Background: an optimization exercise with open tools, aiming at small area, a short achievable clock period and few clock cycles. Do not read the settings as production practice. At most, simulation tests tie the RTL to the original design; equivalence was not proved. The series may have gaps, and a smaller design here may also do less where the tests do not look. No functional check of the RTL was part of runs 2 and 3. In runs 10 to 12 the design's own scripts or RTL, not TritonCTS, make the clock network. The clock port is modelled as an ideal driver, which makes a skipped or thinned clock tree look cheaper than it is; a real chip needs a root buffer or a tree. Power and IR-drop figures of this design are not reliable: the tool's default activity estimate is inflated in some of its runs.

Figure 1. Static IR drop (run 1).
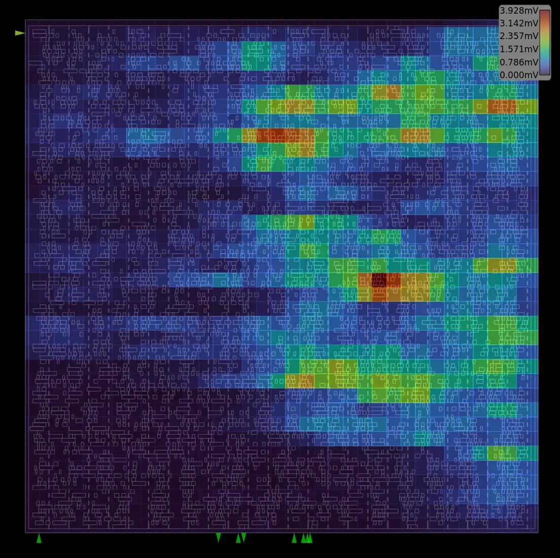
Figure 2. The metal 2 layer (run 1).
Cells faint in the background.
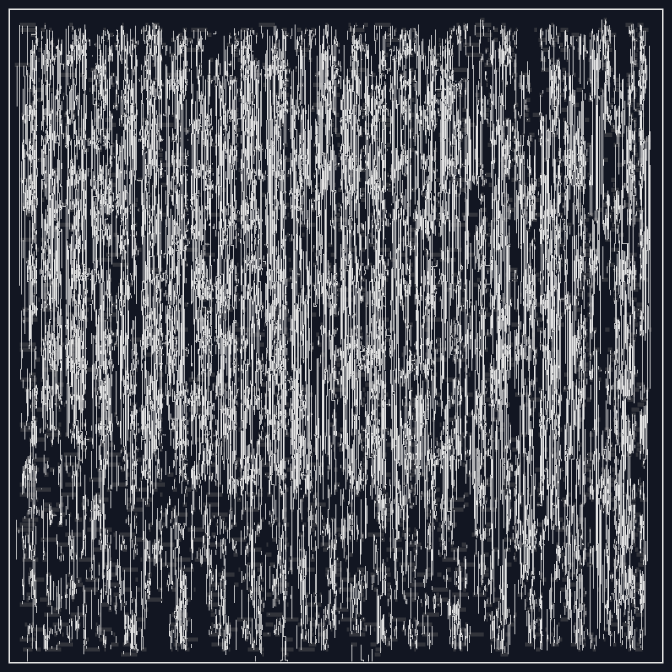
Figure 3. M1 wires (run 1).
Scale bar: 100 um.
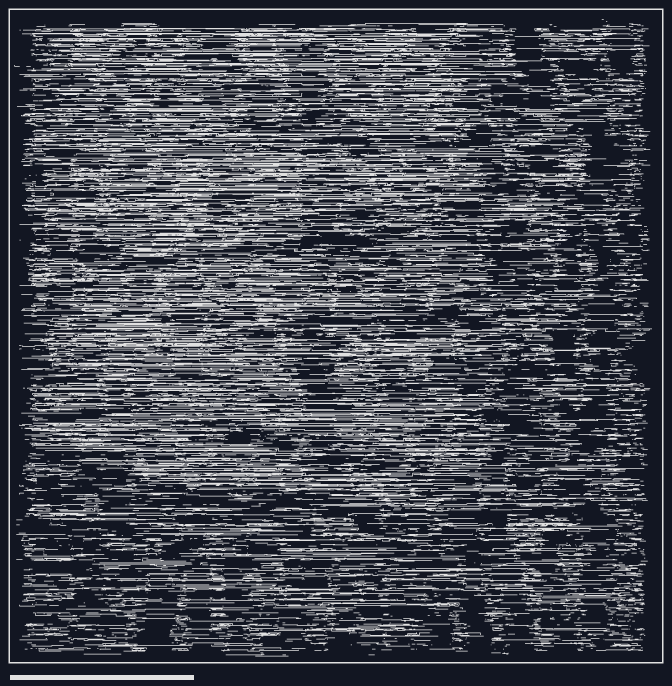
--- constraint.sdc ---
create_clock -name core_clock -period 20.0 [get_ports {clk}]
set_input_delay 4.0000 -clock core_clock [delete_from_list [all_inputs] [get_ports {clk}]]
set_output_delay 4.0000 -clock core_clock [all_outputs]
set_load 0.01 [all_outputs]
--- run.sh ---
#!/bin/bash
# synth_recipe.tcl (not shown) runs the flow's synth.tcl, then flattens the netlist and writes it again
# the make line also repeats each setting of config.mk as NAME=value (left out here)
make -C /OpenROAD-flow-scripts/flow DESIGN_CONFIG=/design/flow/config.mk WORK_HOME=/design/flow/orfs CLKGATE_MAP_FILE= SYNTH_SCRIPT=/design/flow/synth_recipe.tcl finish
--- design.v ---
module SORT_IP #(parameter IP_WIDTH = 8) (
    IN_character, IN_weight,
    OUT_character
);
input [IP_WIDTH*4-1:0]  IN_character;
input [IP_WIDTH*5-1:0]  IN_weight;
output reg [IP_WIDTH*4-1:0] OUT_character;
genvar a, b;
integer i,j;
wire [3:0] array_char [IP_WIDTH:0][IP_WIDTH - 1:0];
wire [4:0] array_weight [IP_WIDTH:0][IP_WIDTH - 1:0];
reg [3:0] temp_char;
reg [4:0] temp_weight;
generate
    for(a = 1; a <= IP_WIDTH; a = a + 1)begin
        assign array_char[0][a - 1] = IN_character[a*4 - 1 -: 4];
        assign array_weight[0][a - 1] = IN_weight[a*5 - 1 -: 5];
    end
    if(IP_WIDTH % 2 == 0)begin
        for(a = 0; a < IP_WIDTH; a = a + 1)begin
            if(a % 2 == 0)begin
                for(b = 0; b < IP_WIDTH - 1;b = b + 2)begin
                    assign array_weight[a + 1][b] = (array_weight[a][b] > array_weight[a][b + 1])? array_weight[a][b + 1] : array_weight[a][b];
                    assign array_weight[a + 1][b + 1] = (array_weight[a][b] > array_weight[a][b + 1])? array_weight[a][b] : array_weight[a][b + 1];
                    assign array_char[a + 1][b] = (array_weight[a][b] > array_weight[a][b + 1])? array_char[a][b + 1] : array_char[a][b];
                    assign array_char[a + 1][b + 1] = (array_weight[a][b] > array_weight[a][b + 1])? array_char[a][b] : array_char[a][b + 1];
                end
            end
            else begin
                assign array_weight[a + 1][0] = array_weight[a][0];
                assign array_weight[a + 1][IP_WIDTH - 1] = array_weight[a][IP_WIDTH - 1];
                assign array_char[a + 1][0] = array_char[a][0]; 
                assign array_char[a + 1][IP_WIDTH-1] = array_char[a][IP_WIDTH - 1];
                for(b = 1; b < IP_WIDTH - 1;b = b + 2)begin
                    assign array_weight[a + 1][b] = (array_weight[a][b] > array_weight[a][b + 1])? array_weight[a][b + 1] : array_weight[a][b];
                    assign array_weight[a + 1][b + 1] = (array_weight[a][b] > array_weight[a][b + 1])? array_weight[a][b] : array_weight[a][b + 1];
                    assign array_char[a + 1][b] = (array_weight[a][b] > array_weight[a][b + 1])? array_char[a][b + 1] : array_char[a][b] ;
                    assign array_char[a + 1][b + 1] = (array_weight[a][b] > array_weight[a][b + 1])? array_char[a][b] : array_char[a][b + 1];
                end
            end
        end
    end
    else begin
        for(a = 0; a < IP_WIDTH; a = a + 1)begin
            if(a % 2 == 0)begin
                assign array_weight[a + 1][IP_WIDTH - 1] = array_weight[a][IP_WIDTH - 1];
                assign array_char[a + 1][IP_WIDTH - 1] = array_char[a][IP_WIDTH - 1]; 
                for(b = 0; b < IP_WIDTH - 1;b = b + 2)begin
                    assign array_weight[a + 1][b] = (array_weight[a][b] > array_weight[a][b + 1])? array_weight[a][b + 1] : array_weight[a][b];
                    assign array_weight[a + 1][b + 1] = (array_weight[a][b] > array_weight[a][b + 1])? array_weight[a][b] : array_weight[a][b + 1];
                    assign array_char[a + 1][b] = (array_weight[a][b] > array_weight[a][b + 1])? array_char[a][b + 1] : array_char[a][b];
                    assign array_char[a + 1][b + 1] = (array_weight[a][b] > array_weight[a][b + 1])? array_char[a][b] : array_char[a][b + 1];
                end
            end
            else begin
                assign array_weight[a + 1][0] = array_weight[a][0];
                assign array_char[a + 1][0] = array_char[a][0]; 
                for(b = 1; b < IP_WIDTH - 1;b = b + 2)begin
                    assign array_weight[a + 1][b] = (array_weight[a][b] > array_weight[a][b + 1])? array_weight[a][b + 1] : array_weight[a][b];
                    assign array_weight[a + 1][b + 1] = (array_weight[a][b] > array_weight[a][b + 1])? array_weight[a][b] : array_weight[a][b + 1];
                    assign array_char[a + 1][b] = (array_weight[a][b] > array_weight[a][b + 1])? array_char[a][b + 1] : array_char[a][b] ;
                    assign array_char[a + 1][b + 1] = (array_weight[a][b] > array_weight[a][b + 1])? array_char[a][b] : array_char[a][b + 1];
                end
            end
        end
    end
    for(a = 1; a <= IP_WIDTH; a = a + 1)begin
        assign OUT_character[a*4-1 -: 4] = array_char[IP_WIDTH][a-1];
    end
endgenerate
endmodule
module HT_TOP(
    clk,
	rst_n,
	in_valid,
    in_weight, 
	out_mode,
    out_valid, 
	out_code
);
input clk, rst_n, in_valid, out_mode;
input [2:0] in_weight;
output reg out_valid, out_code;
parameter Input = 0;
parameter Sort_Huffman = 1;
parameter Huffman = 2;
parameter Out1 = 3;
parameter Out2 = 4;
parameter Out3 = 5;
parameter Out4 = 6;
parameter Out5 = 7;
integer i,j;
reg [4:0] array_weight    [7:0];
reg [4:0] array_weight_dff[7:0];
reg [7:0] Node    [7:0];
reg [7:0] Node_dff[7:0];
reg [3:0] count_8, count_8_dff;
reg [2:0] cur_state, nxt_state;
reg [6:0] huffman    [7:0];
reg [6:0] huffman_dff[7:0];
reg [3:0] length     [7:0];
reg [3:0] length_dff [7:0];
reg [31:0] IN_character;
wire [31:0] OUT_character;
reg [39:0] IN_weight;
reg out_valid_comb, out_code_comb, mode, mode_dff;
always @(posedge clk or negedge rst_n) begin
    if(!rst_n)begin
        cur_state <= 0;
        count_8_dff <= 0;
        mode_dff <= 0;
        Node_dff[7] <= 8'b1000_0000;
        Node_dff[6] <= 8'b0100_0000;
        Node_dff[5] <= 8'b0010_0000;
        Node_dff[4] <= 8'b0001_0000;
        Node_dff[3] <= 8'b0000_1000;
        Node_dff[2] <= 8'b0000_0100;
        Node_dff[1] <= 8'b0000_0010;
        Node_dff[0] <= 8'b0000_0001;
        for(i = 0; i <= 7; i = i + 1)begin
            length_dff[i] <= 0;
            huffman_dff[i] <= 0;
            array_weight_dff[i] <= 0;
        end
    end
    else begin
        cur_state <= nxt_state;
        count_8_dff <= count_8;
        mode_dff <= mode;
        for(i = 0; i <= 7; i = i + 1)begin
            huffman_dff[i] <= huffman[i];
            length_dff[i] <= length[i];
            Node_dff[i] <= Node[i]; 
            array_weight_dff[i] <= array_weight[i];
        end
    end
end
SORT_IP #(.IP_WIDTH(8)) I_SORT_IP(.IN_character(IN_character), .IN_weight(IN_weight), .OUT_character(OUT_character));
assign IN_character = { 4'd7, 4'd6, 4'd5, 4'd4, 4'd3, 4'd2, 4'd1, 4'd0};
assign IN_weight = {array_weight_dff[7], array_weight_dff[6], array_weight_dff[5], array_weight_dff[4], array_weight_dff[3], array_weight_dff[2], array_weight_dff[1], array_weight_dff[0]};
always @(*) begin
    if(cur_state == Input)begin
        out_code = 0;
        out_valid = 0;
        count_8 = 0;
        if(in_valid)begin
            count_8 = count_8_dff + 1;
        end
        if(count_8_dff == 7)begin
            nxt_state = Sort_Huffman;  
            count_8 = 7;   
        end
        else begin
            nxt_state = Input;
        end
    end
    else if(cur_state == Sort_Huffman)begin
        out_code = 0;
        out_valid = 0;
        nxt_state = Huffman;
        count_8 = count_8_dff - 1;
        if(count_8_dff == 0)begin
            nxt_state = Out1;
        end
        else begin
            nxt_state = Sort_Huffman;
        end
    end
    else if(cur_state == Out1)begin
        count_8 = 0;
        out_valid = 1;
        out_code = huffman_dff[3][6];
        if(length_dff[3] == 1)begin
            nxt_state = Out2;
        end
        else begin
            nxt_state = Out1;
        end
    end
    else if(cur_state == Out2)begin
        count_8 = 0;
        out_valid = 1;
        if(mode_dff == 0)begin
            out_code = huffman_dff[2][6];
            if(length_dff[2] == 1)begin
                nxt_state = Out3;
            end
            else begin
                nxt_state = Out2;
            end
        end
        else begin
            out_code = huffman_dff[5][6];
            if(length_dff[5] == 1)begin
                nxt_state = Out3;
            end
            else begin
                nxt_state = Out2;
            end
        end
    end
    else if(cur_state == Out3)begin
        count_8 = 0;
        out_valid = 1;
        if(mode_dff == 0)begin
            out_code = huffman_dff[1][6];
            if(length_dff[1] == 1)begin
                nxt_state = Out4;
            end
            else begin
                nxt_state = Out3;
            end
        end
        else begin
            out_code = huffman_dff[2][6];
            if(length_dff[2] == 1)begin
                nxt_state = Out4;
            end
            else begin
                nxt_state = Out3;
            end
        end
    end
    else if(cur_state == Out4)begin
        count_8 = 0;
        out_valid = 1;
        if(mode_dff == 0)begin
            out_code = huffman_dff[0][6];
            if(length_dff[0] == 1)begin
                nxt_state = Out5;
            end
            else begin
                nxt_state = Out4;
            end
        end
        else begin
            out_code = huffman_dff[7][6];
            if(length_dff[7] == 1)begin
                nxt_state = Out5;
            end
            else begin
                nxt_state = Out4;
            end
        end
    end
    else begin
        count_8 = 0;
        out_valid = 1;
        if(mode_dff == 0)begin
            out_code = huffman_dff[4][6];
            if(length_dff[4] == 1)begin
                nxt_state = Input;
            end
            else begin
                nxt_state = Out5;
            end
        end
        else begin
            out_code = huffman_dff[6][6];
            if(length_dff[6] == 1)begin
                nxt_state = Input;
            end
            else begin
                nxt_state = Out5;
            end
        end
    end
end
always @(*) begin
    if(cur_state == Input)begin
        for(i = 0; i < 8; i = i + 1)begin
            array_weight[i] = array_weight_dff[i];
        end
        mode = mode_dff;
        if(in_valid)begin
            for(i = 7; i > 0; i = i - 1)begin
                array_weight[i] = array_weight_dff[i - 1];
            end
            array_weight[0] = in_weight;
        end
        if(in_valid && count_8_dff == 0)begin
            mode = out_mode;
        end
    end
    else if(cur_state == Sort_Huffman)begin
        mode = mode_dff;
        for(i = 0; i < 8; i = i + 1)begin
            array_weight[i] = array_weight_dff[i];
        end
        if(count_8_dff == 7)begin
            for(i = 7; i >= 0; i = i - 1)begin
                case(OUT_character[(i + 1)*4 - 1 -: 4])
                    0:array_weight[i] = array_weight_dff[0];
                    1:array_weight[i] = array_weight_dff[1];
                    2:array_weight[i] = array_weight_dff[2];
                    3:array_weight[i] = array_weight_dff[3];
                    4:array_weight[i] = array_weight_dff[4];
                    5:array_weight[i] = array_weight_dff[5];
                    6:array_weight[i] = array_weight_dff[6];
                    7:array_weight[i] = array_weight_dff[7];
                    default:array_weight[i] = 0;
                endcase
            end
            array_weight[0] = 0;
            array_weight[1] = array_weight_dff[OUT_character[3:0]] + array_weight_dff[OUT_character[7:4]];
        end
        else if(count_8_dff == 6)begin
            for(i = 7; i >= 1; i = i - 1)begin
                case(OUT_character[(i + 1)*4 - 1 -: 4])
                    1:array_weight[i] = array_weight_dff[1];
                    2:array_weight[i] = array_weight_dff[2];
                    3:array_weight[i] = array_weight_dff[3];
                    4:array_weight[i] = array_weight_dff[4];
                    5:array_weight[i] = array_weight_dff[5];
                    6:array_weight[i] = array_weight_dff[6];
                    7:array_weight[i] = array_weight_dff[7];
                    default:array_weight[i] = 0;
                endcase
            end
            array_weight[1] = 0;
            array_weight[2] = array_weight_dff[OUT_character[7:4]] + array_weight_dff[OUT_character[11:8]];
        end
        else if(count_8_dff == 5)begin
            for(i = 7; i >= 2; i = i - 1)begin
                case(OUT_character[(i + 1)*4 - 1 -: 4])
                    2:array_weight[i] = array_weight_dff[2];
                    3:array_weight[i] = array_weight_dff[3];
                    4:array_weight[i] = array_weight_dff[4];
                    5:array_weight[i] = array_weight_dff[5];
                    6:array_weight[i] = array_weight_dff[6];
                    7:array_weight[i] = array_weight_dff[7];
                    default:array_weight[i] = 0;
                endcase
            end
            array_weight[2] = 0;
            array_weight[3] = array_weight_dff[OUT_character[11:8]] + array_weight_dff[OUT_character[15:12]];
        end
        else if(count_8_dff == 4)begin
            for(i = 7; i >= 3; i = i - 1)begin
                case(OUT_character[(i + 1)*4 - 1 -: 4])
                    3:array_weight[i] = array_weight_dff[3];
                    4:array_weight[i] = array_weight_dff[4];
                    5:array_weight[i] = array_weight_dff[5];
                    6:array_weight[i] = array_weight_dff[6];
                    7:array_weight[i] = array_weight_dff[7];
                    default:array_weight[i] = 0;
                endcase
            end
            array_weight[3] = 0;
            array_weight[4] = array_weight_dff[OUT_character[15:12]] + array_weight_dff[OUT_character[19:16]];
        end
        else if(count_8_dff == 3)begin
            for(i = 7; i >= 4; i = i - 1)begin
                case(OUT_character[(i + 1)*4 - 1 -: 4])
                    4:array_weight[i] = array_weight_dff[4];
                    5:array_weight[i] = array_weight_dff[5];
                    6:array_weight[i] = array_weight_dff[6];
                    7:array_weight[i] = array_weight_dff[7];
                    default:array_weight[i] = 0;
                endcase
            end
            array_weight[4] = 0;
            array_weight[5] = array_weight_dff[OUT_character[19:16]] + array_weight_dff[OUT_character[23:20]];
        end
        else if(count_8_dff == 2)begin
            for(i = 7; i >= 5; i = i - 1)begin
                case(OUT_character[(i + 1)*4 - 1 -: 4])
                    5:array_weight[i] = array_weight_dff[5];
                    6:array_weight[i] = array_weight_dff[6];
                    7:array_weight[i] = array_weight_dff[7];
                    default:array_weight[i] = 0;
                endcase
            end
            array_weight[5] = 0;
            array_weight[6] = array_weight_dff[OUT_character[23:20]] + array_weight_dff[OUT_character[27:24]];
        end
        else if(count_8_dff == 1)begin
            for(i = 0; i < 8; i = i + 1)begin
                array_weight[i] = array_weight_dff[i];
            end
        end
        else begin
            array_weight[6] = 0;
            array_weight[7] = 0;
        end
    end
    else begin
        for(i = 0; i < 8; i = i + 1)begin
            array_weight[i] = array_weight_dff[i];
        end
        mode = mode_dff;
    end
end
always @(*) begin
    if(cur_state == Sort_Huffman)begin
        for(i = 0 ; i < 8; i = i + 1)begin
            Node[i] = Node_dff[i];
            huffman[i] = huffman_dff[i];
            length[i] = length_dff[i];
        end
        if(count_8_dff == 7)begin
            for(i = 7 ; i >= 0 ; i = i - 1)begin
                case(OUT_character[(i + 1)*4 - 1 -: 4])
                    0:Node[i] = Node_dff[0];
                    1:Node[i] = Node_dff[1];
                    2:Node[i] = Node_dff[2];
                    3:Node[i] = Node_dff[3];
                    4:Node[i] = Node_dff[4];
                    5:Node[i] = Node_dff[5];
                    6:Node[i] = Node_dff[6];
                    7:Node[i] = Node_dff[7];
                    default:Node[i] = 0;
                endcase
            end
        end
        else if(count_8_dff == 6)begin
            for(i = 7; i >= 0; i = i - 1)begin
                if(Node_dff[0][i] == 1)begin
                    huffman[i] = huffman_dff[i] >> 1;
                    huffman[i][6] = 1'b1;
                    length[i] = length_dff[i] + 1;
                end
            end
            for(i = 7;i >= 0;i = i - 1)begin
                if(Node_dff[1][i] == 1)begin
                    huffman[i] = huffman_dff[i] >> 1;
                    huffman[i][6] = 1'b0;
                    length[i] = length_dff[i] + 1;
                end
            end
            Node[0] = 0;
            for(i = 7 ; i >= 1; i = i - 1)begin
                case(OUT_character[(i+1)*4 -1 -: 4])
                    7:Node[i] = Node_dff[7];
                    6:Node[i] = Node_dff[6];
                    5:Node[i] = Node_dff[5];
                    4:Node[i] = Node_dff[4];
                    3:Node[i] = Node_dff[3];
                    2:Node[i] = Node_dff[2];
                    1:Node[i] = Node_dff[0] | Node_dff[1];
                    default: Node[i] = 0;
                endcase
            end
        end
        else if(count_8_dff == 5)begin
            for(i = 7; i >= 0; i = i - 1)begin
                if(Node_dff[1][i] == 1)begin
                    huffman[i] = huffman_dff[i] >> 1;
                    huffman[i][6] = 1'b1;
                    length[i] = length_dff[i] + 1;
                end
            end
            for(i = 7; i >= 0; i = i - 1)begin
                if(Node_dff[2][i] == 1)begin
                    huffman[i] = huffman_dff[i] >> 1;
                    huffman[i][6] = 1'b0;
                    length[i] = length_dff[i] + 1;
                end
            end
            Node[1] = 0;
            for(i = 7 ; i >= 2; i = i - 1)begin
                case(OUT_character[(i+1)*4 -1 -: 4])
                    7:Node[i] = Node_dff[7];
                    6:Node[i] = Node_dff[6];
                    5:Node[i] = Node_dff[5];
                    4:Node[i] = Node_dff[4];
                    3:Node[i] = Node_dff[3];
                    2:Node[i] = Node_dff[2] | Node_dff[1];
                    default: Node[i] = 0;
                endcase
            end
        end
        else if(count_8_dff == 4)begin
            for(i = 7; i >= 0; i = i - 1)begin
                if(Node_dff[2][i] == 1)begin
                    huffman[i] = huffman_dff[i] >> 1;
                    huffman[i][6] = 1'b1;
                    length[i] = length_dff[i] + 1;
                end
            end
            for(i = 7; i >= 0; i = i - 1)begin
                if(Node_dff[3][i] == 1)begin
                    huffman[i] = huffman_dff[i] >> 1;
                    huffman[i][6] = 1'b0;
                    length[i] = length_dff[i] + 1;
                end
            end
            Node[2] = 0;
            for(i = 7;i >= 3; i = i - 1)begin
                case(OUT_character[(i+1)*4 -1 -: 4])
                    7:Node[i] = Node_dff[7];
                    6:Node[i] = Node_dff[6];
                    5:Node[i] = Node_dff[5];
                    4:Node[i] = Node_dff[4];
                    3:Node[i] = Node_dff[3] | Node_dff[2];
                    default: Node[i] = 0;
                endcase
            end
        end
        else if(count_8_dff == 3)begin
            for(i = 7; i >= 0; i = i - 1)begin
                if(Node_dff[3][i] == 1)begin
                    huffman[i] = huffman_dff[i] >> 1;
                    huffman[i][6] = 1'b1;
                    length[i] = length_dff[i] + 1;
                end
            end
            for(i = 7;i >= 0;i = i - 1)begin
                if(Node_dff[4][i] == 1)begin
                    huffman[i] = huffman_dff[i] >> 1;
                    huffman[i][6] = 1'b0;
                    length[i] = length_dff[i] + 1;
                end
            end
            Node[3] = 0;
            for(i = 7;i >= 4; i = i - 1)begin
                case(OUT_character[(i+1)*4 -1 -: 4])
                    7:Node[i] = Node_dff[7];
                    6:Node[i] = Node_dff[6];
                    5:Node[i] = Node_dff[5];
                    4:Node[i] = Node_dff[4] | Node_dff[3];
                    default: Node[i] = 0;
                endcase
            end
        end
        else if(count_8_dff == 2)begin
            for(i = 7; i >= 0;i = i - 1)begin
                if(Node_dff[4][i] == 1)begin
                    huffman[i] = huffman_dff[i] >> 1;
                    huffman[i][6] = 1'b1;
                    length[i] = length_dff[i] + 1;
                end
            end
            for(i = 7; i >= 0;i = i - 1)begin
                if(Node_dff[5][i] == 1)begin
                    huffman[i] = huffman_dff[i] >> 1;
                    huffman[i][6] = 1'b0;
                    length[i] = length_dff[i] + 1;
                end
            end
            Node[4] = 0;
            for(i = 7;i >= 5; i = i - 1)begin
                case(OUT_character[(i+1)*4 -1 -: 4])
                    7:Node[i] = Node_dff[7];
                    6:Node[i] = Node_dff[6];
                    5:Node[i] = Node_dff[5] | Node_dff[4];
                    default: Node[i] = 0;
                endcase
            end
        end
        else if(count_8_dff == 1)begin
            for(i = 7 ; i >= 0; i = i - 1)begin
                if(Node_dff[5][i] == 1)begin
                    huffman[i] = huffman_dff[i] >> 1;
                    huffman[i][6] = 1'b1;
                    length[i] = length_dff[i] + 1;
                end
            end
            for(i = 7; i >= 0;i = i - 1)begin
                if(Node_dff[6][i] == 1)begin
                    huffman[i] = huffman_dff[i] >> 1;
                    huffman[i][6] = 1'b0;
                    length[i] = length_dff[i] + 1;
                end
            end
            Node[5] = 0;
            if(array_weight_dff[7] < array_weight_dff[6])begin
                Node[7] = Node_dff[6] | Node_dff[5];
                Node[6] = Node_dff[7];
            end
            else begin
                Node[7] = Node_dff[7];
                Node[6] = Node_dff[6] | Node_dff[5]; 
            end
        end
        else if(count_8_dff == 0)begin
            for(i = 7 ; i >= 0; i = i - 1)begin
                if(Node_dff[7][i] == 1)begin
                    huffman[i] = huffman_dff[i] >> 1;
                    huffman[i][6] = 1'b0;
                    length[i] = length_dff[i] + 1;
                end
            end
            for(i = 7; i >= 0;i = i - 1)begin
                if(Node_dff[6][i] == 1)begin
                    huffman[i] = huffman_dff[i] >> 1;
                    huffman[i][6] = 1'b1;
                    length[i] = length_dff[i] + 1;
                end
            end
            Node[6] = 0;
            Node[7] = 0; 
        end
    end
    else if(cur_state == Out1)begin
        Node[7] = 8'b1000_0000;
        Node[6] = 8'b0100_0000;
        Node[5] = 8'b0010_0000;
        Node[4] = 8'b0001_0000;
        Node[3] = 8'b0000_1000;
        Node[2] = 8'b0000_0100;
        Node[1] = 8'b0000_0010;
        Node[0] = 8'b0000_0001;
        for(i = 0; i < 8;i = i + 1)begin
            huffman[i] = huffman_dff[i];
            length[i] = length_dff[i];
        end
        for(i = 6;i > 0; i = i - 1)begin
            huffman[3][i] = huffman_dff[3][i - 1];
        end
        huffman[3][0] = 0;
        length[3] = length_dff[3] - 1;
    end
    else if(cur_state == Out2)begin
        for(i = 0; i < 8;i = i + 1)begin
            huffman[i] = huffman_dff[i];
            length[i] = length_dff[i];
            Node[i] = Node_dff[i];
        end
        if(mode_dff == 0)begin
            for(i = 6;i > 0; i = i - 1)begin
                huffman[2][i] = huffman_dff[2][i - 1];
            end
            huffman[2][0] = 0;
            length[2] = length_dff[2] - 1;
        end
        else begin
            for(i = 6;i > 0; i = i - 1)begin
                huffman[5][i] = huffman_dff[5][i - 1];
            end
            huffman[5][0] = 0;
            length[5] = length_dff[5] - 1;
        end
    end
    else if(cur_state == Out3)begin
        for(i = 0; i < 8;i = i + 1)begin
            huffman[i] = huffman_dff[i];
            length[i] = length_dff[i];
            Node[i] = Node_dff[i];
        end
        if(mode_dff == 0)begin
            for(i = 6;i > 0; i = i - 1)begin
                huffman[1][i] = huffman_dff[1][i - 1];
            end
            huffman[1][0] = 0;
            length[1] = length_dff[1] - 1;
        end
        else begin
            for(i = 6;i > 0; i = i - 1)begin
                huffman[2][i] = huffman_dff[2][i - 1];
            end
            huffman[2][0] = 0;
            length[2] = length_dff[2] - 1;
        end
    end
    else if(cur_state == Out4)begin
        for(i = 0; i < 8;i = i + 1)begin
            huffman[i] = huffman_dff[i];
            length[i] = length_dff[i];
            Node[i] = Node_dff[i];
        end
        if(mode_dff == 0)begin
            for(i = 6;i > 0; i = i - 1)begin
                huffman[0][i] = huffman_dff[0][i - 1];
            end
            huffman[0][0] = 0;
            length[0] = length_dff[0] - 1;
        end
        else begin
            for(i = 6;i > 0; i = i - 1)begin
                huffman[7][i] = huffman_dff[7][i - 1];
            end
            huffman[7][0] = 0;
            length[7] = length_dff[7] - 1;
        end
    end
    else if(cur_state == Out5)begin
        for(i = 0; i < 8;i = i + 1)begin
            huffman[i] = huffman_dff[i];
            length[i] = length_dff[i];
            Node[i] = Node_dff[i];
        end
        if(mode_dff == 0)begin
            for(i = 6;i > 0; i = i - 1)begin
                huffman[4][i] = huffman_dff[4][i - 1];
            end
            huffman[4][0] = 0;
            length[4] = length_dff[4] - 1;
        end
        else begin
            for(i = 6;i > 0; i = i - 1)begin
                huffman[6][i] = huffman_dff[6][i - 1];
            end
            huffman[6][0] = 0;
            length[6] = length_dff[6] - 1;
        end
    end
    else begin
        for(i = 0; i < 8; i = i + 1)begin
            Node[i] = Node_dff[i];
            huffman[i] = 0;
            length[i] = 0;
        end
    end
end
endmodule
--- config.mk ---
export PLATFORM = sky130hd
export DESIGN_NAME = HT_TOP
export DESIGN_NICKNAME = HT_TOP
export VERILOG_FILES = /design/flow/design.v
export SDC_FILE = /design/flow/constraint.sdc
export NUM_CORES = 4
export LEC_CHECK = 0
export CAP_MARGIN = 20
export CELL_PAD_IN_SITES_DETAIL_PLACEMENT = 2
export CELL_PAD_IN_SITES_GLOBAL_PLACEMENT = 2
export CORE_MARGIN = 2
export CORE_UTILIZATION = 25
export PLACE_DENSITY = 0.3
export SLEW_MARGIN = 20
==> summary.md, run 1 <==
| Metric | Value |
|---|---|
| Complex-gate fraction of the synthesized area | `0.3747` |
| Worst r2r path cells | `62` |
| Placed Area | `around 34000 sq um` |
| Simple-gate share of the synthesized area | `0.1892` |
| WP buf/inv | `5` |
| Hold Crit Class | `flop to flop` |
| DP HPWL | `between 150 and 200 mm` |
| Worst-margin pin slew | `1.099 ns` |
| Vias per inst | `around 6.4` |
| Status | `finished clean` |
| Setup violations, final | `0` |
| Crit path max fanout | `14` |
| Die ar. | `126000 sq um` |
| Post-layout util | `0.2809` |
| WHS Endpoint | `length_dff[4][3]` |
| Max-area cell class | `multi-input gates` |
| Vias in the first global route | `roughly 40000` |
| # port buffers | `8` |
| Hold Slack | `a little under 0.5 ns` |
| Post-Synth XOR/XNOR Area | `0.008251` |
| Share of cells above drive strength 1 | `0.1198` |
| Largest register by flop count | `Node_dff` |
| FFs & Latches | `a little under 200` |
| Register share of the cell area | `0.1448` |
| Crit path max-delay family | `compound AO/OA/AOI/OAI gates` |
| Clock buf count | `20` |
| Syn Area/Cell | `around 7.2 sq um` |
| GP Congestion | `between 0.9 and 1` |
| Final non-clock buffer share | `0.06336` |
| Reg clk slew, reported paths | `roughly 0.090 ns` |
| Biggest regs | `Node_dff x64, huffman_dff x56, array_weight_dff x38` |
| Nonclk buf count | `between 200 and 300` |
| Library cells used by synthesis | `roughly 110` |
| FP Rows | `128` |
| Critical path origin | `array_weight_dff[5][4]` |
| Max_cap viols | `0` |
| I/O pin count | `9` |
| Worst reg2reg endpoint | `array_weight_dff[3][4]` |
| Multi-input combinational area share | `0.6978` |
| Post-CTS setup buffers | `0` |
| Area occupied by registers | `between 4000 and 5000 sq um` |
| Clock latency on the worst-skew pair | `approximately 0.56 ns` |
| Commonest non-fill, non-tap cells in the layout | `nand2_1, nor2_1, o21ai_0` |
| GRT overflow | `0` |
| Number of synthesized flops with an enable pin | `0` |
| Core area | `roughly 120000 sq um` |
| Total CTS buffers | `17` |
| CTS root buffer | `clkbuf_16` |
| Slew headroom | `0.2643` |
| Initial antenna violation count | `8` |
| Synth Warn # | `20` |
| Crit path to | `array_weight_dff[3][4]` |
| Multi-input gates | `about 3500` |
Testbench counts for the RTL of run 1, summed over its fixed seeds: cycles 40,138.
About Figure 1:

About Figure 2:
nets with wire on the layer: 3988
longest straight run: 150 um
wire length on this layer: 99.6 mm
main direction: vertical
share of all routed wire: 48%

About Figure 3:
wire length on this layer: 88.1 mm
nets with wire on the layer: 4166
share of all routed wire: 42%
longest straight run: 105 um
Routed WL: 209.6 mm
GR Util met1: 0.3999
via count: 37420

[run 1: worst register-to-register path: cells and delay by family (launching register included)]
| kind | cells | cell delay [ns] |
|---|---|---|
| adder cells (fa/ha/maj) | 10 | 3.29 |
| flip-flops | 1 | 0.66 |
| AO/OA/AOI/OAI | 20 | 6.40 |
| multiplexers | 8 | 3.69 |
| AND/OR/NAND/NOR | 19 | 3.99 |
| buffers and inverters | 5 | 0.84 |
[run 1: synth_stat cells (24+ instances only)]
| library cell | count | area, sq um |
|---|---|---|
| o21ai_1 | 30 | 150.1 |
| a221oi_1 | 42 | 367.9 |
| a22o_1 | 45 | 394.1 |
| mux2i_1 | 248 | 2482 |
| nor2_1 | 398 | 1494 |
| o21ai_0 | 371 | 1857 |
| mux2_2 | 46 | 518.0 |
| and2_1 | 35 | 219.0 |
| o221ai_1 | 47 | 411.6 |
| o211ai_1 | 62 | 465.5 |
| ha_1 | 190 | 2377 |
| a21oi_1 | 364 | 1822 |
| dfrtp_1 | 190 | 4755 |
| nand4_1 | 37 | 231.5 |
| o21a_1 | 41 | 307.8 |
| a211oi_1 | 60 | 450.4 |
| a22oi_1 | 154 | 1156 |
| a31oi_1 | 56 | 350.3 |
| clkbuf_1 | 304 | 1141 |
| and3_1 | 40 | 250.2 |
| or2_2 | 30 | 187.7 |
| inv_1 | 157 | 589.3 |
| a21o_1 | 46 | 345.3 |
| xnor2_1 | 24 | 210.2 |
| nand2_1 | 395 | 1483 |
| nand2b_1 | 39 | 244.0 |
| o22ai_1 | 50 | 312.8 |
| o2bb2ai_1 | 26 | 227.7 |
| nor3_1 | 93 | 465.5 |
| buf_2 | 56 | 280.3 |
| nor2b_1 | 29 | 181.4 |
| buf_1 | 26 | 97.59 |
| nand3_1 | 108 | 540.5 |
| a221o_1 | 30 | 300.3 |
[run 1: routing by layer]
layer / vias to the layer above / wire length, um / global-route usage
met4: 4 / 12030 / 0.1714
met3: 475 / 9869 / 0.04349
met5: - / 29 / 0
met1: 19600 / 88090 / 0.3999
met2: 1342 / 99620 / 0.5509
li1: 16000 / - / -
Figure 4. Cell area per tile (run 1).
35 x 35 tiles, from white (low) to dark blue (high), 0 to 100% covered.
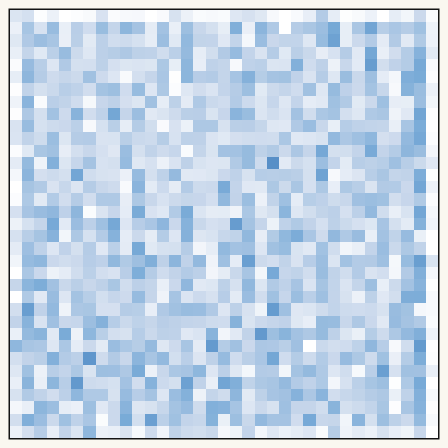

==> run 2: a larger rewrite; changed files in full <==
==> design.v <==
module HT_TOP(
    clk,
    rst_n,
    in_valid,
    in_weight,
    out_mode,
    out_valid,
    out_code
);
input clk, rst_n, in_valid, out_mode;
input [2:0] in_weight;
output out_valid, out_code;
integer i;
reg       iv_r;
reg [2:0] w_in;
reg       mode;
reg [3:0] s;
reg [2:0] ci;
reg       inbody;
reg       ov_r, oc_r;
reg [2:0] w0, w1, w2, w3;
reg [3:0] w4, w5, w6;
reg [4:0] w7;
wire [4:0] w [0:7];
assign w[0] = {2'b0, w0};
assign w[1] = {2'b0, w1};
assign w[2] = {2'b0, w2};
assign w[3] = {2'b0, w3};
assign w[4] = {1'b0, w4};
assign w[5] = {1'b0, w5};
assign w[6] = {1'b0, w6};
assign w[7] = w7;
reg [2:0] pos [0:4];
reg [6:0] c   [0:4];
wire in_ph  = (s[3] == 1'b0) & iv_r;
wire mg_ph  = (s[3] == 1'b1) & (s != 4'd14) & (s != 4'd15);
wire out_ph = (s == 4'd14);
wire upd    = in_ph | mg_ph;
wire [2:0] k = s[2:0];
reg [4:0] x;
always @(*) begin
    if (!s[3]) x = {2'b0, w_in};
    else begin
        case (k)
            3'd0: x = w[0] + w[1];
            3'd1: x = w[1] + w[2];
            3'd2: x = w[2] + w[3];
            3'd3: x = w[3] + w[4];
            3'd4: x = w[4] + w[5];
            default: x = w[5] + w[6];
        endcase
    end
end
reg [8:0] lt;
always @(*) begin
    for (i = 0; i < 8; i = i + 1) begin
        if (!s[3]) lt[i] = (i + s < 8) | (w[i] < x);
        else       lt[i] = (i + 6 < s) | (w[i] < x);
    end
    lt[8] = 1'b0;
end
wire [2:0] p;
assign p[2] = lt[4];
assign p[1] = lt[6] | (lt[2] & ~lt[4]);
assign p[0] = lt[7] | (lt[5] & ~lt[6]) | (lt[3] & ~lt[4]) | (lt[1] & ~lt[2]);
reg [2:0] arr [0:4];
always @(*) begin
    arr[0] = 3'd4;
    arr[1] = mode ? 3'd2 : 3'd5;
    arr[2] = mode ? 3'd5 : 3'd6;
    arr[3] = mode ? 3'd0 : 3'd7;
    arr[4] = mode ? 3'd1 : 3'd3;
end
reg [2:0] npos [0:4];
reg       rem  [0:4];
always @(*) begin
    for (i = 0; i < 5; i = i + 1) begin
        rem[i] = mg_ph & (pos[i] <= k + 3'd1);
        if ((in_ph & (s[2:0] == arr[i])) | rem[i]) npos[i] = p;
        else if (pos[i] <= p) npos[i] = pos[i] - 3'd1;
        else npos[i] = pos[i];
    end
end
wire [6:0] cc   = c[ci];
wire       root_nxt = ~pos[ci + 3'd1][0];
wire       last = inbody ? (cc[6:1] == 6'd1) : (cc == 7'd1);
always @(posedge clk or negedge rst_n) begin
    if (!rst_n) begin
        iv_r <= 1'b0;
        s    <= 4'd0;
        ov_r <= 1'b0;
        oc_r <= 1'b0;
    end else begin
        iv_r <= in_valid;
        if (upd) s <= s + 4'd1;
        if (mg_ph && k == 3'd5) begin
            ov_r <= 1'b1;
            oc_r <= ~npos[0][0];
        end else if (out_ph) begin
            if (last) begin
                if (ci == 3'd4) begin
                    s    <= 4'd0;
                    ov_r <= 1'b0;
                    oc_r <= 1'b0;
                end else
                    oc_r <= root_nxt;
            end else
                oc_r <= inbody ? cc[1] : cc[0];
        end
    end
end
always @(posedge clk) begin
    w_in <= in_weight;
    if (in_valid & ~iv_r) mode <= out_mode;
    if (mg_ph && k == 3'd5) begin
        ci     <= 3'd0;
        inbody <= 1'b0;
    end else if (out_ph) begin
        if (last) begin
            ci     <= ci + 3'd1;
            inbody <= 1'b0;
        end else
            inbody <= 1'b1;
    end
    if (upd) begin
        w0 <= lt[1] ? w[1][2:0] : (lt[0] ? x[2:0] : w0);
        w1 <= lt[2] ? w[2][2:0] : (lt[1] ? x[2:0] : w1);
        w2 <= lt[3] ? w[3][2:0] : (lt[2] ? x[2:0] : w2);
        w3 <= lt[4] ? w[4][2:0] : (lt[3] ? x[2:0] : w3);
        w4 <= lt[5] ? w[5][3:0] : (lt[4] ? x[3:0] : w4);
        w5 <= lt[6] ? w[6][3:0] : (lt[5] ? x[3:0] : w5);
        w6 <= lt[7] ? w[7][3:0] : (lt[6] ? x[3:0] : w6);
        w7 <= lt[7] ? x : w7;
    end
    for (i = 0; i < 5; i = i + 1) begin
        if (upd) pos[i] <= npos[i];
        if (in_ph) c[i] <= 7'd1;
        else if (rem[i]) c[i] <= {c[i][5:0], pos[i] == k};
        else if (out_ph && inbody && !last && ci == i) c[i] <= c[i] >> 1;
    end
end
assign out_valid = ov_r;
assign out_code  = oc_r;
endmodule
Figure 5. Cell area per tile (run 2).
17 x 17 tiles, from white (low) to dark blue (high), 0 to 100% covered.
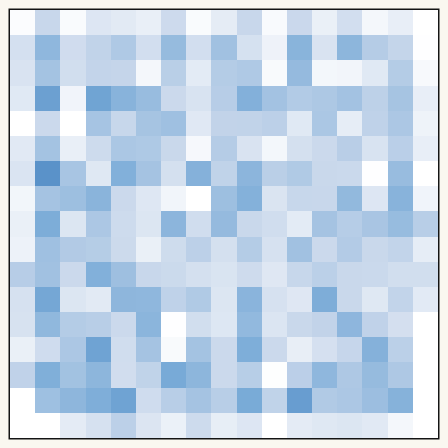
nearly empty tiles: 6.6%
fullest tile: 60%
emptiest ninth of the die: upper right
core area: 25910 sq um
starting density of the core: 0.2539
post-layout util: 0.2817

==> run 2 against run 1 <==
Compared with the run above:
- synthesized cell count fell by 84%
- worst setup slack improved by 11 ns
- design area fell by 79%
- synthesized area fell by 79%
- hold slack got worse by 0.019 ns
- first-iteration DRC count fell by 91%
- routed wire length fell by 89%
- sequential cell count fell by 104
- clock skew fell by 0.012 ns
- via count fell by 85%
- non-clock buffer count fell by 271
- utilization rose by 0.081 points
- highest routed layer is now met4
==> summary.md, run 2 <==
| Metric | Value |
|---|---|
| Synth Warn # | `6` |
| Final instance area | `7300 sq um` |
| Area occupied by registers | `2367 sq um` |
| Most numerous cell in the Yosys netlist | `ha_1` |
| FP Rows | `between 50 and 60` |
| Initial antenna violation count | `1` |
| Hold Crit Class | `flop to flop` |
| Reg clk slew, reported paths | `0.08 ns` |
| Number of synthesized flops with an enable pin | `45` |
| Routed WL | `between 20 and 25 mm` |
| Via count | `between 5000 and 6000` |
| Post-Synth XOR/XNOR Area | `0.03995` |
| Worst EP arrival | `8.14 ns` |
| Most instantiated cells after synthesis | `ha_1, a21oi_1, nand2_1` |
| Die ar. | `around 28000 sq um` |
| # port buffers | `8` |
| Crit path max fanout | `20` |
| Vias per inst | `roughly 5.2` |
| Synth area leaders | `edfxtp_1, ha_1, dfxtp_1` |
| Total CTS buffers | `9` |
| GRT overflow | `0` |
| Syn Area/Cell | `roughly 9.4 sq um` |
| CTS root buffer | `clkbuf_16` |
| Clock latency on the worst-skew pair | `0.36 ns` |
| Yosys top cell by area | `edfxtp_1` |
| DP HPWL | `between 15 and 20 mm` |
| Vias in the first global route | `approximately 6000` |
| Biggest regs | `c x35, pos x15, w7 x5` |
| Max_cap viols | `0` |
| Register area share after synthesis | `0.3599` |
| Setup violations, final | `0` |
| Yosys top cell area share | `0.2054` |
| Final cycle utilization of the critical path | `0.4042` |
| Complex-gate fraction of the synthesized area | `0.2115` |
| Worst-margin pin slew | `1.099 ns` |
| Status | `finished clean` |
| Post-CTS setup buffers | `0` |
| GP Congestion | `approximately 0.76` |
| Commonest non-fill, non-tap cells in the layout | `ha_1, a21oi_1, nand2_1` |
| Largest register by flop count | `c` |
| Library cells used by synthesis | `67` |
| Post-CTS Resized | `0` |
| I/O pin count | `9` |
| Slew headroom | `0.2648` |
| Simple-gate share of the synthesized area | `0.1191` |
| Share of cells above drive strength 1 | `0.08665` |
| Placed Area | `roughly 7000 sq um` |
Figure 6. Placed cells, one colour a class (run 2).
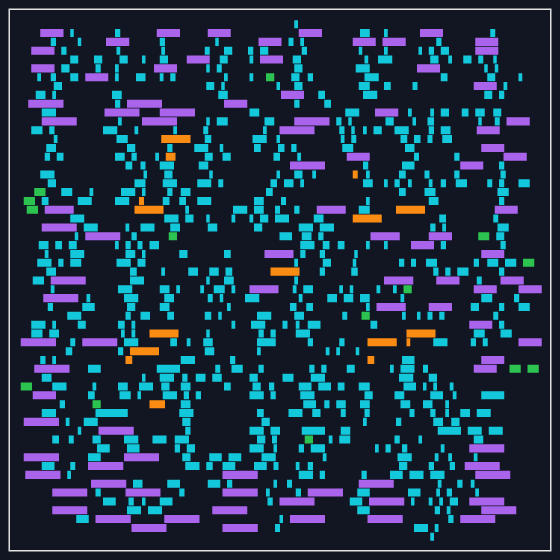
legend:
  purple:
    class: flops
    cells: 94
    share_of_their_area: 34%
  orange:
    class: clock drivers and dummy loads
    cells: 16
    share_of_their_area: 4.0%
  cyan:
    class: all other logic
    cells: 580
    share_of_their_area: 60%
  green:
    class: other buffers and delay cells
    cells: 14
    share_of_their_area: 1.8%

-- run 2: routing by layer --
metal	track usage	wire, um	up-vias
met4	0.03819	296	0
met2	0.2771	10550	60
met1	0.2592	12380	2788
met5	0	0	-
met3	0.02193	566	19
li1	-	-	2579
-- run 2: path summary, 6_finish.rpt --
path	start	endpoint	slack, ns	cells after the start
hold / removal	c[1][0]	c[1][0]	0.47	2
setup / recovery	s[1]	pos[0][2]	11.92	24
min in group asynchronous	rst_n	s[1]	3.98	1
max in group asynchronous	rst_n	iv_r	15.69	1
hold reg to reg	c[1][0]	c[1][0]	0.47	2
setup reg to reg	s[1]	pos[0][2]	11.92	24
-- run 2: area by class of cell --
class,count,share of cell area
timing repair buffer,14,0.01714
inverter,46,0.02365
sequential,94,0.3243
tap,335,0.05742
multi-input combinational,534,0.5399
clock inverter,5,0.004285
clock buffer,11,0.03325
-- run 2: per-stage QoR --
stage                     instances  utilization  hold WS, ns  setup WS (ns)
after global placement         1023       0.2710       0.4536          12.41
final                          1039       0.2817       0.4748          11.92
after detailed placement       1023       0.2710       0.4723          11.89
after CTS                      1039       0.2816       0.4816          11.85
after floorplan                 698            -       0.4313          13.89
after global routing           1039       0.2817       0.5011          11.16
-- run 2: critical path, cell delays in order (launching register included) --
cell      delay, ns
dfrtp_1        0.83
inv_1          0.22
ha_1           0.40
nand2_1        0.25
mux2_2         0.36
ha_1           0.21
fa_1           0.43
xnor2_1        0.15
o32ai_1        0.12
a21oi_1        0.08
a21oi_1        0.58
inv_1          0.40
ha_1           0.39
o21a_1         0.12
o211ai_1       0.08
a211oi_1       0.77
nand2b_1       0.21
o2111a_1       0.48
inv_1          0.25
ha_1           0.35
nand2_1        0.07
a211o_1        0.26
a32oi_1        0.31
nand2_1        0.19
a21oi_1        0.26
-- run 2: cells by family after synthesis --
group                      Yosys count
DFF                                 94
AOI/OAI and AO/OA                  212
and+or+nand+nor                    168
xor gates and xnor gates            30
muxes                               43
buffers and inverters               70
adders and majority gates           81
Figure 7. Static IR drop (run 2).
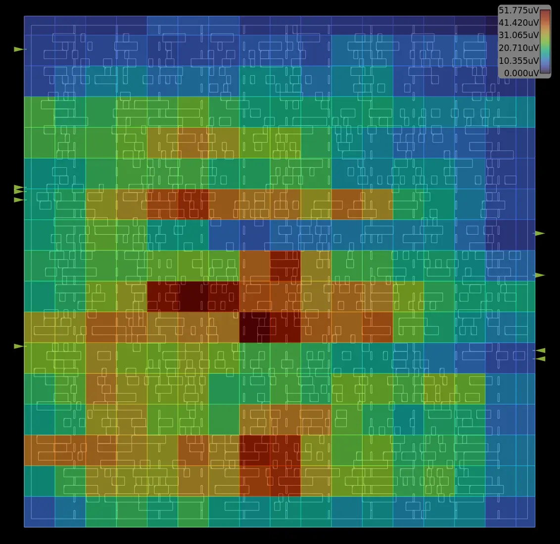

## Run 3: what changed since run 2
--- a/design.v
+++ b/design.v
@@ -38,18 +38,6 @@
 wire upd    = in_ph | mg_ph;
 wire [2:0] k = s[2:0];
-reg [4:0] x;
-always @(*) begin
-    if (!s[3]) x = {2'b0, w_in};
-    else begin
-        case (k)
-            3'd0: x = w[0] + w[1];
-            3'd1: x = w[1] + w[2];
-            3'd2: x = w[2] + w[3];
-            3'd3: x = w[3] + w[4];
-            3'd4: x = w[4] + w[5];
-            default: x = w[5] + w[6];
-        endcase
-    end
-end
+reg  [4:0] xr;
+wire [4:0] x = s[3] ? xr : {2'b0, w_in};
 reg [8:0] lt;
 always @(*) begin
@@ -64,4 +52,19 @@
 assign p[1] = lt[6] | (lt[2] & ~lt[4]);
 assign p[0] = lt[7] | (lt[5] & ~lt[6]) | (lt[3] & ~lt[4]) | (lt[1] & ~lt[2]);
+reg [4:0] wm, wm1;
+reg       ltm1;
+always @(*) begin
+    case (s)
+        4'd8:  begin wm = w[2]; wm1 = w[3]; ltm1 = lt[3]; end
+        4'd9:  begin wm = w[3]; wm1 = w[4]; ltm1 = lt[4]; end
+        4'd10: begin wm = w[4]; wm1 = w[5]; ltm1 = lt[5]; end
+        4'd11: begin wm = w[5]; wm1 = w[6]; ltm1 = lt[6]; end
+        4'd12: begin wm = w[6]; wm1 = w[7]; ltm1 = lt[7]; end
+        default: begin wm = w[1]; wm1 = w[2]; ltm1 = lt[2]; end
+    endcase
+end
+wire [4:0] sa = wm + wm1;
+wire [4:0] sb = wm + x;
+wire [4:0] xr_nxt = ltm1 ? sa : sb;
 reg [2:0] arr [0:4];
 always @(*) begin
@@ -112,4 +115,5 @@
 always @(posedge clk) begin
     w_in <= in_weight;
+    if (upd) xr <= xr_nxt;
     if (in_valid & ~iv_r) mode <= out_mode;
     if (mg_ph && k == 3'd5) begin
Figure 8. Static IR drop (run 3).
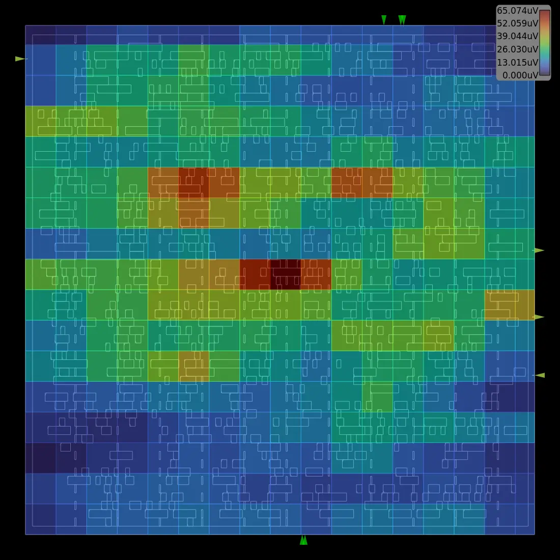

Figure 9. Cell area per tile (run 3).
17 x 17 tiles, from white (low) to dark blue (high), 0 to 100% covered.
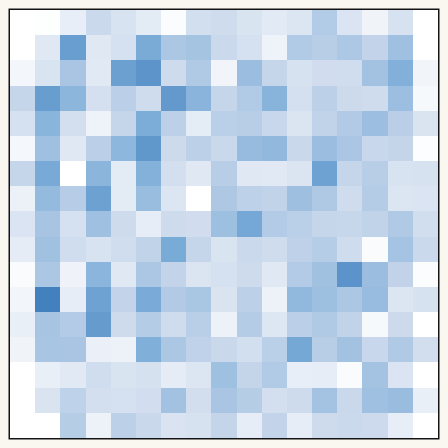
mean over tiles: 25%
fullest tile: 68%
nearly empty tiles: 5.9%
core area: 25980 sq um
starting density of the core: 0.2534
post-layout util: 0.2808

==> run 3 against run 2 <==
Compared with the run above:
- routed wire length shrank 0.32%
- fmax grew 53%
- global-route usage shrank 0.14 points
- non-clock buffer count grew 8
- critical endpoint is now out_code
- critical path type is now flop to primary output
- utilization shrank 0.090 points
==> summary.md, run 3 <==
| Metric | Value |
|---|---|
| Die ar. | `~28000 sq um` |
| Worst-path cell chain | `clkdlybuf4s50_1` |
| Crit path max fanout | `2` |
| Worst reg2reg endpoint | `oc_r` |
| Crit path max-delay family | `buffers and inverters` |
| Min-Delay Startpoint | `c[0][5]` |
| Vias per inst | `between 5 and 6` |
| Via count | `between 5000 and 6000` |
| DP HPWL | `between 15 and 20 mm` |
| Status | `finished clean` |
| Post-CTS setup buffers | `0` |
| Worst flop-to-flop path startpoint | `s[3]` |
| Largest register by flop count | `c` |
| Max_cap viols | `0` |
| Final cycle utilization of the critical path | `0.2643` |
| M1 WL | `12.40 mm` |
| GP Congestion | `0.7566` |
| Routed WL | `23.72 mm` |
| Biggest regs | `c x35, pos x15` |
| Reg-to-reg slack, setup | `15.29 ns` |
| Critical-path top delay cell | `clkdlybuf4s50_1` |
| Post-CTS Resized | `0` |
| Worst r2r path cells | `14` |
| Commonest non-fill, non-tap cells in the layout | `a21oi_1, ha_1, nor2_1` |
| CP max stage delay | `between 0.5 and 0.6 ns` |
| Total CTS buffers | `9` |
| Met2 WL | `10.57 mm` |
| Vias in the first global route | `5854` |
| Setup violations, final | `0` |
| Number of synthesized flops with an enable pin | `between 40 and 50` |
| Yosys top cell by area | `edfxtp_1` |
| DR WL met3 | `around 460 um` |
| Most numerous cell in the Yosys netlist | `a21oi_1` |
| WHS Endpoint | `c[0][5]` |
| # port buffers | `8` |
| GRT overflow | `0` |
| WP buf/inv | `1` |
| I/O pin count | `9` |
| Initial antenna violation count | `0` |
| Share of cells above drive strength 1 | `0.08310` |
| Register area share after synthesis | `0.3687` |
| Library cells used by synthesis | `77` |
| Most instantiated cells after synthesis | `a21oi_1, ha_1, nor2_1` |
| Hold Slack | `0.5031 ns` |
| Hold Crit Class | `flop to flop` |
[run 3: cell types whose count changed after synthesis, sizes merged, moves of 6 or more]
cell and change:
nor2 +18, o21ai +9, mux2 -20, inv -6
a21oi +18, o21a -8, buf +10, mux2i +11
nand2 -15, a31oi -7
[run 3: routing by layer]
| layer | vias up | track usage |
|---|---|---|
| met5 | - | 0 |
| met4 | 0 | 0.03973 |
| met3 | 16 | 0.02145 |
| met2 | 56 | 0.2726 |
| met1 | 2761 | 0.2592 |
| li1 | 2623 | - |
[run 3: worst max path at each step]
stage	start	to	slack, ns	depth (start not counted)
floorplan	in_valid	mode	15.59	1
global placement	oc_r	out_code	15.09	1
detailed placement	in_valid	mode	15.07	2
CTS	oc_r	out_code	14.69	1
global route	oc_r	out_code	14.68	1
finish	oc_r	out_code	14.71	1
[run 3: final cells by class]
cell class | instances | share of cell area
Tap cell | 335 | 0.05744
Clock buffer | 12 | 0.03412
Inverter | 39 | 0.02006
Multi-Input combinational cell | 537 | 0.5238
Sequential cell | 96 | 0.3326
Clock inverter | 4 | 0.006859
Timing Repair Buffer | 22 | 0.02503
[run 3: cell families after synthesis]
logic type	share of synthesized area
AND/OR/NAND/NOR	0.1319
buffers and inverters	0.05074
adder cells (fa/ha/maj)	0.1323
XOR/XNOR	0.03326
AO/OA/AOI/OAI	0.2273
flip-flops	0.3687
multiplexers	0.05587
[run 3: through the flow]
| stage | worst slack (ns) | cells | area [sq um] | util |
|---|---|---|---|---|
| after floorplan | 15.59 | 705 | 6584 | - |
| after global placement | 15.09 | 1028 | 6993 | 0.2691 |
| after detailed placement | 15.07 | 1029 | 6998 | 0.2693 |
| after CTS | 14.69 | 1045 | 7297 | 0.2808 |
| after global routing | 14.68 | 1045 | 7297 | 0.2808 |
| final | 14.71 | 1045 | 7297 | 0.2808 |
[run 3: tightest hold or removal path, delay by kind of cell (launching register included)]
| kind | cells | cell delay, ns |
|---|---|---|
| DFF | 1 | 0.34 |
| and+or+nand+nor | 1 | 0.06 |
| AOI/OAI and AO/OA | 1 | 0.06 |
Figure 10. Placed cells, one colour a class (run 3).
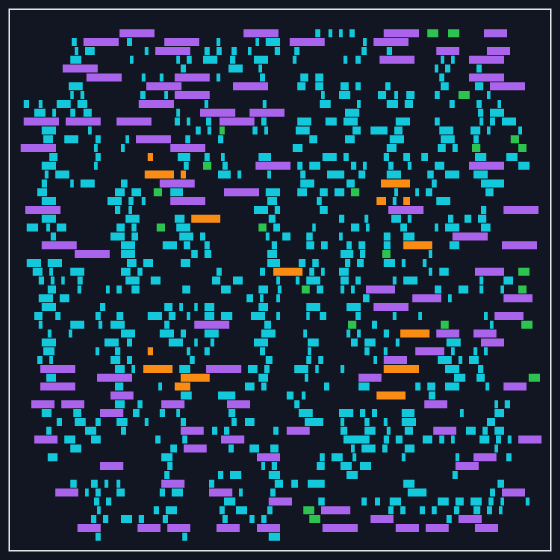

==> run 4: a larger rewrite; changed files in full <==
==> design.v <==
module HT_TOP(
    clk,
    rst_n,
    in_valid,
    in_weight,
    out_mode,
    out_valid,
    out_code
);
input clk, rst_n, in_valid, out_mode;
input [2:0] in_weight;
output out_valid, out_code;
integer i;
function lt5;
    input [4:0] a, b;
    integer n;
    reg r;
    begin
        r = 1'b0;
        for (n = 0; n < 5; n = n + 1)
            r = (~a[n] & b[n]) | ((~a[n] | b[n]) & r);
        lt5 = r;
    end
endfunction
reg       iv_r;
reg [2:0] w_in;
reg       mode;
reg [3:0] s;
reg       inbody;
reg       ov_r, oc_r;
reg [2:0] w1, w2, w3;
reg [3:0] w4, w5, w6;
reg [4:0] w7;
wire [4:0] w [1:7];
assign w[1] = {2'b0, w1};
assign w[2] = {2'b0, w2};
assign w[3] = {2'b0, w3};
assign w[4] = {1'b0, w4};
assign w[5] = {1'b0, w5};
assign w[6] = {1'b0, w6};
assign w[7] = w7;
reg [2:0] pos [0:4];
reg [6:0] c   [0:4];
wire in_ph  = ~s[3] & iv_r;
wire mg_ph  = s[3] & ~(s[2] & s[1]);
wire out_ph = s[3] & s[2] & s[1] & ~s[0];
wire upd    = in_ph | mg_ph;
wire [2:0] k = s[2:0];
reg [7:0] force_lo;
reg [5:0] kh;
always @(*) begin
    case (s)
        4'd0:  force_lo = 8'b1111_1111;
        4'd1:  force_lo = 8'b0111_1111;
        4'd2:  force_lo = 8'b0011_1111;
        4'd3:  force_lo = 8'b0001_1111;
        4'd4:  force_lo = 8'b0000_1111;
        4'd5:  force_lo = 8'b0000_0111;
        4'd6:  force_lo = 8'b0000_0011;
        4'd7:  force_lo = 8'b0000_0001;
        4'd8:  force_lo = 8'b0000_0011;
        4'd9:  force_lo = 8'b0000_0111;
        4'd10: force_lo = 8'b0000_1111;
        4'd11: force_lo = 8'b0001_1111;
        4'd12: force_lo = 8'b0011_1111;
        default: force_lo = 8'b0111_1111;
    endcase
    case (s)
        4'd8:  kh = 6'b000001;
        4'd9:  kh = 6'b000010;
        4'd10: kh = 6'b000100;
        4'd11: kh = 6'b001000;
        4'd12: kh = 6'b010000;
        4'd13: kh = 6'b100000;
        default: kh = 6'b000000;
    endcase
end
reg  [4:0] xr;
wire [4:0] x = s[3] ? xr : {2'b0, w_in};
reg [8:0] lt;
always @(*) begin
    lt[0] = 1'b1;
    for (i = 1; i < 8; i = i + 1)
        lt[i] = force_lo[i] | lt5(w[i], x);
    lt[8] = 1'b0;
end
wire [2:0] p;
assign p[2] = lt[4];
assign p[1] = lt[6] | (lt[2] & ~lt[4]);
assign p[0] = lt[7] | (lt[5] & ~lt[6]) | (lt[3] & ~lt[4]) | (lt[1] & ~lt[2]);
reg [4:0] wm, wm1;
reg       ltm1;
always @(*) begin
    case (s)
        4'd8:  begin wm = w[2]; wm1 = w[3]; ltm1 = lt[3]; end
        4'd9:  begin wm = w[3]; wm1 = w[4]; ltm1 = lt[4]; end
        4'd10: begin wm = w[4]; wm1 = w[5]; ltm1 = lt[5]; end
        4'd11: begin wm = w[5]; wm1 = w[6]; ltm1 = lt[6]; end
        4'd12: begin wm = w[6]; wm1 = w[7]; ltm1 = lt[7]; end
        default: begin wm = w[1]; wm1 = w[2]; ltm1 = lt[2]; end
    endcase
end
wire [4:0] xr_nxt = wm + (ltm1 ? wm1 : x);
reg [2:0] arr [0:4];
always @(*) begin
    arr[0] = 3'd4;
    arr[1] = mode ? 3'd2 : 3'd5;
    arr[2] = mode ? 3'd5 : 3'd6;
    arr[3] = mode ? 3'd0 : 3'd7;
    arr[4] = mode ? 3'd1 : 3'd3;
end
reg [2:0] pdec [0:4];
reg [2:0] npos [0:4];
reg       rem  [0:4];
reg       bit0 [0:4];
always @(*) begin
    for (i = 0; i < 5; i = i + 1) begin
        case (pos[i])
            3'd0: pdec[i] = 3'd7;
            3'd1: pdec[i] = 3'd0;
            3'd2: pdec[i] = 3'd1;
            3'd3: pdec[i] = 3'd2;
            3'd4: pdec[i] = 3'd3;
            3'd5: pdec[i] = 3'd4;
            3'd6: pdec[i] = 3'd5;
            default: pdec[i] = 3'd6;
        endcase
        rem[i]  = mg_ph & force_lo[pos[i]];
        bit0[i] = ~(pos[i][0] ^ k[0]);
        if ((in_ph & (k == arr[i])) | rem[i]) npos[i] = p;
        else if (lt[pos[i]]) npos[i] = pdec[i];
        else npos[i] = pos[i];
    end
end
wire cur_done = inbody ? (c[0][6:1] == 6'd1) : (c[0] == 7'd1);
wire rot      = out_ph & cur_done;
always @(posedge clk or negedge rst_n) begin
    if (!rst_n) begin
        iv_r <= 1'b0;
        s    <= 4'd0;
        ov_r <= 1'b0;
        oc_r <= 1'b0;
    end else begin
        iv_r <= in_valid;
        if (upd) s <= s + 4'd1;
        if (kh[5]) begin
            ov_r <= 1'b1;
            oc_r <= ~npos[0][0];
        end else if (out_ph) begin
            if (cur_done) begin
                if (c[1] == 7'd0) begin
                    s    <= 4'd0;
                    ov_r <= 1'b0;
                    oc_r <= 1'b0;
                end else
                    oc_r <= ~pos[1][0];
            end else
                oc_r <= inbody ? c[0][1] : c[0][0];
        end
    end
end
always @(posedge clk) begin
    w_in <= in_weight;
    if (in_valid & ~iv_r) mode <= out_mode;
    if (upd) xr <= xr_nxt;
    if (kh[5] | rot) inbody <= 1'b0;
    else if (out_ph) inbody <= 1'b1;
    if (upd) begin
        w1 <= lt[2] ? w[2][2:0] : (lt[1] ? x[2:0] : w1);
        w2 <= lt[3] ? w[3][2:0] : (lt[2] ? x[2:0] : w2);
        w3 <= lt[4] ? w[4][2:0] : (lt[3] ? x[2:0] : w3);
        w4 <= lt[5] ? w[5][3:0] : (lt[4] ? x[3:0] : w4);
        w5 <= lt[6] ? w[6][3:0] : (lt[5] ? x[3:0] : w5);
        w6 <= lt[7] ? w[7][3:0] : (lt[6] ? x[3:0] : w6);
        w7 <= lt[7] ? x : w7;
    end
    for (i = 0; i < 5; i = i + 1) begin
        if (upd) pos[i] <= npos[i];
        else if (rot && i < 4) pos[i][0] <= pos[i + 1][0];
        if (in_ph) c[i] <= 7'd1;
        else if (rem[i]) c[i] <= {c[i][5:0], bit0[i]};
        else if (rot) c[i] <= (i < 4) ? c[i + 1] : 7'd0;
        else if (i == 0 && out_ph && inbody) c[i] <= c[i] >> 1;
    end
end
assign out_valid = ov_r;
assign out_code  = oc_r;
endmodule
Figure 11. Placed cells, one colour a class (run 4).
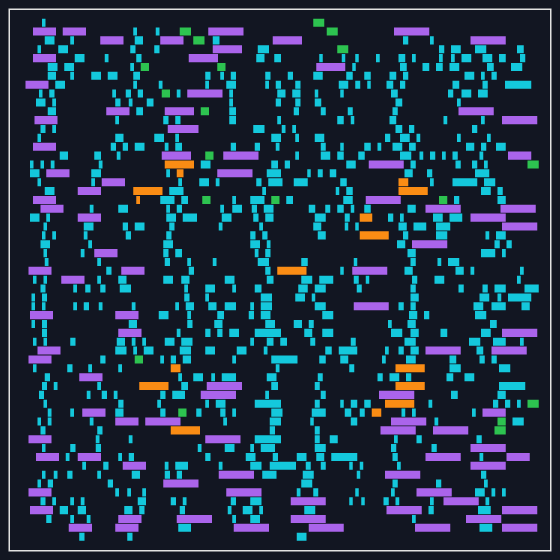
legend:
  cyan:
    class: all other logic
    cells: 629
    share_of_their_area: 58%
  purple:
    class: flops
    cells: 93
    share_of_their_area: 35%
  green:
    class: other buffers and delay cells
    cells: 19
    share_of_their_area: 2.4%
  orange:
    class: clock drivers and dummy loads
    cells: 16
    share_of_their_area: 4.4%
post-layout util: 0.2774
core area: 25840 sq um
register share of the cell area: 0.3304

Figure 12. Cell area per tile (run 4).
17 x 17 tiles, from white (low) to dark blue (high), 0 to 100% covered.
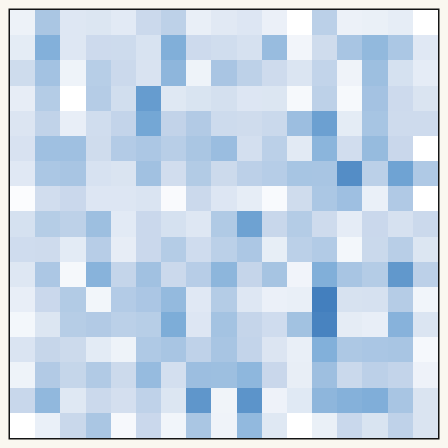
mean over tiles: 25%
fullest tile: 68%
nearly empty tiles: 2.8%
starting density of the core: 0.2531

==> run 4 against run 3 <==
Compared with the run above:
- register-to-register slack worse by 0.47 ns
- synthesized area is 0.68% lower
- die area decreased by 0.67%
- critical path depth is the same
- count of clock-buffer cells in the layout is 1 lower
- design area decreased by 1.8%
- sequential share of layout area fell by 0.22 points
- via count grew 8.1%
- clock skew rose by 0.0023 ns
- critical endpoint unchanged
==> summary.md, run 4 <==
| Metric | Value |
|---|---|
| Critical-path top delay cell | `clkdlybuf4s50_1` |
| Total CTS buffers | `9` |
| GRT overflow | `0` |
| Vias in the first global route | `between 6000 and 7000` |
| Die ar. | `27460 sq um` |
| Cell Area, Synth | `~6500 sq um` |
| I/O pin count | `9` |
| Library cells used by synthesis | `80` |
| Register area share after synthesis | `0.3620` |
| Final instance area | `7168 sq um` |
| Initial antenna violation count | `0` |
| Status | `finished clean` |
| Drt drc | `0` |
| Pre-CTS WS | `~15 ns` |
| Crit path max-delay family | `buffers and inverters` |
| Slew headroom | `0.3443` |
| Max_cap viols | `0` |
| Routed WL | `around 26 mm` |
| Final worst slack | `approximately 15 ns` |
| Fillers | `between 2000 and 3000` |
| Most instantiated cells after synthesis | `nand2_1, a21oi_1, nor2_1` |
| Synth area leaders | `edfxtp_1, dfxtp_1, a21oi_1` |
| Async S/R FF share, synth | `0.07527` |
| Yosys top cell by area | `edfxtp_1` |
| Stages on the worst setup path | `1` |
| CP max stage delay | `around 0.55 ns` |
| Biggest regs | `c x35, pos x15` |
| Largest register by flop count | `c` |
| Reg clk slew, reported paths | `0.08 ns` |
| Worst EP arrival | `between 1 and 1.5 ns` |
| Max reg flops | `35` |
| GP Congestion | `roughly 0.76` |
| Placed cell count | `1075` |
| Number of synthesized flops with an enable pin | `47` |
| Placed Area | `roughly 6900 sq um` |
| WP buf/inv | `1` |
| Area occupied by registers | `2369 sq um` |
| Setup violations, final | `0` |
| Via count | `between 5000 and 6000` |
| Hold Crit Class | `flop to flop` |
| Worst-path cell chain | `clkdlybuf4s50_1` |
| # port buffers | `8` |
| Yosys top cell area share | `0.2158` |
| FP Rows | `59` |
| Post-CTS setup buffers | `0` |
| Commonest non-fill, non-tap cells in the layout | `nand2_1, a21oi_1, nor2_1` |
| Hold Vio Cnt, Final | `0` |
| DP HPWL | `around 20 mm` |
| Share of cells above drive strength 1 | `0.08190` |
| Syn Area/Cell | `8.383 sq um` |
| Final cycle utilization of the critical path | `0.2631` |
| Worst-margin pin slew | `between 0.9 and 1 ns` |
| Vias per inst | `5.402` |
Testbench counts for the RTL of run 4, summed over its fixed seeds: cycles 38,938.
==> run 4: changes by cell type in the layout (fill, tap and decap cells not counted), moves of 9 or more <==
cell | previous run | this run
nor2b_1 | 6 | 19
a21o_1 | 15 | 3
xor2_1 | 17 | 3
nand2_1 | 39 | 99
a221oi_1 | 1 | 10
nor2_1 | 66 | 76
ha_1 | 68 | 12
==> run 4: metal layers <==
metal	GRT usage	wire [um]	part of all wire	vias to the layer above
met3	0.01983	275	0.010	17
met5	0	0	0	-
met2	0.3767	14620	0.55	34
li1	-	-	-	2802
met1	0.2258	11230	0.42	3046
met4	0.04726	361	0.014	0
==> run 4: kinds of logic (layout without fill, tap and decap cells) <==
group / count (synthesis) / in the layout / share of synthesized area
AO/OA/AOI/OAI: 266 / 266 / 0.2702
AND/OR/NAND/NOR: 258 / 258 / 0.1822
flip-flops: 93 / 93 / 0.3620
buffers and inverters: 93 / 70 / 0.05951
multiplexers: 37 / 37 / 0.07309
XOR/XNOR: 19 / 19 / 0.02545
adder cells (fa/ha/maj): 14 / 14 / 0.02755
==> run 4: final cells by class <==
class                           count  area share
Multi-Input combinational cell    594      0.5285
Sequential cell                    93      0.3304
Tap cell                          335     0.05847
Clock buffer                       11     0.03543
Timing Repair Buffer               19     0.02269
Inverter                           35     0.01833
Clock inverter                      5    0.006109
==> run 4: final timing paths <==
kind / end / start / slack [ns]
max in group asynchronous: s[3] / rst_n / 15.81
min in group asynchronous: ov_r / rst_n / 3.91
hold reg to reg: c[0][6] / c[0][6] / 0.48
setup / recovery: out_code / oc_r / 14.74
setup reg to reg: xr[4] / s[1] / 14.82
hold / removal: c[0][6] / c[0][6] / 0.48
Figure 13. M1 wires (run 4).
Scale bar: 50 um.
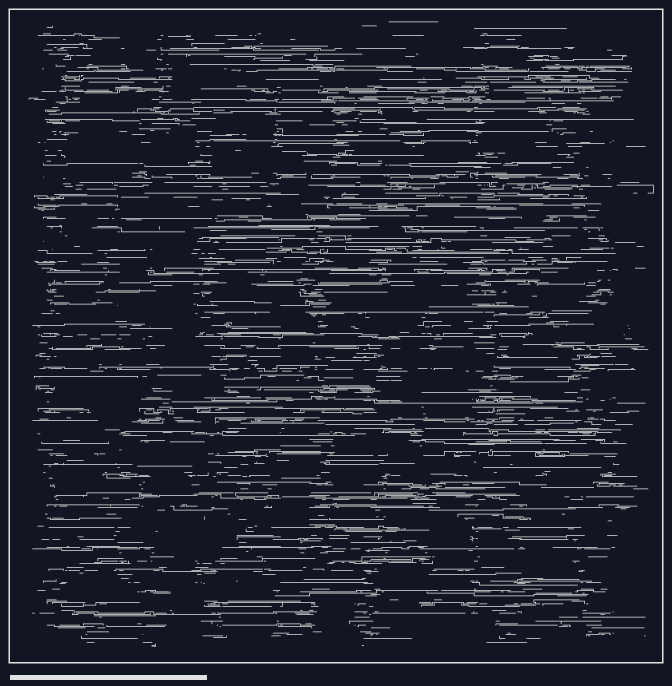

## Run 5: what changed since run 4
==> flow/run.sh (new file) <==
#!/bin/bash
# The standard layout (standard.sh, unchanged synthesis), with a
# faster buffer on the ports than the one buffer_ports picks by default.
set -euo pipefail
export BUFFER_PORTS_ARGS="-buffer_cell sky130_fd_sc_hd__buf_4"
bash standard.sh > standard_flow.log 2>&1
==> standard.sh (new file) <==
#!/bin/bash
# synth_recipe.tcl (not shown) runs the flow's synth.tcl, then flattens the netlist and writes it again
# the make line also repeats each setting of config.mk as NAME=value (left out here)
make -C /OpenROAD-flow-scripts/flow DESIGN_CONFIG=/design/flow/config.mk WORK_HOME=/design/flow/orfs CLKGATE_MAP_FILE= SYNTH_SCRIPT=/design/flow/synth_recipe.tcl "${@:-finish}"
--- a/config.mk
+++ b/config.mk
@@ -6,4 +6,5 @@
 export NUM_CORES = 4
 export LEC_CHECK = 0
+export ABC_AREA = 1
 export CAP_MARGIN = 20
 export CELL_PAD_IN_SITES_DETAIL_PLACEMENT = 2
removed: run.sh
Figure 14. M1 wires (run 5).
Scale bar: 50 um.
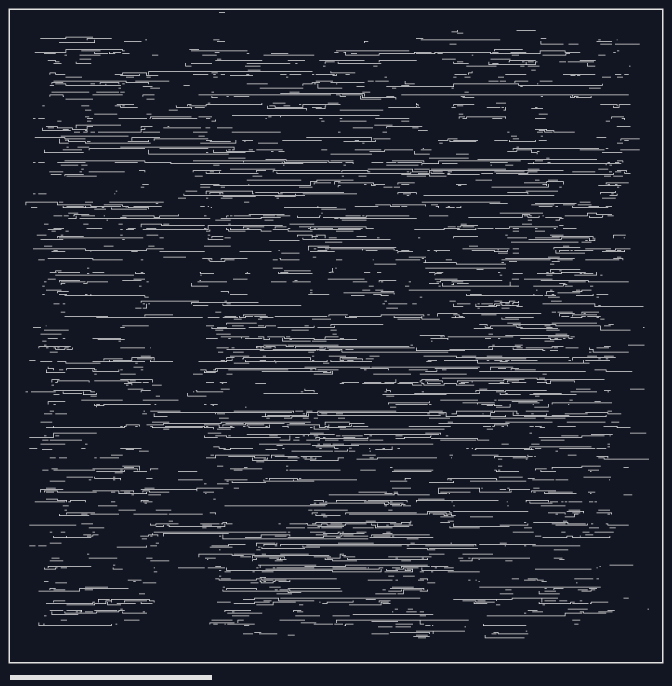
nets with wire on the layer: 826
wire length on this layer: 10100 um
main direction: horizontal
longest straight run: 56.1 um

==> run 5 against run 4 <==
Compared with the run above:
- critical path depth did not move
- worst setup slack improved by 0.37 ns
- count of clock-buffer cells in the layout fell by 2
- routed wire length fell by 10%
- synthesized area fell by 5.4%
- sequential cell count did not move
- non-clock buffer count fell by 10
==> summary.md, run 5 <==
| Metric | Value |
|---|---|
| Final worst slack | `~15 ns` |
| I/O pin count | `9` |
| Placed Area | `6544 sq um` |
| Number of synthesized flops with an enable pin | `47` |
| Status | `finished clean` |
| Async S/R FF share, synth | `0.07527` |
| Max_cap viols | `0` |
| Crit path max fanout | `2` |
| Worst-path cell chain | `buf_4` |
| CTS root buffer | `clkbuf_16` |
| Cell Area, Synth | `6183 sq um` |
| Placed cell count | `1166` |
| Share of cells above drive strength 1 | `0.1212` |
| Vias per inst | `4.949` |
| Max reg flops | `35` |
| Final cycle utilization of the critical path | `0.2446` |
| Most numerous cell in the Yosys netlist | `nand2_1` |
| WP buf/inv | `1` |
| Clock latency on the worst-skew pair | `about 0.36 ns` |
| Worst r2r path cells | `21` |
| WHS Endpoint | `c[4][6]` |
| # port buffers | `8` |
| Complex-gate fraction of the synthesized area | `0.2021` |
| Hold Vio Cnt, Final | `0` |
| Core area | `24320 sq um` |
| Hold depth | `2` |
| Vias in the first global route | `6291` |
| Setup violations, final | `0` |
| Initial antenna violation count | `0` |
| Pre-CTS WS | `15.44 ns` |
| Slew headroom | `0.5359` |
| GP Congestion | `~0.78` |
| Syn Area/Cell | `7.258 sq um` |
| Synth area leaders | `edfxtp_1, nand2_1, dfxtp_1` |
| Worst EP arrival | `a little under 0.9 ns` |
| Largest family of logic cells by synthesized area | `simple AND/OR/NAND/NOR gates` |
| Post-CTS setup buffers | `0` |
| Min-Delay Startpoint | `c[4][6]` |
| CP max stage delay | `between 0.3 and 0.4 ns` |
| Area share of fa/ha/maj cells after synthesis | `0.02752` |
| Post-Synth XOR/XNOR Area | `0.01416` |
| Worst flop-to-flop path startpoint | `s[0]` |
| Drt drc | `0` |
| Synth Warn # | `8` |
| Yosys top cell by area | `edfxtp_1` |
| Starting density of the core | `0.2543` |
| Mux share of post-synthesis cell area | `0.001619` |
| Yosys top cell area share | `0.2282` |
| Post-CTS Resized | `0` |
| GRT overflow | `0` |
| Hold Crit Class | `flop to flop` |
Figure 15. The metal 2 layer (run 5).
Cells faint in the background.
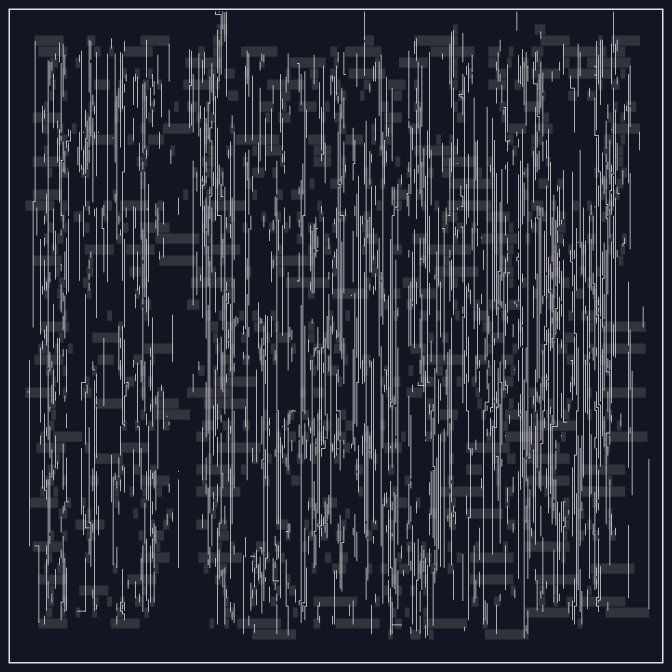
main direction: vertical
nets with wire on the layer: 777
share of all routed wire: 54%
longest straight run: 98.9 um
Routed WL: 23.76 mm
via count: 5850
grt met2 use: 0.3668

[run 5: cell count changes in the layout (fill, tap and decap cells not counted), sizes merged, moves of 12 or more]
cell,change
nand2,+151
inv,+96
a21oi,-47
o21ai,+37
nand3,+29
mux2i,-24
nor2b,-20
o22ai,+15
nor2,-12
[run 5: cell type report]
class	instances	area (sq um)
flip-flops and latches	93	2367
clock inverters	7	92.59
clock buffers	9	225.2
multi-input cells	606	3196
well taps	324	405.4
inverters	134	508.0
repair buffers	9	67.56
fillers	2889	17460
[run 5: cells by family after synthesis]
logic type,after synthesis
AO/OA/AOI/OAI,208
multiplexers,1
XOR/XNOR,10
adder cells (fa/ha/maj),13
flip-flops,93
buffers and inverters,153
AND/OR/NAND/NOR,374
[run 5: how the worst max path moves through the flow]
stage | start | endpoint | slack [ns] | cells past startpoint
final | ov_r | out_valid | 15.11 | 1
after global routing | ov_r | out_valid | 15.08 | 1
after CTS | oc_r | out_code | 15.09 | 1
after detailed placement | in_valid | mode | 15.44 | 3
after global placement | in_valid | mode | 15.49 | 3
after floorplan | in_valid | mode | 15.61 | 2
[run 5: per-layer routing]
layer,part of all wire,global-route usage,vias up
met2,0.54,0.3668,49
li1,-,-,2848
met3,0.018,0.02003,22
met1,0.42,0.2218,2931
met4,0.017,0.04830,0
met5,0,0,-
[run 5: worst register-to-register path, stage by stage (launching register included)]
cell      delay [ns]
dfrtp_1         0.74
ha_1            0.29
inv_1           0.09
ha_1            0.18
nand2_1         0.07
nand2_2         0.17
a211oi_2        0.21
nand2_1         0.35
nand2_1         0.16
nand2_1         0.07
a21oi_2         0.11
nand3_2         0.10
nand2_4         0.13
nand2_1         0.07
o21ai_0         0.09
ha_1            0.21
inv_1           0.06
fa_1            0.40
inv_1           0.07
a31oi_1         0.11
nand3_1         0.11
nand2_1         0.06
[run 5: stage by stage]
step	hold WS, ns	utilization
after global routing	0.4952	0.2821
final	0.4675	0.2821
after CTS	0.4742	0.2821
after global placement	0.4570	0.2691
after detailed placement	0.4607	0.2691
after floorplan	0.4402	-
Figure 16. Routing view (run 5).
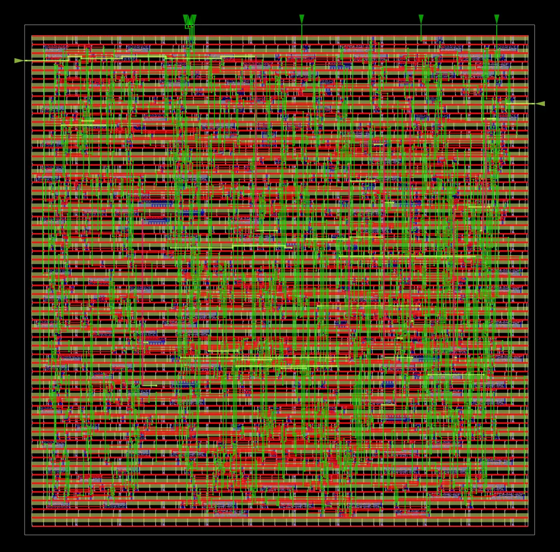

## Run 6: what changed since run 5
--- a/config.mk
+++ b/config.mk
@@ -12,4 +12,5 @@
 export CORE_MARGIN = 2
 export CORE_UTILIZATION = 25
+export CTS_BUF_LIST = sky130_fd_sc_hd__clkbuf_8
 export PLACE_DENSITY = 0.3
 export SLEW_MARGIN = 20
Figure 17. Routing view (run 6).
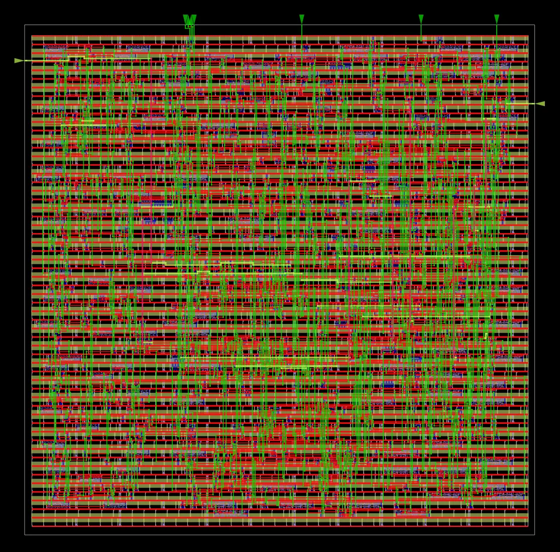
met2 WL: 12.85 mm
M1 WL: 10.12 mm
via count: 5831
GR Util All Layers: 0.1889
DR WL/cell: 20.11 um

==> run 6 against run 5 <==
Compared with the run above:
- still clean on timing, DRC and antenna
- critical path depth unchanged
- clock skew up 0.0011 ns
- sequential cell count unchanged
- critical path type unchanged
- largest cell class unchanged
- highest routed layer unchanged
==> summary.md, run 6 <==
| Metric | Value |
|---|---|
| Status | `finished clean` |
| Core area | `approximately 24000 sq um` |
| Reg clk slew, reported paths | `between 0.1 and 0.15 ns` |
| Post-layout util | `0.2780` |
| Worst flop-to-flop path startpoint | `s[0]` |
| Max_cap viols | `0` |
| Library cells used by synthesis | `52` |
| Syn Area/Cell | `slightly above 7 sq um` |
| FP Rows | `57` |
| Hold Vio Cnt, Final | `0` |
| Final worst slack | `15.07 ns` |
| GRT overflow | `0` |
| DP HPWL | `~19 mm` |
| Vias per inst | `between 4 and 5` |
| Min-Delay Startpoint | `c[4][6]` |
| # port buffers | `8` |
| Area occupied by registers | `~2400 sq um` |
| Reg-to-reg slack, setup | `15.90 ns` |
| Pre-CTS WS | `approximately 15 ns` |
| Setup violations, final | `0` |
| Clock latency on the worst-skew pair | `about 0.39 ns` |
| WP buf/inv | `1` |
| Cell Area, Synth | `between 6000 and 7000 sq um` |
| Die ar. | `between 20000 and 30000 sq um` |
| CTS root buffer | `clkbuf_8` |
| Starting density of the core | `0.2543` |
| Worst-path cell chain | `buf_4` |
| Most instantiated cells after synthesis | `nand2_1, inv_1, o21ai_0` |
| Largest register by flop count | `c` |
| Routed WL | `23.77 mm` |
| Drt drc | `0` |
| Critical-path top delay cell | `dfrtp_1` |
| Share of cells above drive strength 1 | `0.1212` |
| Worst-margin pin slew | `roughly 0.7 ns` |
| Crit path max fanout | `2` |
| Synth Warn # | `8` |
| Hold Slack | `~0.47 ns` |
Figure 18. Static IR drop (run 6).
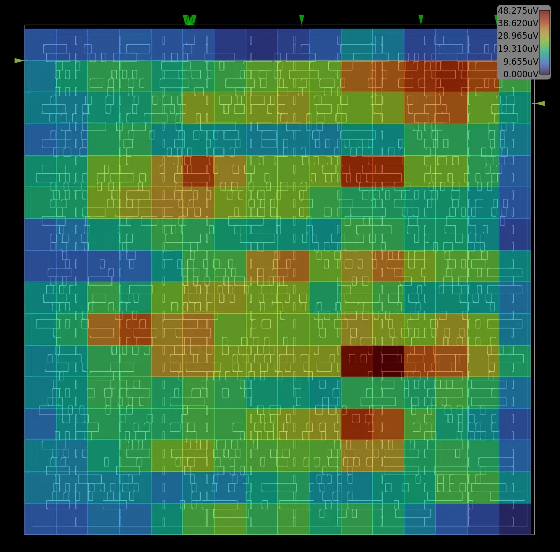

## run 6: cell counts after synthesis
No cell type changed its count.
## run 6: kinds of logic (layout without fill, tap and decap cells)
family          after synthesis  count (layout)  synth area share
buf+inv                     153             159            0.1004
compound gates              208             208            0.2021
xor+xnor                     10              10           0.01416
flops                        93              93            0.3828
simple gates                374             374            0.2713
mux                           1               1          0.001619
fa+ha+maj                    13              13           0.02752
## run 6: worst max-delay path by stage
stage | startpoint | end | slack (ns) | cells past startpoint
finish | ov_r | out_valid | 15.07 | 1
global route | ov_r | out_valid | 15.03 | 1
CTS | oc_r | out_code | 15.04 | 1
detailed placement | in_valid | mode | 15.44 | 3
global placement | in_valid | mode | 15.49 | 3
floorplan | in_valid | mode | 15.61 | 2
## run 6: per-stage QoR
stage	instances	instance area (sq um)
final	1182	6760
after global routing	1182	6760
after CTS	1182	6760
after detailed placement	1166	6544
after global placement	1166	6544
after floorplan	852	6183
## run 6: per-layer routing
| metal | routed length [um] | vias up | track usage |
|---|---|---|---|
| met1 | 10120 | 2924 | 0.2213 |
| met3 | 444 | 18 | 0.02003 |
| met5 | 0 | - | 0 |
| met2 | 12850 | 42 | 0.3673 |
| li1 | - | 2847 | - |
| met4 | 367 | 0 | 0.04221 |
## run 6: final cells by class
cell class / count / area share
clock inverters: 7 / 0.01370
clock buffers: 9 / 0.01832
well taps: 324 / 0.05997
repair buffers: 9 / 0.009994
flip-flops and latches: 93 / 0.3502
multi-input cells: 606 / 0.4727
inverters: 134 / 0.07514
Figure 19. Cell area per tile (run 6).
16 x 16 tiles, from white (low) to dark blue (high), 0 to 100% covered.
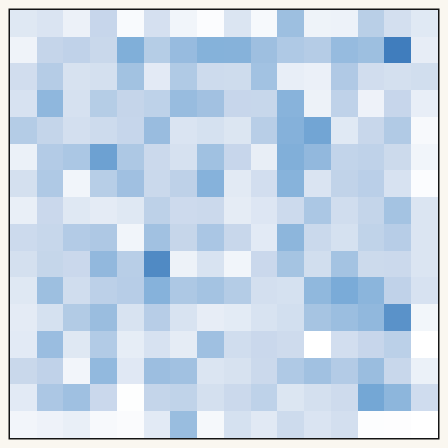

## Run 7: what changed since run 6
--- a/config.mk
+++ b/config.mk
@@ -6,5 +6,4 @@
 export NUM_CORES = 4
 export LEC_CHECK = 0
-export ABC_AREA = 1
 export CAP_MARGIN = 20
 export CELL_PAD_IN_SITES_DETAIL_PLACEMENT = 2
@@ -12,5 +11,4 @@
 export CORE_MARGIN = 2
 export CORE_UTILIZATION = 25
-export CTS_BUF_LIST = sky130_fd_sc_hd__clkbuf_8
 export PLACE_DENSITY = 0.3
 export SLEW_MARGIN = 20
Figure 20. Cell area per tile (run 7).
17 x 17 tiles, from white (low) to dark blue (high), 0 to 100% covered.
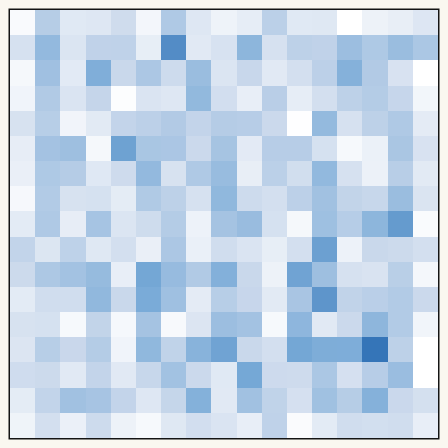
fullest tile: 72%
nearly empty tiles: 2.1%
mean over tiles: 25%

Figure 21. M1 wires (run 7).
Scale bar: 50 um.
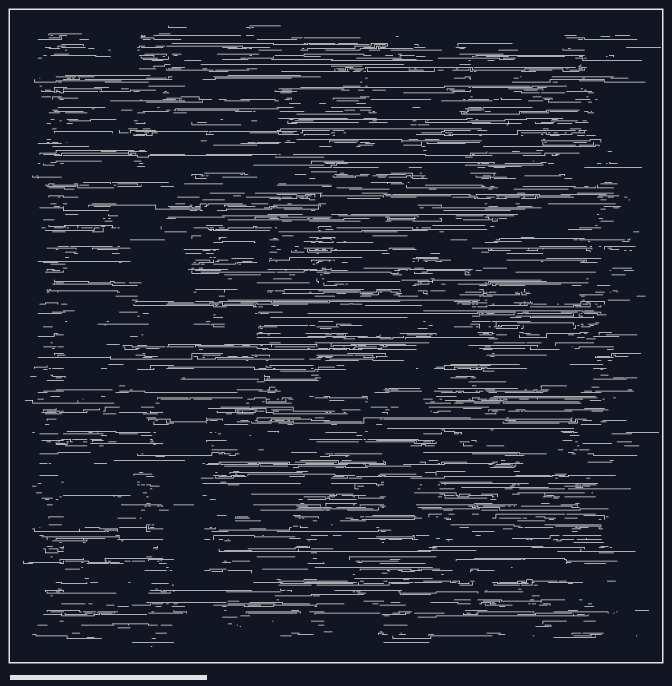
longest straight run: 63.9 um
nets with wire on the layer: 727
wire length on this layer: 11700 um
share of all routed wire: 42%
via count: 5918
GR Util met1: 0.2352
Routed WL: 27.65 mm

==> run 7 against run 6 <==
Compared with the run above:
- still clean
- design area is 5.6% higher
- critical path depth stayed put
- routed wire length is 16% higher
==> summary.md, run 7 <==
| Metric | Value |
|---|---|
| Status | `finished clean` |
| Share of cells above drive strength 1 | `0.09007` |
| Commonest non-fill, non-tap cells in the layout | `nand2_1, a21oi_1, nor2_1` |
| Critical-path top delay cell | `dfrtp_1` |
| Post-CTS setup buffers | `0` |
| Biggest regs | `c x35, pos x15` |
| Worst r2r path cells | `17` |
| Library cells used by synthesis | `80` |
| I/O pin count | `9` |
| CTS root buffer | `clkbuf_16` |
| Worst-margin pin slew | `1.009 ns` |
| Worst-path cell chain | `buf_4` |
| Final instance area | `roughly 7100 sq um` |
| Register area share after synthesis | `0.3620` |
| Hold depth | `2` |
| WP buf/inv | `1` |
| Hold Crit Class | `flop to flop` |
| Most instantiated cells after synthesis | `nand2_1, a21oi_1, nor2_1` |
| Reg-to-reg slack, setup | `15.17 ns` |
| Reg clk slew, reported paths | `0.07 ns` |
| Worst flop-to-flop path startpoint | `s[1]` |
| FP Rows | `59` |
| Yosys top cell by area | `edfxtp_1` |
| Placed Area | `between 6000 and 7000 sq um` |
| Placed cell count | `approximately 1100` |
| # port buffers | `8` |
| Syn Area/Cell | `between 8 and 9 sq um` |
| Crit path max fanout | `2` |
| Async S/R FF share, synth | `0.07527` |
| DP HPWL | `between 20 and 25 mm` |
| Met3 GRT Util | `0.02007` |
| GP Congestion | `around 0.78` |
| Total CTS buffers | `9` |
| Gr busiest metal | `met2` |
| Min-Delay Startpoint | `c[4][2]` |
| Grt met2 use | `0.3891` |
| Setup violations, final | `0` |
| Die ar. | `about 27000 sq um` |
| Clock latency on the worst-skew pair | `~0.36 ns` |
| DR WL/cell | `25.37 um` |
| Cell Area, Synth | `between 6000 and 7000 sq um` |
| Crit path max-delay family | `flip-flops` |
| GR Util All Layers | `0.2014` |
| Initial antenna violation count | `0` |
| Vias in the first global route | `roughly 6400` |
| Final cycle utilization of the critical path | `0.2458` |
| Hold Vio Cnt, Final | `0` |
| Synth Warn # | `8` |
| Most numerous cell in the Yosys netlist | `nand2_1` |
| Post-CTS Resized | `0` |
| Vias per inst | `approximately 5.4` |
| WHS Endpoint | `c[4][3]` |
| CP max stage delay | `0.41 ns` |
| Hold Slack | `0.4736 ns` |
| GRT overflow | `0` |
| Max reg flops | `35` |
run 7: worst min-delay path, cell delays in order, from the launching register on:
cell and delay, ns:
dfxtp_1 0.33, nand2_1 0.06, a21oi_1 0.05
run 7: layout make-up:
cell class / count / area (sq um)
Timing Repair Buffer: 17 / 127.6
Tap cell: 335 / 419.2
Inverter: 35 / 131.4
Fill cell: 2956 / 18700
Clock inverter: 4 / 35.03
Multi-Input combinational cell: 594 / 3789
Sequential cell: 93 / 2369
Clock buffer: 12 / 267.8
run 7: metrics by stage:
step / worst slack [ns] / utilization
6_report: 15.08 / 0.2763
4_1_cts: 15.07 / 0.2763
3_3_place_gp: 15.37 / 0.2646
3_5_place_dp: 15.25 / 0.2646
2_1_floorplan: 15.59 / -
5_1_grt: 14.74 / 0.2763
run 7: per-layer routing:
layer | vias to the layer above | part of all wire
met5 | - | 0
met4 | 0 | 0.016
met3 | 23 | 0.014
met2 | 58 | 0.55
met1 | 3036 | 0.42
li1 | 2801 | -
run 7: worst max path at each step:
| stage | to | slack, ns | start | cells past startpoint |
|---|---|---|---|---|
| global route | xr[4] | 14.74 | s[1] | 17 |
| detailed placement | xr[4] | 15.25 | s[1] | 17 |
| finish | out_code | 15.08 | oc_r | 1 |
| global placement | xr[4] | 15.37 | s[1] | 17 |
| floorplan | mode | 15.59 | in_valid | 1 |
| CTS | out_code | 15.07 | oc_r | 1 |
run 7: cell families (layout without fill, tap and decap cells):
logic type               count (synthesis)  after routing  synth area share
AO/OA/AOI/OAI                          266            266            0.2702
AND/OR/NAND/NOR                        258            258            0.1822
flip-flops                              93             93            0.3620
buffers and inverters                   93             68           0.05951
multiplexers                            37             37           0.07309
XOR/XNOR                                19             19           0.02545
adder cells (fa/ha/maj)                 14             14           0.02755
## Run 8: what changed since run 7
--- a/config.mk
+++ b/config.mk
@@ -6,9 +6,12 @@
 export NUM_CORES = 4
 export LEC_CHECK = 0
+export ABC_AREA = 1
 export CAP_MARGIN = 20
 export CELL_PAD_IN_SITES_DETAIL_PLACEMENT = 2
 export CELL_PAD_IN_SITES_GLOBAL_PLACEMENT = 2
 export CORE_MARGIN = 2
-export CORE_UTILIZATION = 25
-export PLACE_DENSITY = 0.3
+export CORE_UTILIZATION = 50
+export CTS_CLUSTER_DIAMETER = 300
+export CTS_CLUSTER_SIZE = 60
+export PLACE_DENSITY = 0.6
 export SLEW_MARGIN = 20
==> run 8 against run 7 <==
Compared with the run above:
- the run now fails in global placement without I/O
- synthesized cell count rose by 9.2%
- synthesized area fell by 5.4%
==> summary.md, run 8 <==
| Metric | Value |
|---|---|
| Status | `aborted with a tool error` |
| Exit stage | `global placement without I/O` |
| First Err | `[ERROR GPL-0301] Utilization 100.500 % exceeds 100%.` |
| Most numerous cell in the Yosys netlist | `nand2_1` |
| Register area share after synthesis | `0.3828` |
| Post-Synth XOR/XNOR Area | `0.01416` |
| Simple-gate share of the synthesized area | `0.2713` |
| Most used DFF post-synth | `edfxtp_1` |
| Starting density of the core | `0.5127` |
| Cell Area, Synth | `between 6000 and 7000 sq um` |
| Largest family of logic cells by synthesized area | `simple AND/OR/NAND/NOR gates` |
| Die span in x | `~120 um` |
| Synth Instances | `852` |
| Async S/R FF share, synth | `0.07527` |
| Mux share of post-synthesis cell area | `0.001619` |
| Yosys top cell area share | `0.2282` |
| Most instantiated cells after synthesis | `nand2_1, inv_1, o21ai_0` |
| Yosys reg bits | `slightly above 90` |
| Synth area leaders | `edfxtp_1, nand2_1, dfxtp_1` |
| Library cells used by synthesis | `52` |
| Syn Area/Cell | `around 7.3 sq um` |
| Yosys top cell by area | `edfxtp_1` |
| Complex-gate fraction of the synthesized area | `0.2021` |
| Number of synthesized flops with an enable pin | `47` |
| FP Rows | `40` |
| Area share of fa/ha/maj cells after synthesis | `0.02752` |
| Synth Warn # | `8` |
| Die height | `between 100 and 150 um` |
-- run 8: logic make-up after synthesis --
kind of cell	after synthesis
AO/OA/AOI/OAI	208
AND/OR/NAND/NOR	374
buffers and inverters	153
flip-flops	93
multiplexers	1
adder cells (fa/ha/maj)	13
XOR/XNOR	10
## Run 9: what changed since run 8
--- a/config.mk
+++ b/config.mk
@@ -11,7 +11,7 @@
 export CELL_PAD_IN_SITES_GLOBAL_PLACEMENT = 2
 export CORE_MARGIN = 2
-export CORE_UTILIZATION = 50
+export CORE_UTILIZATION = 35
 export CTS_CLUSTER_DIAMETER = 300
 export CTS_CLUSTER_SIZE = 60
-export PLACE_DENSITY = 0.6
+export PLACE_DENSITY = 0.5
 export SLEW_MARGIN = 20
Figure 22. M1 wires (run 9).
Scale bar: 50 um.
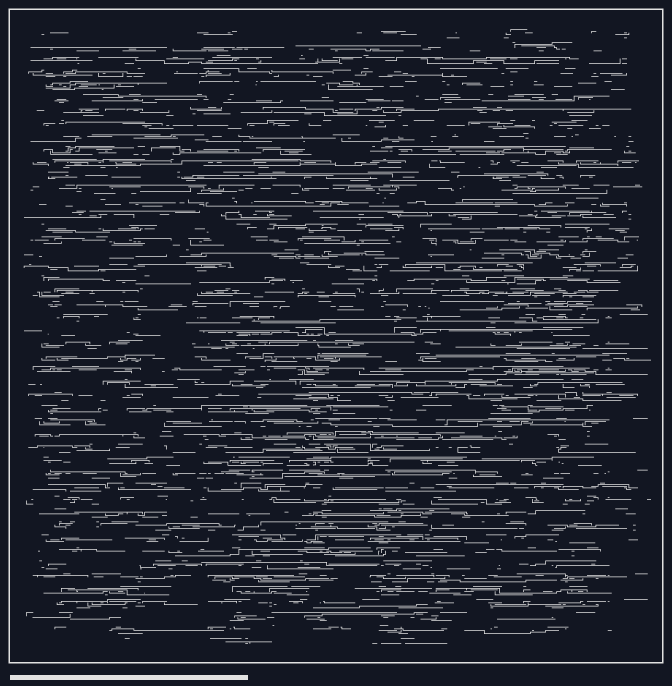
longest straight run: 40.5 um
wire length on this layer: 9360 um
nets with wire on the layer: 828
main direction: horizontal
share of all routed wire: 42%

==> run 9 against run 8 <==
Compared with the run above:
- synthesized area did not move
- the run now finishes clean
- synthesized cell count did not move
==> summary.md, run 9 <==
| Metric | Value |
|---|---|
| Reg-to-reg slack, setup | `roughly 16 ns` |
| Cell Area, Synth | `a little over 6000 sq um` |
| Worst EP arrival | `between 0.8 and 0.9 ns` |
| Synth area leaders | `edfxtp_1, nand2_1, dfxtp_1` |
| Drt drc | `0` |
| Yosys top cell area share | `0.2282` |
| Largest register by flop count | `c` |
| GP Congestion | `0.8412` |
| DP HPWL | `around 17 mm` |
| Worst reg2reg endpoint | `xr[4]` |
| # port buffers | `8` |
| Initial antenna violation count | `0` |
| Pre-CTS WS | `around 15 ns` |
| Most instantiated cells after synthesis | `nand2_1, inv_1, o21ai_0` |
| Worst flop-to-flop path startpoint | `s[0]` |
| Post-Synth XOR/XNOR Area | `0.01416` |
| Vias in the first global route | `approximately 6500` |
| Syn Area/Cell | `7.258 sq um` |
| Status | `finished clean` |
| Die ar. | `between 15000 and 20000 sq um` |
| WP buf/inv | `1` |
| Synth Instances | `around 850` |
| Worst r2r path cells | `19` |
| Hold depth | `2` |
| Commonest non-fill, non-tap cells in the layout | `nand2_1, inv_1, o21ai_0` |
| Critical-path top delay cell | `dfrtp_1` |
| Hold Crit Class | `flop to flop` |
| Max reg flops | `35` |
| Number of synthesized flops with an enable pin | `47` |
| Async S/R FF share, synth | `0.07527` |
| Post-CTS Resized | `0` |
| Synth Warn # | `8` |
| Vias per inst | `5.400` |
| CP max stage delay | `0.39 ns` |
| Yosys top cell by area | `edfxtp_1` |
| Final cycle utilization of the critical path | `0.2445` |
| Total CTS buffers | `9` |
| Via count | `between 5000 and 6000` |
| Starting density of the core | `0.3575` |
| GRT overflow | `0` |
| WHS Endpoint | `c[4][1]` |
| Final worst slack | `15.11 ns` |
| Worst-path cell chain | `buf_4` |
| Crit path max-delay family | `flip-flops` |
| Clock latency on the worst-skew pair | `between 0.3 and 0.4 ns` |
| Max_cap viols | `0` |
| Routed WL | `22.05 mm` |
| Simple-gate share of the synthesized area | `0.2713` |
| Hold Slack | `approximately 0.48 ns` |
| Core area | `17300 sq um` |
| Min-Delay Startpoint | `c[4][0]` |
| Library cells used by synthesis | `52` |
| Hold Vio Cnt, Final | `0` |
| Largest family of logic cells by synthesized area | `simple AND/OR/NAND/NOR gates` |
| Die height | `about 140 um` |
| Setup violations, final | `0` |
| Worst-margin pin slew | `0.8197 ns` |
| CTS root buffer | `clkbuf_16` |
Figure 23. Cell area per tile (run 9).
14 x 14 tiles, from white (low) to dark blue (high), 0 to 100% covered.
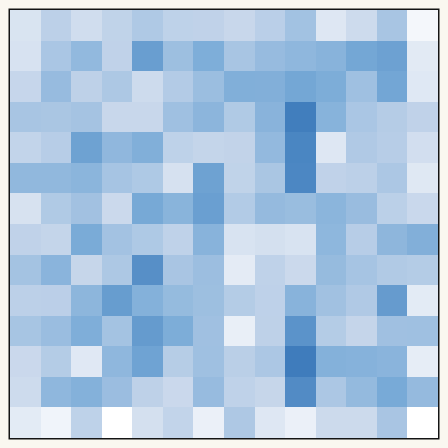
mean over tiles: 34%
fullest tile: 69%
nearly empty tiles: 1.0%

==> run 9: worst min-delay path: cells and delay by family (launching register included) <==
family,cells,cell delay [ns]
simple gates,1,0.06
compound gates,1,0.06
flops,1,0.31
==> run 9: metal layers <==
layer  global-route usage  part of all wire  vias to the layer above
li1                     -                 -                     2849
met5                    0                 0                        -
met3              0.02333             0.016                       39
met4               0.1025             0.035                        0
met1               0.2891              0.42                     2897
met2               0.4631              0.52                       58
==> run 9: final cells by class <==
type                    instances  area (sq um)  area share
multi-input cells             606          3196      0.4767
inverters                     134         508.0     0.07577
repair buffers                  8         60.06    0.008959
clock buffers                  14         276.5     0.04125
clock inverters                 2         15.01    0.002240
flip-flops and latches         93          2367      0.3531
well taps                     225         281.5     0.04199
==> run 9: how the worst max path moves through the flow <==
stage	start	endpoint	slack [ns]	depth (start not counted)
2_1_floorplan	in_valid	mode	15.61	2
4_1_cts	ov_r	out_valid	15.10	1
3_5_place_dp	in_valid	mode	15.49	3
5_1_grt	oc_r	out_code	15.09	1
3_3_place_gp	in_valid	mode	15.50	3
6_report	ov_r	out_valid	15.11	1
==> run 9: stage by stage <==
step,instance area [sq um],std cells
6_report,6704,1082
2_1_floorplan,6183,852
5_1_grt,6704,1082
3_5_place_dp,6412,1066
3_3_place_gp,6412,1066
4_1_cts,6704,1082
==> run 9: cells by family after synthesis <==
kind of cell / Yosys count
mux: 1
simple gates: 374
fa+ha+maj: 13
flops: 93
buf+inv: 153
xor+xnor: 10
compound gates: 208
Figure 24. The metal 2 layer (run 9).
Cells faint in the background.
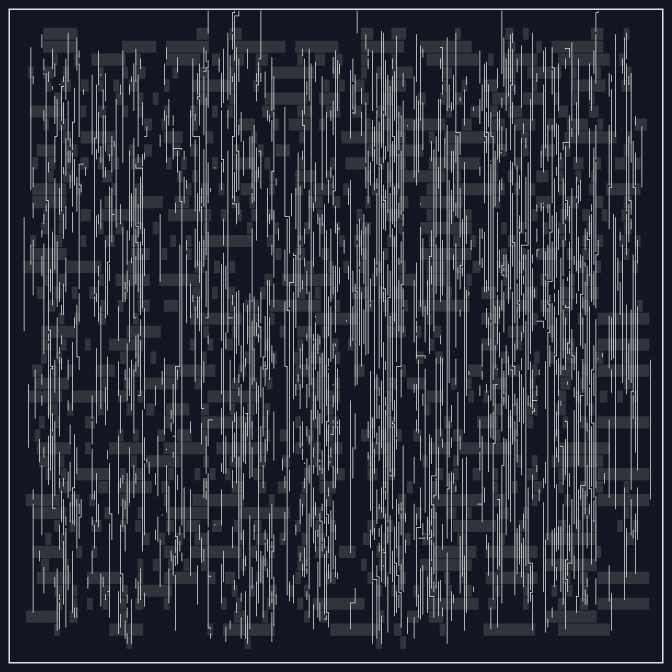

## Run 10: what changed since run 9
==> flow/run.sh (replaced) <==
#!/bin/bash
# The standard layout (standard.sh, unchanged synthesis), with a
# faster buffer on the ports than the one buffer_ports picks by default,
# and a single-level clock tree in place of TritonCTS's two levels
# (flow/cts_post.tcl, run at the end of the CTS step).
set -euo pipefail
export BUFFER_PORTS_ARGS="-buffer_cell sky130_fd_sc_hd__buf_4"
export POST_CTS_TCL="$(pwd)/flow/cts_post.tcl"
bash standard.sh > standard_flow.log 2>&1
==> flow/cts_post.tcl (new file) <==
# Runs at the end of ORFS's CTS step (POST_CTS_TCL hook).
# Replaces the two-level tree TritonCTS built with a single level: the clock
# port drives four clkbuf_16 buffers, each driving the flip-flops of one
# quadrant of the placed flip-flops, so every flip-flop sees one buffer delay.
set block [ord::get_db_block]
set db [ord::get_db]
set master [$db findMaster sky130_fd_sc_hd__clkbuf_16]
set port_net [$block findNet clk]

# clock sinks: the CLK pins of all flip-flops
set sinks {}
foreach inst [$block getInsts] {
  set mname [[$inst getMaster] getName]
  if {![string match "sky130_fd_sc_hd__*df*" $mname]} { continue }
  set it [$inst findITerm CLK]
  if {$it eq "NULL" || $it eq ""} { continue }
  set bb [$inst getBBox]
  lappend sinks [list $it [expr {([$bb xMin] + [$bb xMax]) / 2}] [expr {([$bb yMin] + [$bb yMax]) / 2}]]
}
puts "manual cts: [llength $sinks] sinks"

# remove TritonCTS's buffers and their nets
set old_nets {}
foreach inst [$block getInsts] {
  if {[string match "clkbuf_*" [$inst getName]] || [string match "clkload*" [$inst getName]]} {
    set out [$inst findITerm X]
    if {$out ne "NULL" && $out ne ""} {
      set n [$out getNet]
      if {$n ne "NULL" && $n ne ""} { lappend old_nets $n }
    }
    puts "manual cts: removing [$inst getName] ([[$inst getMaster] getName])"
    odb::dbInst_destroy $inst
  }
}
foreach s $sinks { [lindex $s 0] disconnect }
foreach n [lsort -unique $old_nets] {
  if {[$n getName] ne "clk"} { odb::dbNet_destroy $n }
}

# split the sinks into quadrants: halves by x, then each half by y
set sorted [lsort -integer -index 1 $sinks]
set half [expr {[llength $sorted] / 2}]
set groups {}
foreach part [list [lrange $sorted 0 [expr {$half - 1}]] [lrange $sorted $half end]] {
  set ys [lsort -integer -index 2 $part]
  set h2 [expr {[llength $ys] / 2}]
  lappend groups [lrange $ys 0 [expr {$h2 - 1}]] [lrange $ys $h2 end]
}
set g 0
foreach grp $groups {
  if {[llength $grp] == 0} { continue }
  set sx 0; set sy 0
  foreach s $grp { incr sx [lindex $s 1]; incr sy [lindex $s 2] }
  set cx [expr {$sx / [llength $grp]}]
  set cy [expr {$sy / [llength $grp]}]
  set inst [odb::dbInst_create $block $master "clkbuf_manual_$g"]
  $inst setLocation $cx $cy
  $inst setPlacementStatus PLACED
  set net [odb::dbNet_create $block "clknet_manual_$g"]
  $net setSigType CLOCK
  [$inst findITerm A] connect $port_net
  [$inst findITerm X] connect $net
  foreach s $grp { [lindex $s 0] connect $net }
  puts "manual cts: buffer $g at ($cx, $cy) drives [llength $grp] sinks"
  incr g
}
$port_net setSigType CLOCK

detailed_placement
check_placement -verbose
estimate_parasitics -placement
report_clock_skew
repair_timing -hold -verbose
detailed_placement
check_placement -verbose
report_checks -path_delay max -to [all_outputs]
--- a/config.mk
+++ b/config.mk
@@ -11,7 +11,5 @@
 export CELL_PAD_IN_SITES_GLOBAL_PLACEMENT = 2
 export CORE_MARGIN = 2
-export CORE_UTILIZATION = 35
-export CTS_CLUSTER_DIAMETER = 300
-export CTS_CLUSTER_SIZE = 60
-export PLACE_DENSITY = 0.5
+export CORE_UTILIZATION = 25
+export PLACE_DENSITY = 0.3
 export SLEW_MARGIN = 20
Figure 25. The metal 2 layer (run 10).
Cells faint in the background.
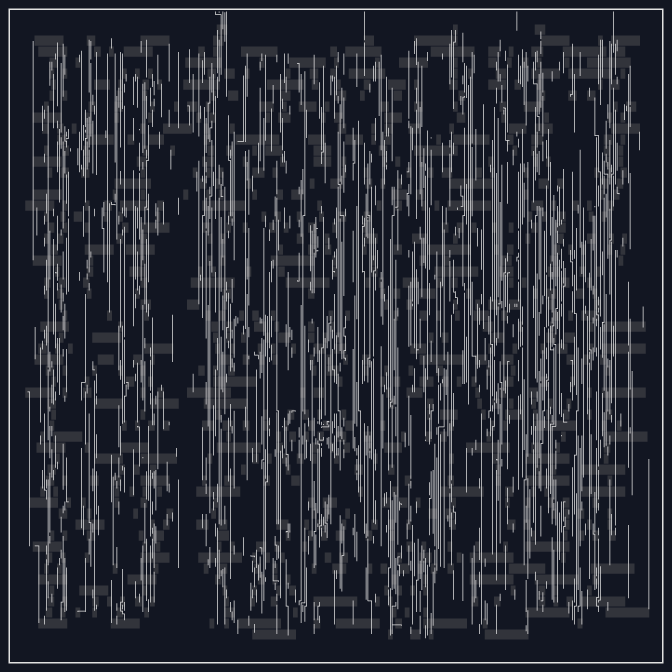
longest straight run: 80.6 um
nets with wire on the layer: 774
grt met2 use: 0.3636
Routed WL: 23.62 mm
via count: 5808

==> run 10 against run 9 <==
Compared with the run above:
- design area decreased by 0.90%
- critical endpoint unchanged
- worst setup slack improved by 0.19 ns
- via count decreased by 0.60%
- final cell count increased by 8.1%
- clock skew increased by 0.016 ns
- die area increased by 39%
==> summary.md, run 10 <==
| Metric | Value |
|---|---|
| Most numerous cell in the Yosys netlist | `nand2_1` |
| DR WL/cell | `around 20 um` |
| Fillers | `2897` |
| Reg-to-reg slack, setup | `about 16 ns` |
| Worst EP arrival | `0.70 ns` |
| GP Congestion | `0.7840` |
| Worst-margin pin slew | `slightly below 0.7 ns` |
| Vias in the first global route | `about 6200` |
| Number of synthesized flops with an enable pin | `47` |
| Status | `finished clean` |
| Worst-path cell chain | `buf_4` |
| CP max stage delay | `0.39 ns` |
| Yosys top cell by area | `edfxtp_1` |
| Drt drc | `0` |
| Die height | `roughly 160 um` |
| Critical path origin | `ov_r` |
| I/O pin count | `9` |
| Met3 GRT Util | `0.02234` |
| Placed Area | `6544 sq um` |
| Crit path max-delay family | `flip-flops` |
| Final Non-Filler Cells | `~1200` |
| Yosys top cell area share | `0.2282` |
| Die ar. | `~26000 sq um` |
| Max_cap viols | `0` |
| Die span in x | `161.3 um` |
Figure 26. Placed cells, one colour a class (run 10).
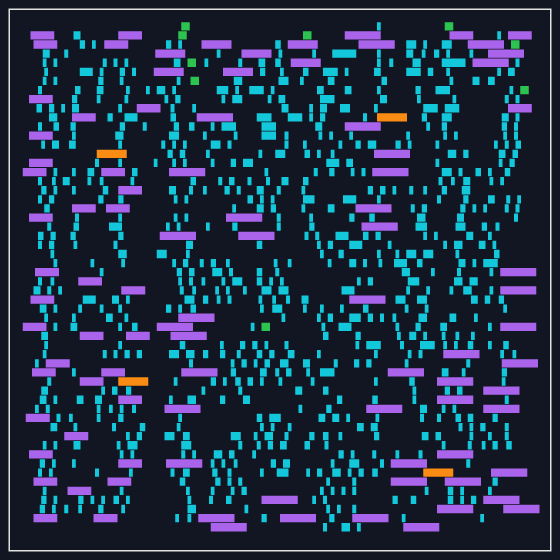
legend:
  cyan:
    class: all other logic
    cells: 740
    share_of_their_area: 59%
  green:
    class: other buffers and delay cells
    cells: 9
    share_of_their_area: 1.1%
  purple:
    class: flops
    cells: 93
    share_of_their_area: 38%
  orange:
    class: cells driving clock nets
    cells: 4
    share_of_their_area: 1.6%
core area: 24320 sq um
final instance area: 6644 sq um

[run 10: cell families (layout without fill, tap and decap cells)]
family                     Yosys count  count (layout)  synth area share
adders and majority gates           13              13           0.02752
xor gates and xnor gates            10              10           0.01416
muxes                                1               1          0.001619
DFF                                 93              93            0.3828
and+or+nand+nor                    374             374            0.2713
AOI/OAI and AO/OA                  208             208            0.2021
buffers and inverters              153             147            0.1004
[run 10: area by class of cell]
cell class,instances,area (sq um),share of cell area
Buffer,4,100.1,0.01507
Sequential cell,93,2367,0.3563
Inverter,134,508.0,0.07646
Tap cell,324,405.4,0.06102
Timing Repair Buffer,9,67.56,0.01017
Multi-Input combinational cell,606,3196,0.4810
[run 10: how the worst min path moves through the flow]
stage                    to  cells after the start  startpoint
finish              c[4][6]                      2     c[4][6]
global route        c[4][6]                      2     c[4][6]
detailed placement  c[4][6]                      2     c[4][6]
global placement    c[4][6]                      2     c[4][6]
floorplan           c[4][6]                      2     c[4][6]
[run 10: routing by layer]
metal / wire length, um / part of all wire / up-vias
met2: 12740 / 0.54 / 37
met3: 397 / 0.017 / 18
met4: 337 / 0.014 / 0
met1: 10140 / 0.43 / 2925
li1: - / - / 2828
met5: 0 / 0 / -
Figure 27. Cell area per tile (run 10).
16 x 16 tiles, from white (low) to dark blue (high), 0 to 100% covered.
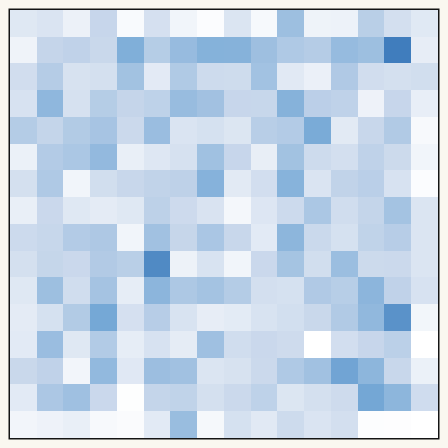

## Run 11: what changed since run 10
--- a/config.mk
+++ b/config.mk
@@ -11,5 +11,5 @@
 export CELL_PAD_IN_SITES_GLOBAL_PLACEMENT = 2
 export CORE_MARGIN = 2
-export CORE_UTILIZATION = 25
-export PLACE_DENSITY = 0.3
+export CORE_UTILIZATION = 35
+export PLACE_DENSITY = 0.5
 export SLEW_MARGIN = 20
Figure 28. Cell area per tile (run 11).
14 x 14 tiles, from white (low) to dark blue (high), 0 to 100% covered.
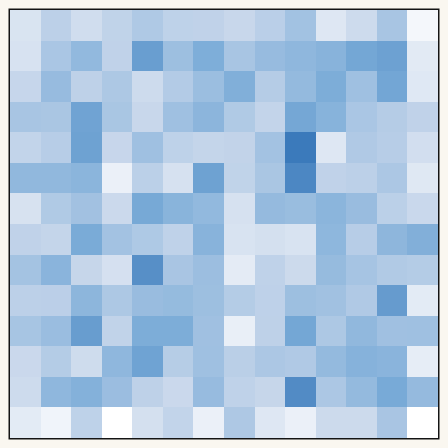
nearly empty tiles: 1.0%
fullest tile: 70%
mean over tiles: 33%

Figure 29. Routing view (run 11).
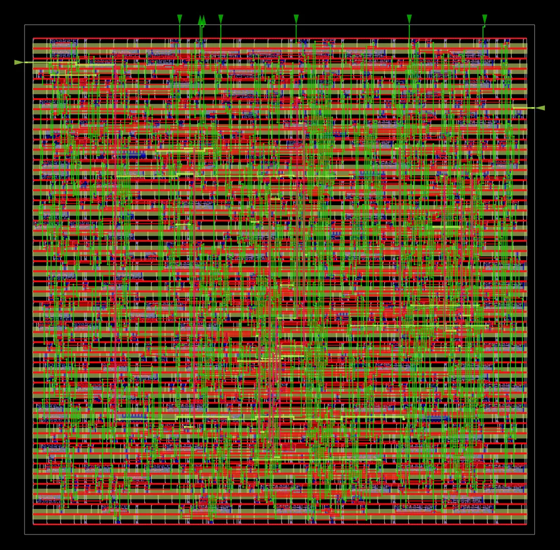
M1 WL: 9.349 mm
met2 WL: 11.60 mm
top sig layer: met4
DR WL met3: 370 um

==> run 11 against run 10 <==
Compared with the run above:
- critical endpoint unchanged
- still clean on timing, DRC and antenna
- critical path depth did not move
- sequential cell count is the same
- register-to-register slack about the same
- via count increased by 0.40%
- final cell count down 8.5%
- design area is 2.0% lower
- clock skew fell by 0.0092 ns
==> summary.md, run 11 <==
| Metric | Value |
|---|---|
| Setup violations, final | `0` |
| Async S/R FF share, synth | `0.07527` |
| Status | `finished clean` |
| Placed Area | `between 6000 and 7000 sq um` |
| Library cells used by synthesis | `52` |
| Cell Area, Synth | `6183 sq um` |
| Stages on the worst setup path | `1` |
| Max_cap viols | `0` |
| Routed WL | `about 22 mm` |
| Critical-path top delay cell | `dfrtp_1` |
| # port buffers | `8` |
| Starting density of the core | `0.3575` |
| GRT overflow | `0` |
| Die span in x | `136.9 um` |
| Syn Area/Cell | `a little over 7 sq um` |
| Worst-margin pin slew | `0.8079 ns` |
| Most numerous cell in the Yosys netlist | `nand2_1` |
| Share of cells above drive strength 1 | `0.1077` |
| Gr busiest metal | `met2` |
| GP Congestion | `0.8412` |
| Synth Instances | `roughly 850` |
| Initial antenna violation count | `0` |
| Via count | `around 5800` |
| Most used DFF post-synth | `edfxtp_1` |
| Biggest regs | `c x35, pos x15` |
| Synth area leaders | `edfxtp_1, nand2_1, dfxtp_1` |
| WP buf/inv | `1` |
| Met3 GRT Util | `0.02889` |
| Final cycle utilization of the critical path | `0.2352` |
| Area of the multi-input gates | `3196 sq um` |
| Slew headroom | `0.4601` |
| Die ar. | `roughly 19000 sq um` |
| GR Util All Layers | `0.2456` |
| Largest register by flop count | `c` |
| Vias per inst | `between 5 and 6` |
| Crit path max fanout | `2` |
| DP HPWL | `~17 mm` |
| Worst r2r path cells | `19` |
| Yosys reg bits | `93` |
| Vias in the first global route | `6440` |
| Area occupied by registers | `about 2400 sq um` |
| Placed cell count | `1066` |
| DR WL/cell | `20.51 um` |
| Clock latency on the worst-skew pair | `approximately 0.17 ns` |
| Drt drc | `0` |
| I/O pin count | `9` |
-- run 11: final timing paths --
kind                         start         to  slack [ns]
max reg2reg                   s[0]      xr[4]       15.90
min                        c[4][0]    c[4][1]        0.48
min in group asynchronous    rst_n       s[2]        3.62
max                           ov_r  out_valid       15.30
max in group asynchronous    rst_n       oc_r       16.24
min reg2reg                c[4][0]    c[4][1]        0.48
-- run 11: per-layer routing --
layer  up-vias  wire length, um
li1       2820                -
met2        53            11600
met1      2929             9349
met3        29              370
met5         -                0
met4         0              623
-- run 11: metrics by stage --
stage,setup WS (ns),hold WS (ns)
floorplan,15.61,0.4402
global placement,15.50,0.4579
detailed placement,15.49,0.4718
finish,15.30,0.4818
global route,15.27,0.5093
-- run 11: cell families (layout without fill, tap and decap cells) --
logic type,after synthesis,count (layout),share of synthesized area
buffers and inverters,153,146,0.1004
adders and majority gates,13,13,0.02752
and+or+nand+nor,374,374,0.2713
DFF,93,93,0.3828
xor gates and xnor gates,10,10,0.01416
AOI/OAI and AO/OA,208,208,0.2021
muxes,1,1,0.001619
-- run 11: layout make-up --
type                       instances  share of cell area
sequential                        93              0.3635
buffer                             4             0.01537
inverter                         134             0.07800
multi-input combinational        606              0.4907
timing repair buffer               8            0.009222
tap                              225             0.04323
Figure 30. The metal 2 layer (run 11).
Cells faint in the background.
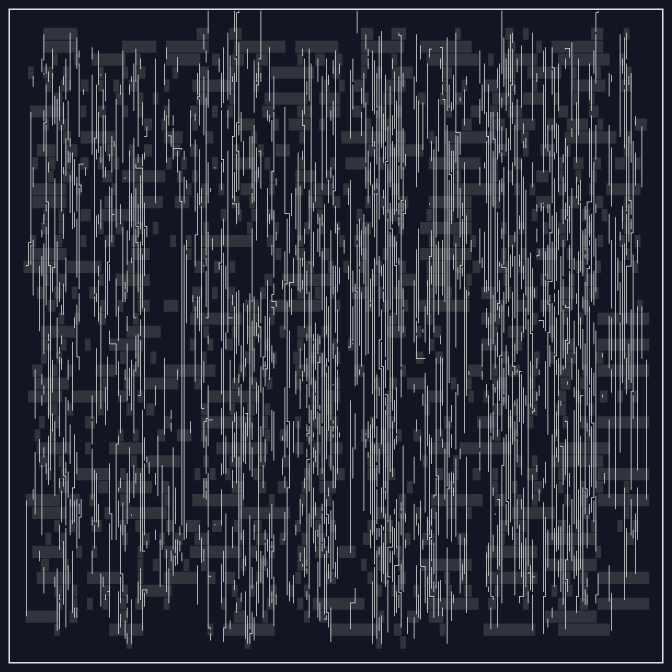

## Run 12: what changed since run 11
--- a/flow/cts_post.tcl
+++ b/flow/cts_post.tcl
@@ -67,4 +67,15 @@
 $port_net setSigType CLOCK
 
+# the output flip-flops drive the output buffers: use a stronger drive
+foreach inst [$block getInsts] {
+  set n [$inst getName]
+  if {[string match "ov_r*" $n] || [string match "oc_r*" $n]} {
+    set m [[$inst getMaster] getName]
+    regsub {_[0-9]+$} $m {_4} m4
+    puts "manual cts: $n $m -> $m4"
+    $inst swapMaster [$db findMaster $m4]
+  }
+}
+
 detailed_placement
 check_placement -verbose
--- a/config.mk
+++ b/config.mk
@@ -11,5 +11,5 @@
 export CELL_PAD_IN_SITES_GLOBAL_PLACEMENT = 2
 export CORE_MARGIN = 2
-export CORE_UTILIZATION = 35
-export PLACE_DENSITY = 0.5
+export CORE_UTILIZATION = 25
+export PLACE_DENSITY = 0.3
 export SLEW_MARGIN = 20
Figure 31. The metal 2 layer (run 12).
Cells faint in the background.
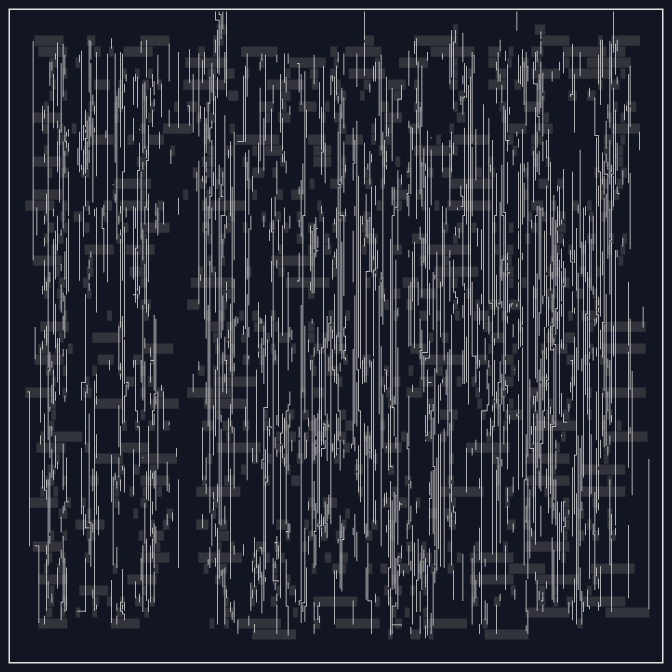
nets with wire on the layer: 772
main direction: vertical
wire length on this layer: 12700 um
share of all routed wire: 54%

Figure 32. Static IR drop (run 12).
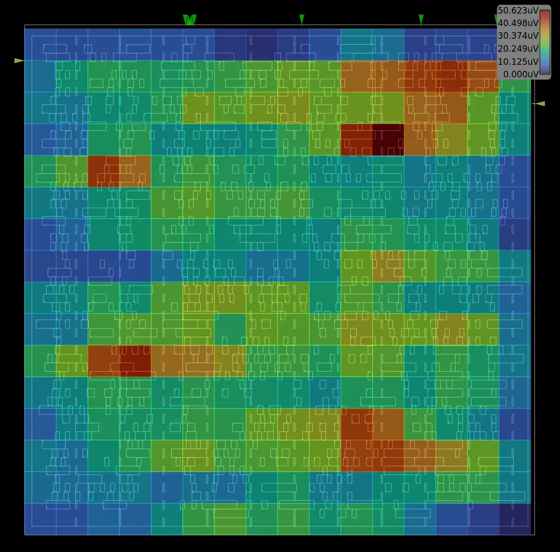

==> run 12 against run 11 <==
Compared with the run above:
- hold slack worse by 0.012 ns
==> summary.md, run 12 <==
| Metric | Value |
|---|---|
| Worst r2r path cells | `16` |
| Complex-gate fraction of the synthesized area | `0.2021` |
| Status | `finished clean` |
| Hold Crit Class | `flop to flop` |
| DP HPWL | `18.64 mm` |
| Commonest non-fill, non-tap cells in the layout | `nand2_1, inv_1, o21ai_0` |
| Core area | `roughly 24000 sq um` |
| Critical-path top delay cell | `dfrtp_4` |
| WP buf/inv | `1` |
| Final cycle utilization of the critical path | `0.2394` |
| Die height | `161.3 um` |
| Share of cells above drive strength 1 | `0.1111` |
| Starting density of the core | `0.2543` |
| Syn Area/Cell | `just over 7 sq um` |
| Number of synthesized flops with an enable pin | `47` |
| Cell Area, Synth | `about 6000 sq um` |
| GP Congestion | `just under 0.8` |
| Setup violations, final | `0` |
| Die ar. | `around 26000 sq um` |
| GRT overflow | `0` |
| Hold Slack | `around 0.47 ns` |
| Hold depth | `2` |
| FP Rows | `57` |
| Initial antenna violation count | `0` |
| Max_cap viols | `0` |
| Yosys reg bits | `93` |
| Biggest regs | `c x35, pos x15` |
| Routed WL | `~24 mm` |
| Critical path origin | `oc_r` |
| I/O pin count | `9` |
| Register area share after synthesis | `0.3828` |
| Most instantiated cells after synthesis | `nand2_1, inv_1, o21ai_0` |
| Worst EP arrival | `between 0.7 and 0.8 ns` |
| Synth area leaders | `edfxtp_1, nand2_1, dfxtp_1` |
| Reg-to-reg slack, setup | `roughly 16 ns` |
| Area occupied by registers | `2375 sq um` |
| Final instance area | `between 6000 and 7000 sq um` |
| Crit path max-delay family | `flip-flops` |
| Worst flop-to-flop path startpoint | `s[0]` |
| Post-Synth XOR/XNOR Area | `0.01416` |
| Die span in x | `161.3 um` |
| Crit path max fanout | `2` |
| Vias in the first global route | `~6200` |
| Largest register by flop count | `c` |
| Vias per inst | `4.946` |
## run 12: how the worst max path moves through the flow
stage	endpoint	slack (ns)	depth (start not counted)
after global placement	mode	15.49	3
after detailed placement	mode	15.44	3
after floorplan	mode	15.61	2
after global routing	out_valid	15.18	1
final	out_code	15.21	1
## run 12: cells by family (layout without fill, tap and decap cells)
family,Yosys count,in the layout
flip-flops,93,93
adder cells (fa/ha/maj),13,13
XOR/XNOR,10,10
multiplexers,1,1
buffers and inverters,153,147
AND/OR/NAND/NOR,374,374
AO/OA/AOI/OAI,208,208
## run 12: area by class of cell
cell class / instances / share of cell area
buffer: 4 / 0.01505
inverter: 134 / 0.07637
multi-input combinational: 606 / 0.4804
sequential: 93 / 0.3570
tap: 324 / 0.06095
timing repair buffer: 9 / 0.01016
## run 12: routing by layer
layer,vias to the layer above,track usage,share of wire
li1,2830,-,-
met1,2911,0.2219,0.43
met2,32,0.3636,0.54
met3,14,0.02234,0.018
met4,0,0.03450,0.014
met5,-,0,0
## run 12: through the flow
stage          cells  worst slack [ns]  utilization
3_3_place_gp    1166             15.49       0.2691
3_5_place_dp    1166             15.44       0.2691
5_1_grt         1170             15.18       0.2735
6_report        1170             15.21       0.2735
2_1_floorplan    852             15.61            -

port drivers added, routing unchanged:
The flow's constraints put no driver on any port. The routed layouts listed below were extracted and timed again, unchanged, in two steps.
Step 1 sets driving cells, clkbuf_16 on the clock port and buf_2 on the other inputs (assumed; they add their load-dependent delay and slew).
Step 2, shift: input delay + t, output delay - t, t = (earliest + latest rising clock arrival at the registers) / 2. This alone moves slack from input paths to output paths.
Slacks: no drivers / after step 1 / after step 2; pairs: no drivers / after step 1.
| run | t, ns | setup slack, ns | pins driven straight from the clock port |
|---|---|---|---|
| run 1 | 0.619 | 1.010 / 1.010 / 1.010 | 1 |
| run 2 | 0.396 | 11.915 / 11.915 / 11.915 | 1 |
| run 3 | 0.401 | 14.713 / 14.667 / 15.068 | 1 |
| run 4 | 0.403 | 14.739 / 14.691 / 14.824 | 1 |
| run 5 | 0.404 | 15.109 / 15.062 / 15.443 | 1 |
| run 6 | 0.427 | 15.069 / 15.026 / 15.451 | 1 |
| run 7 | 0.406 | 15.084 / 15.038 / 15.171 | 1 |
| run 9 | 0.395 | 15.110 / 15.066 / 15.461 | 1 |
| run 10 | 0.269 | 15.303 / 15.198 / 15.456 | 4 |
| run 11 | 0.257 | 15.297 / 15.202 / 15.459 | 4 |
| run 12 | 0.268 | 15.212 / 15.107 / 15.375 | 4 |
After both steps setup and hold are still met in every run listed.
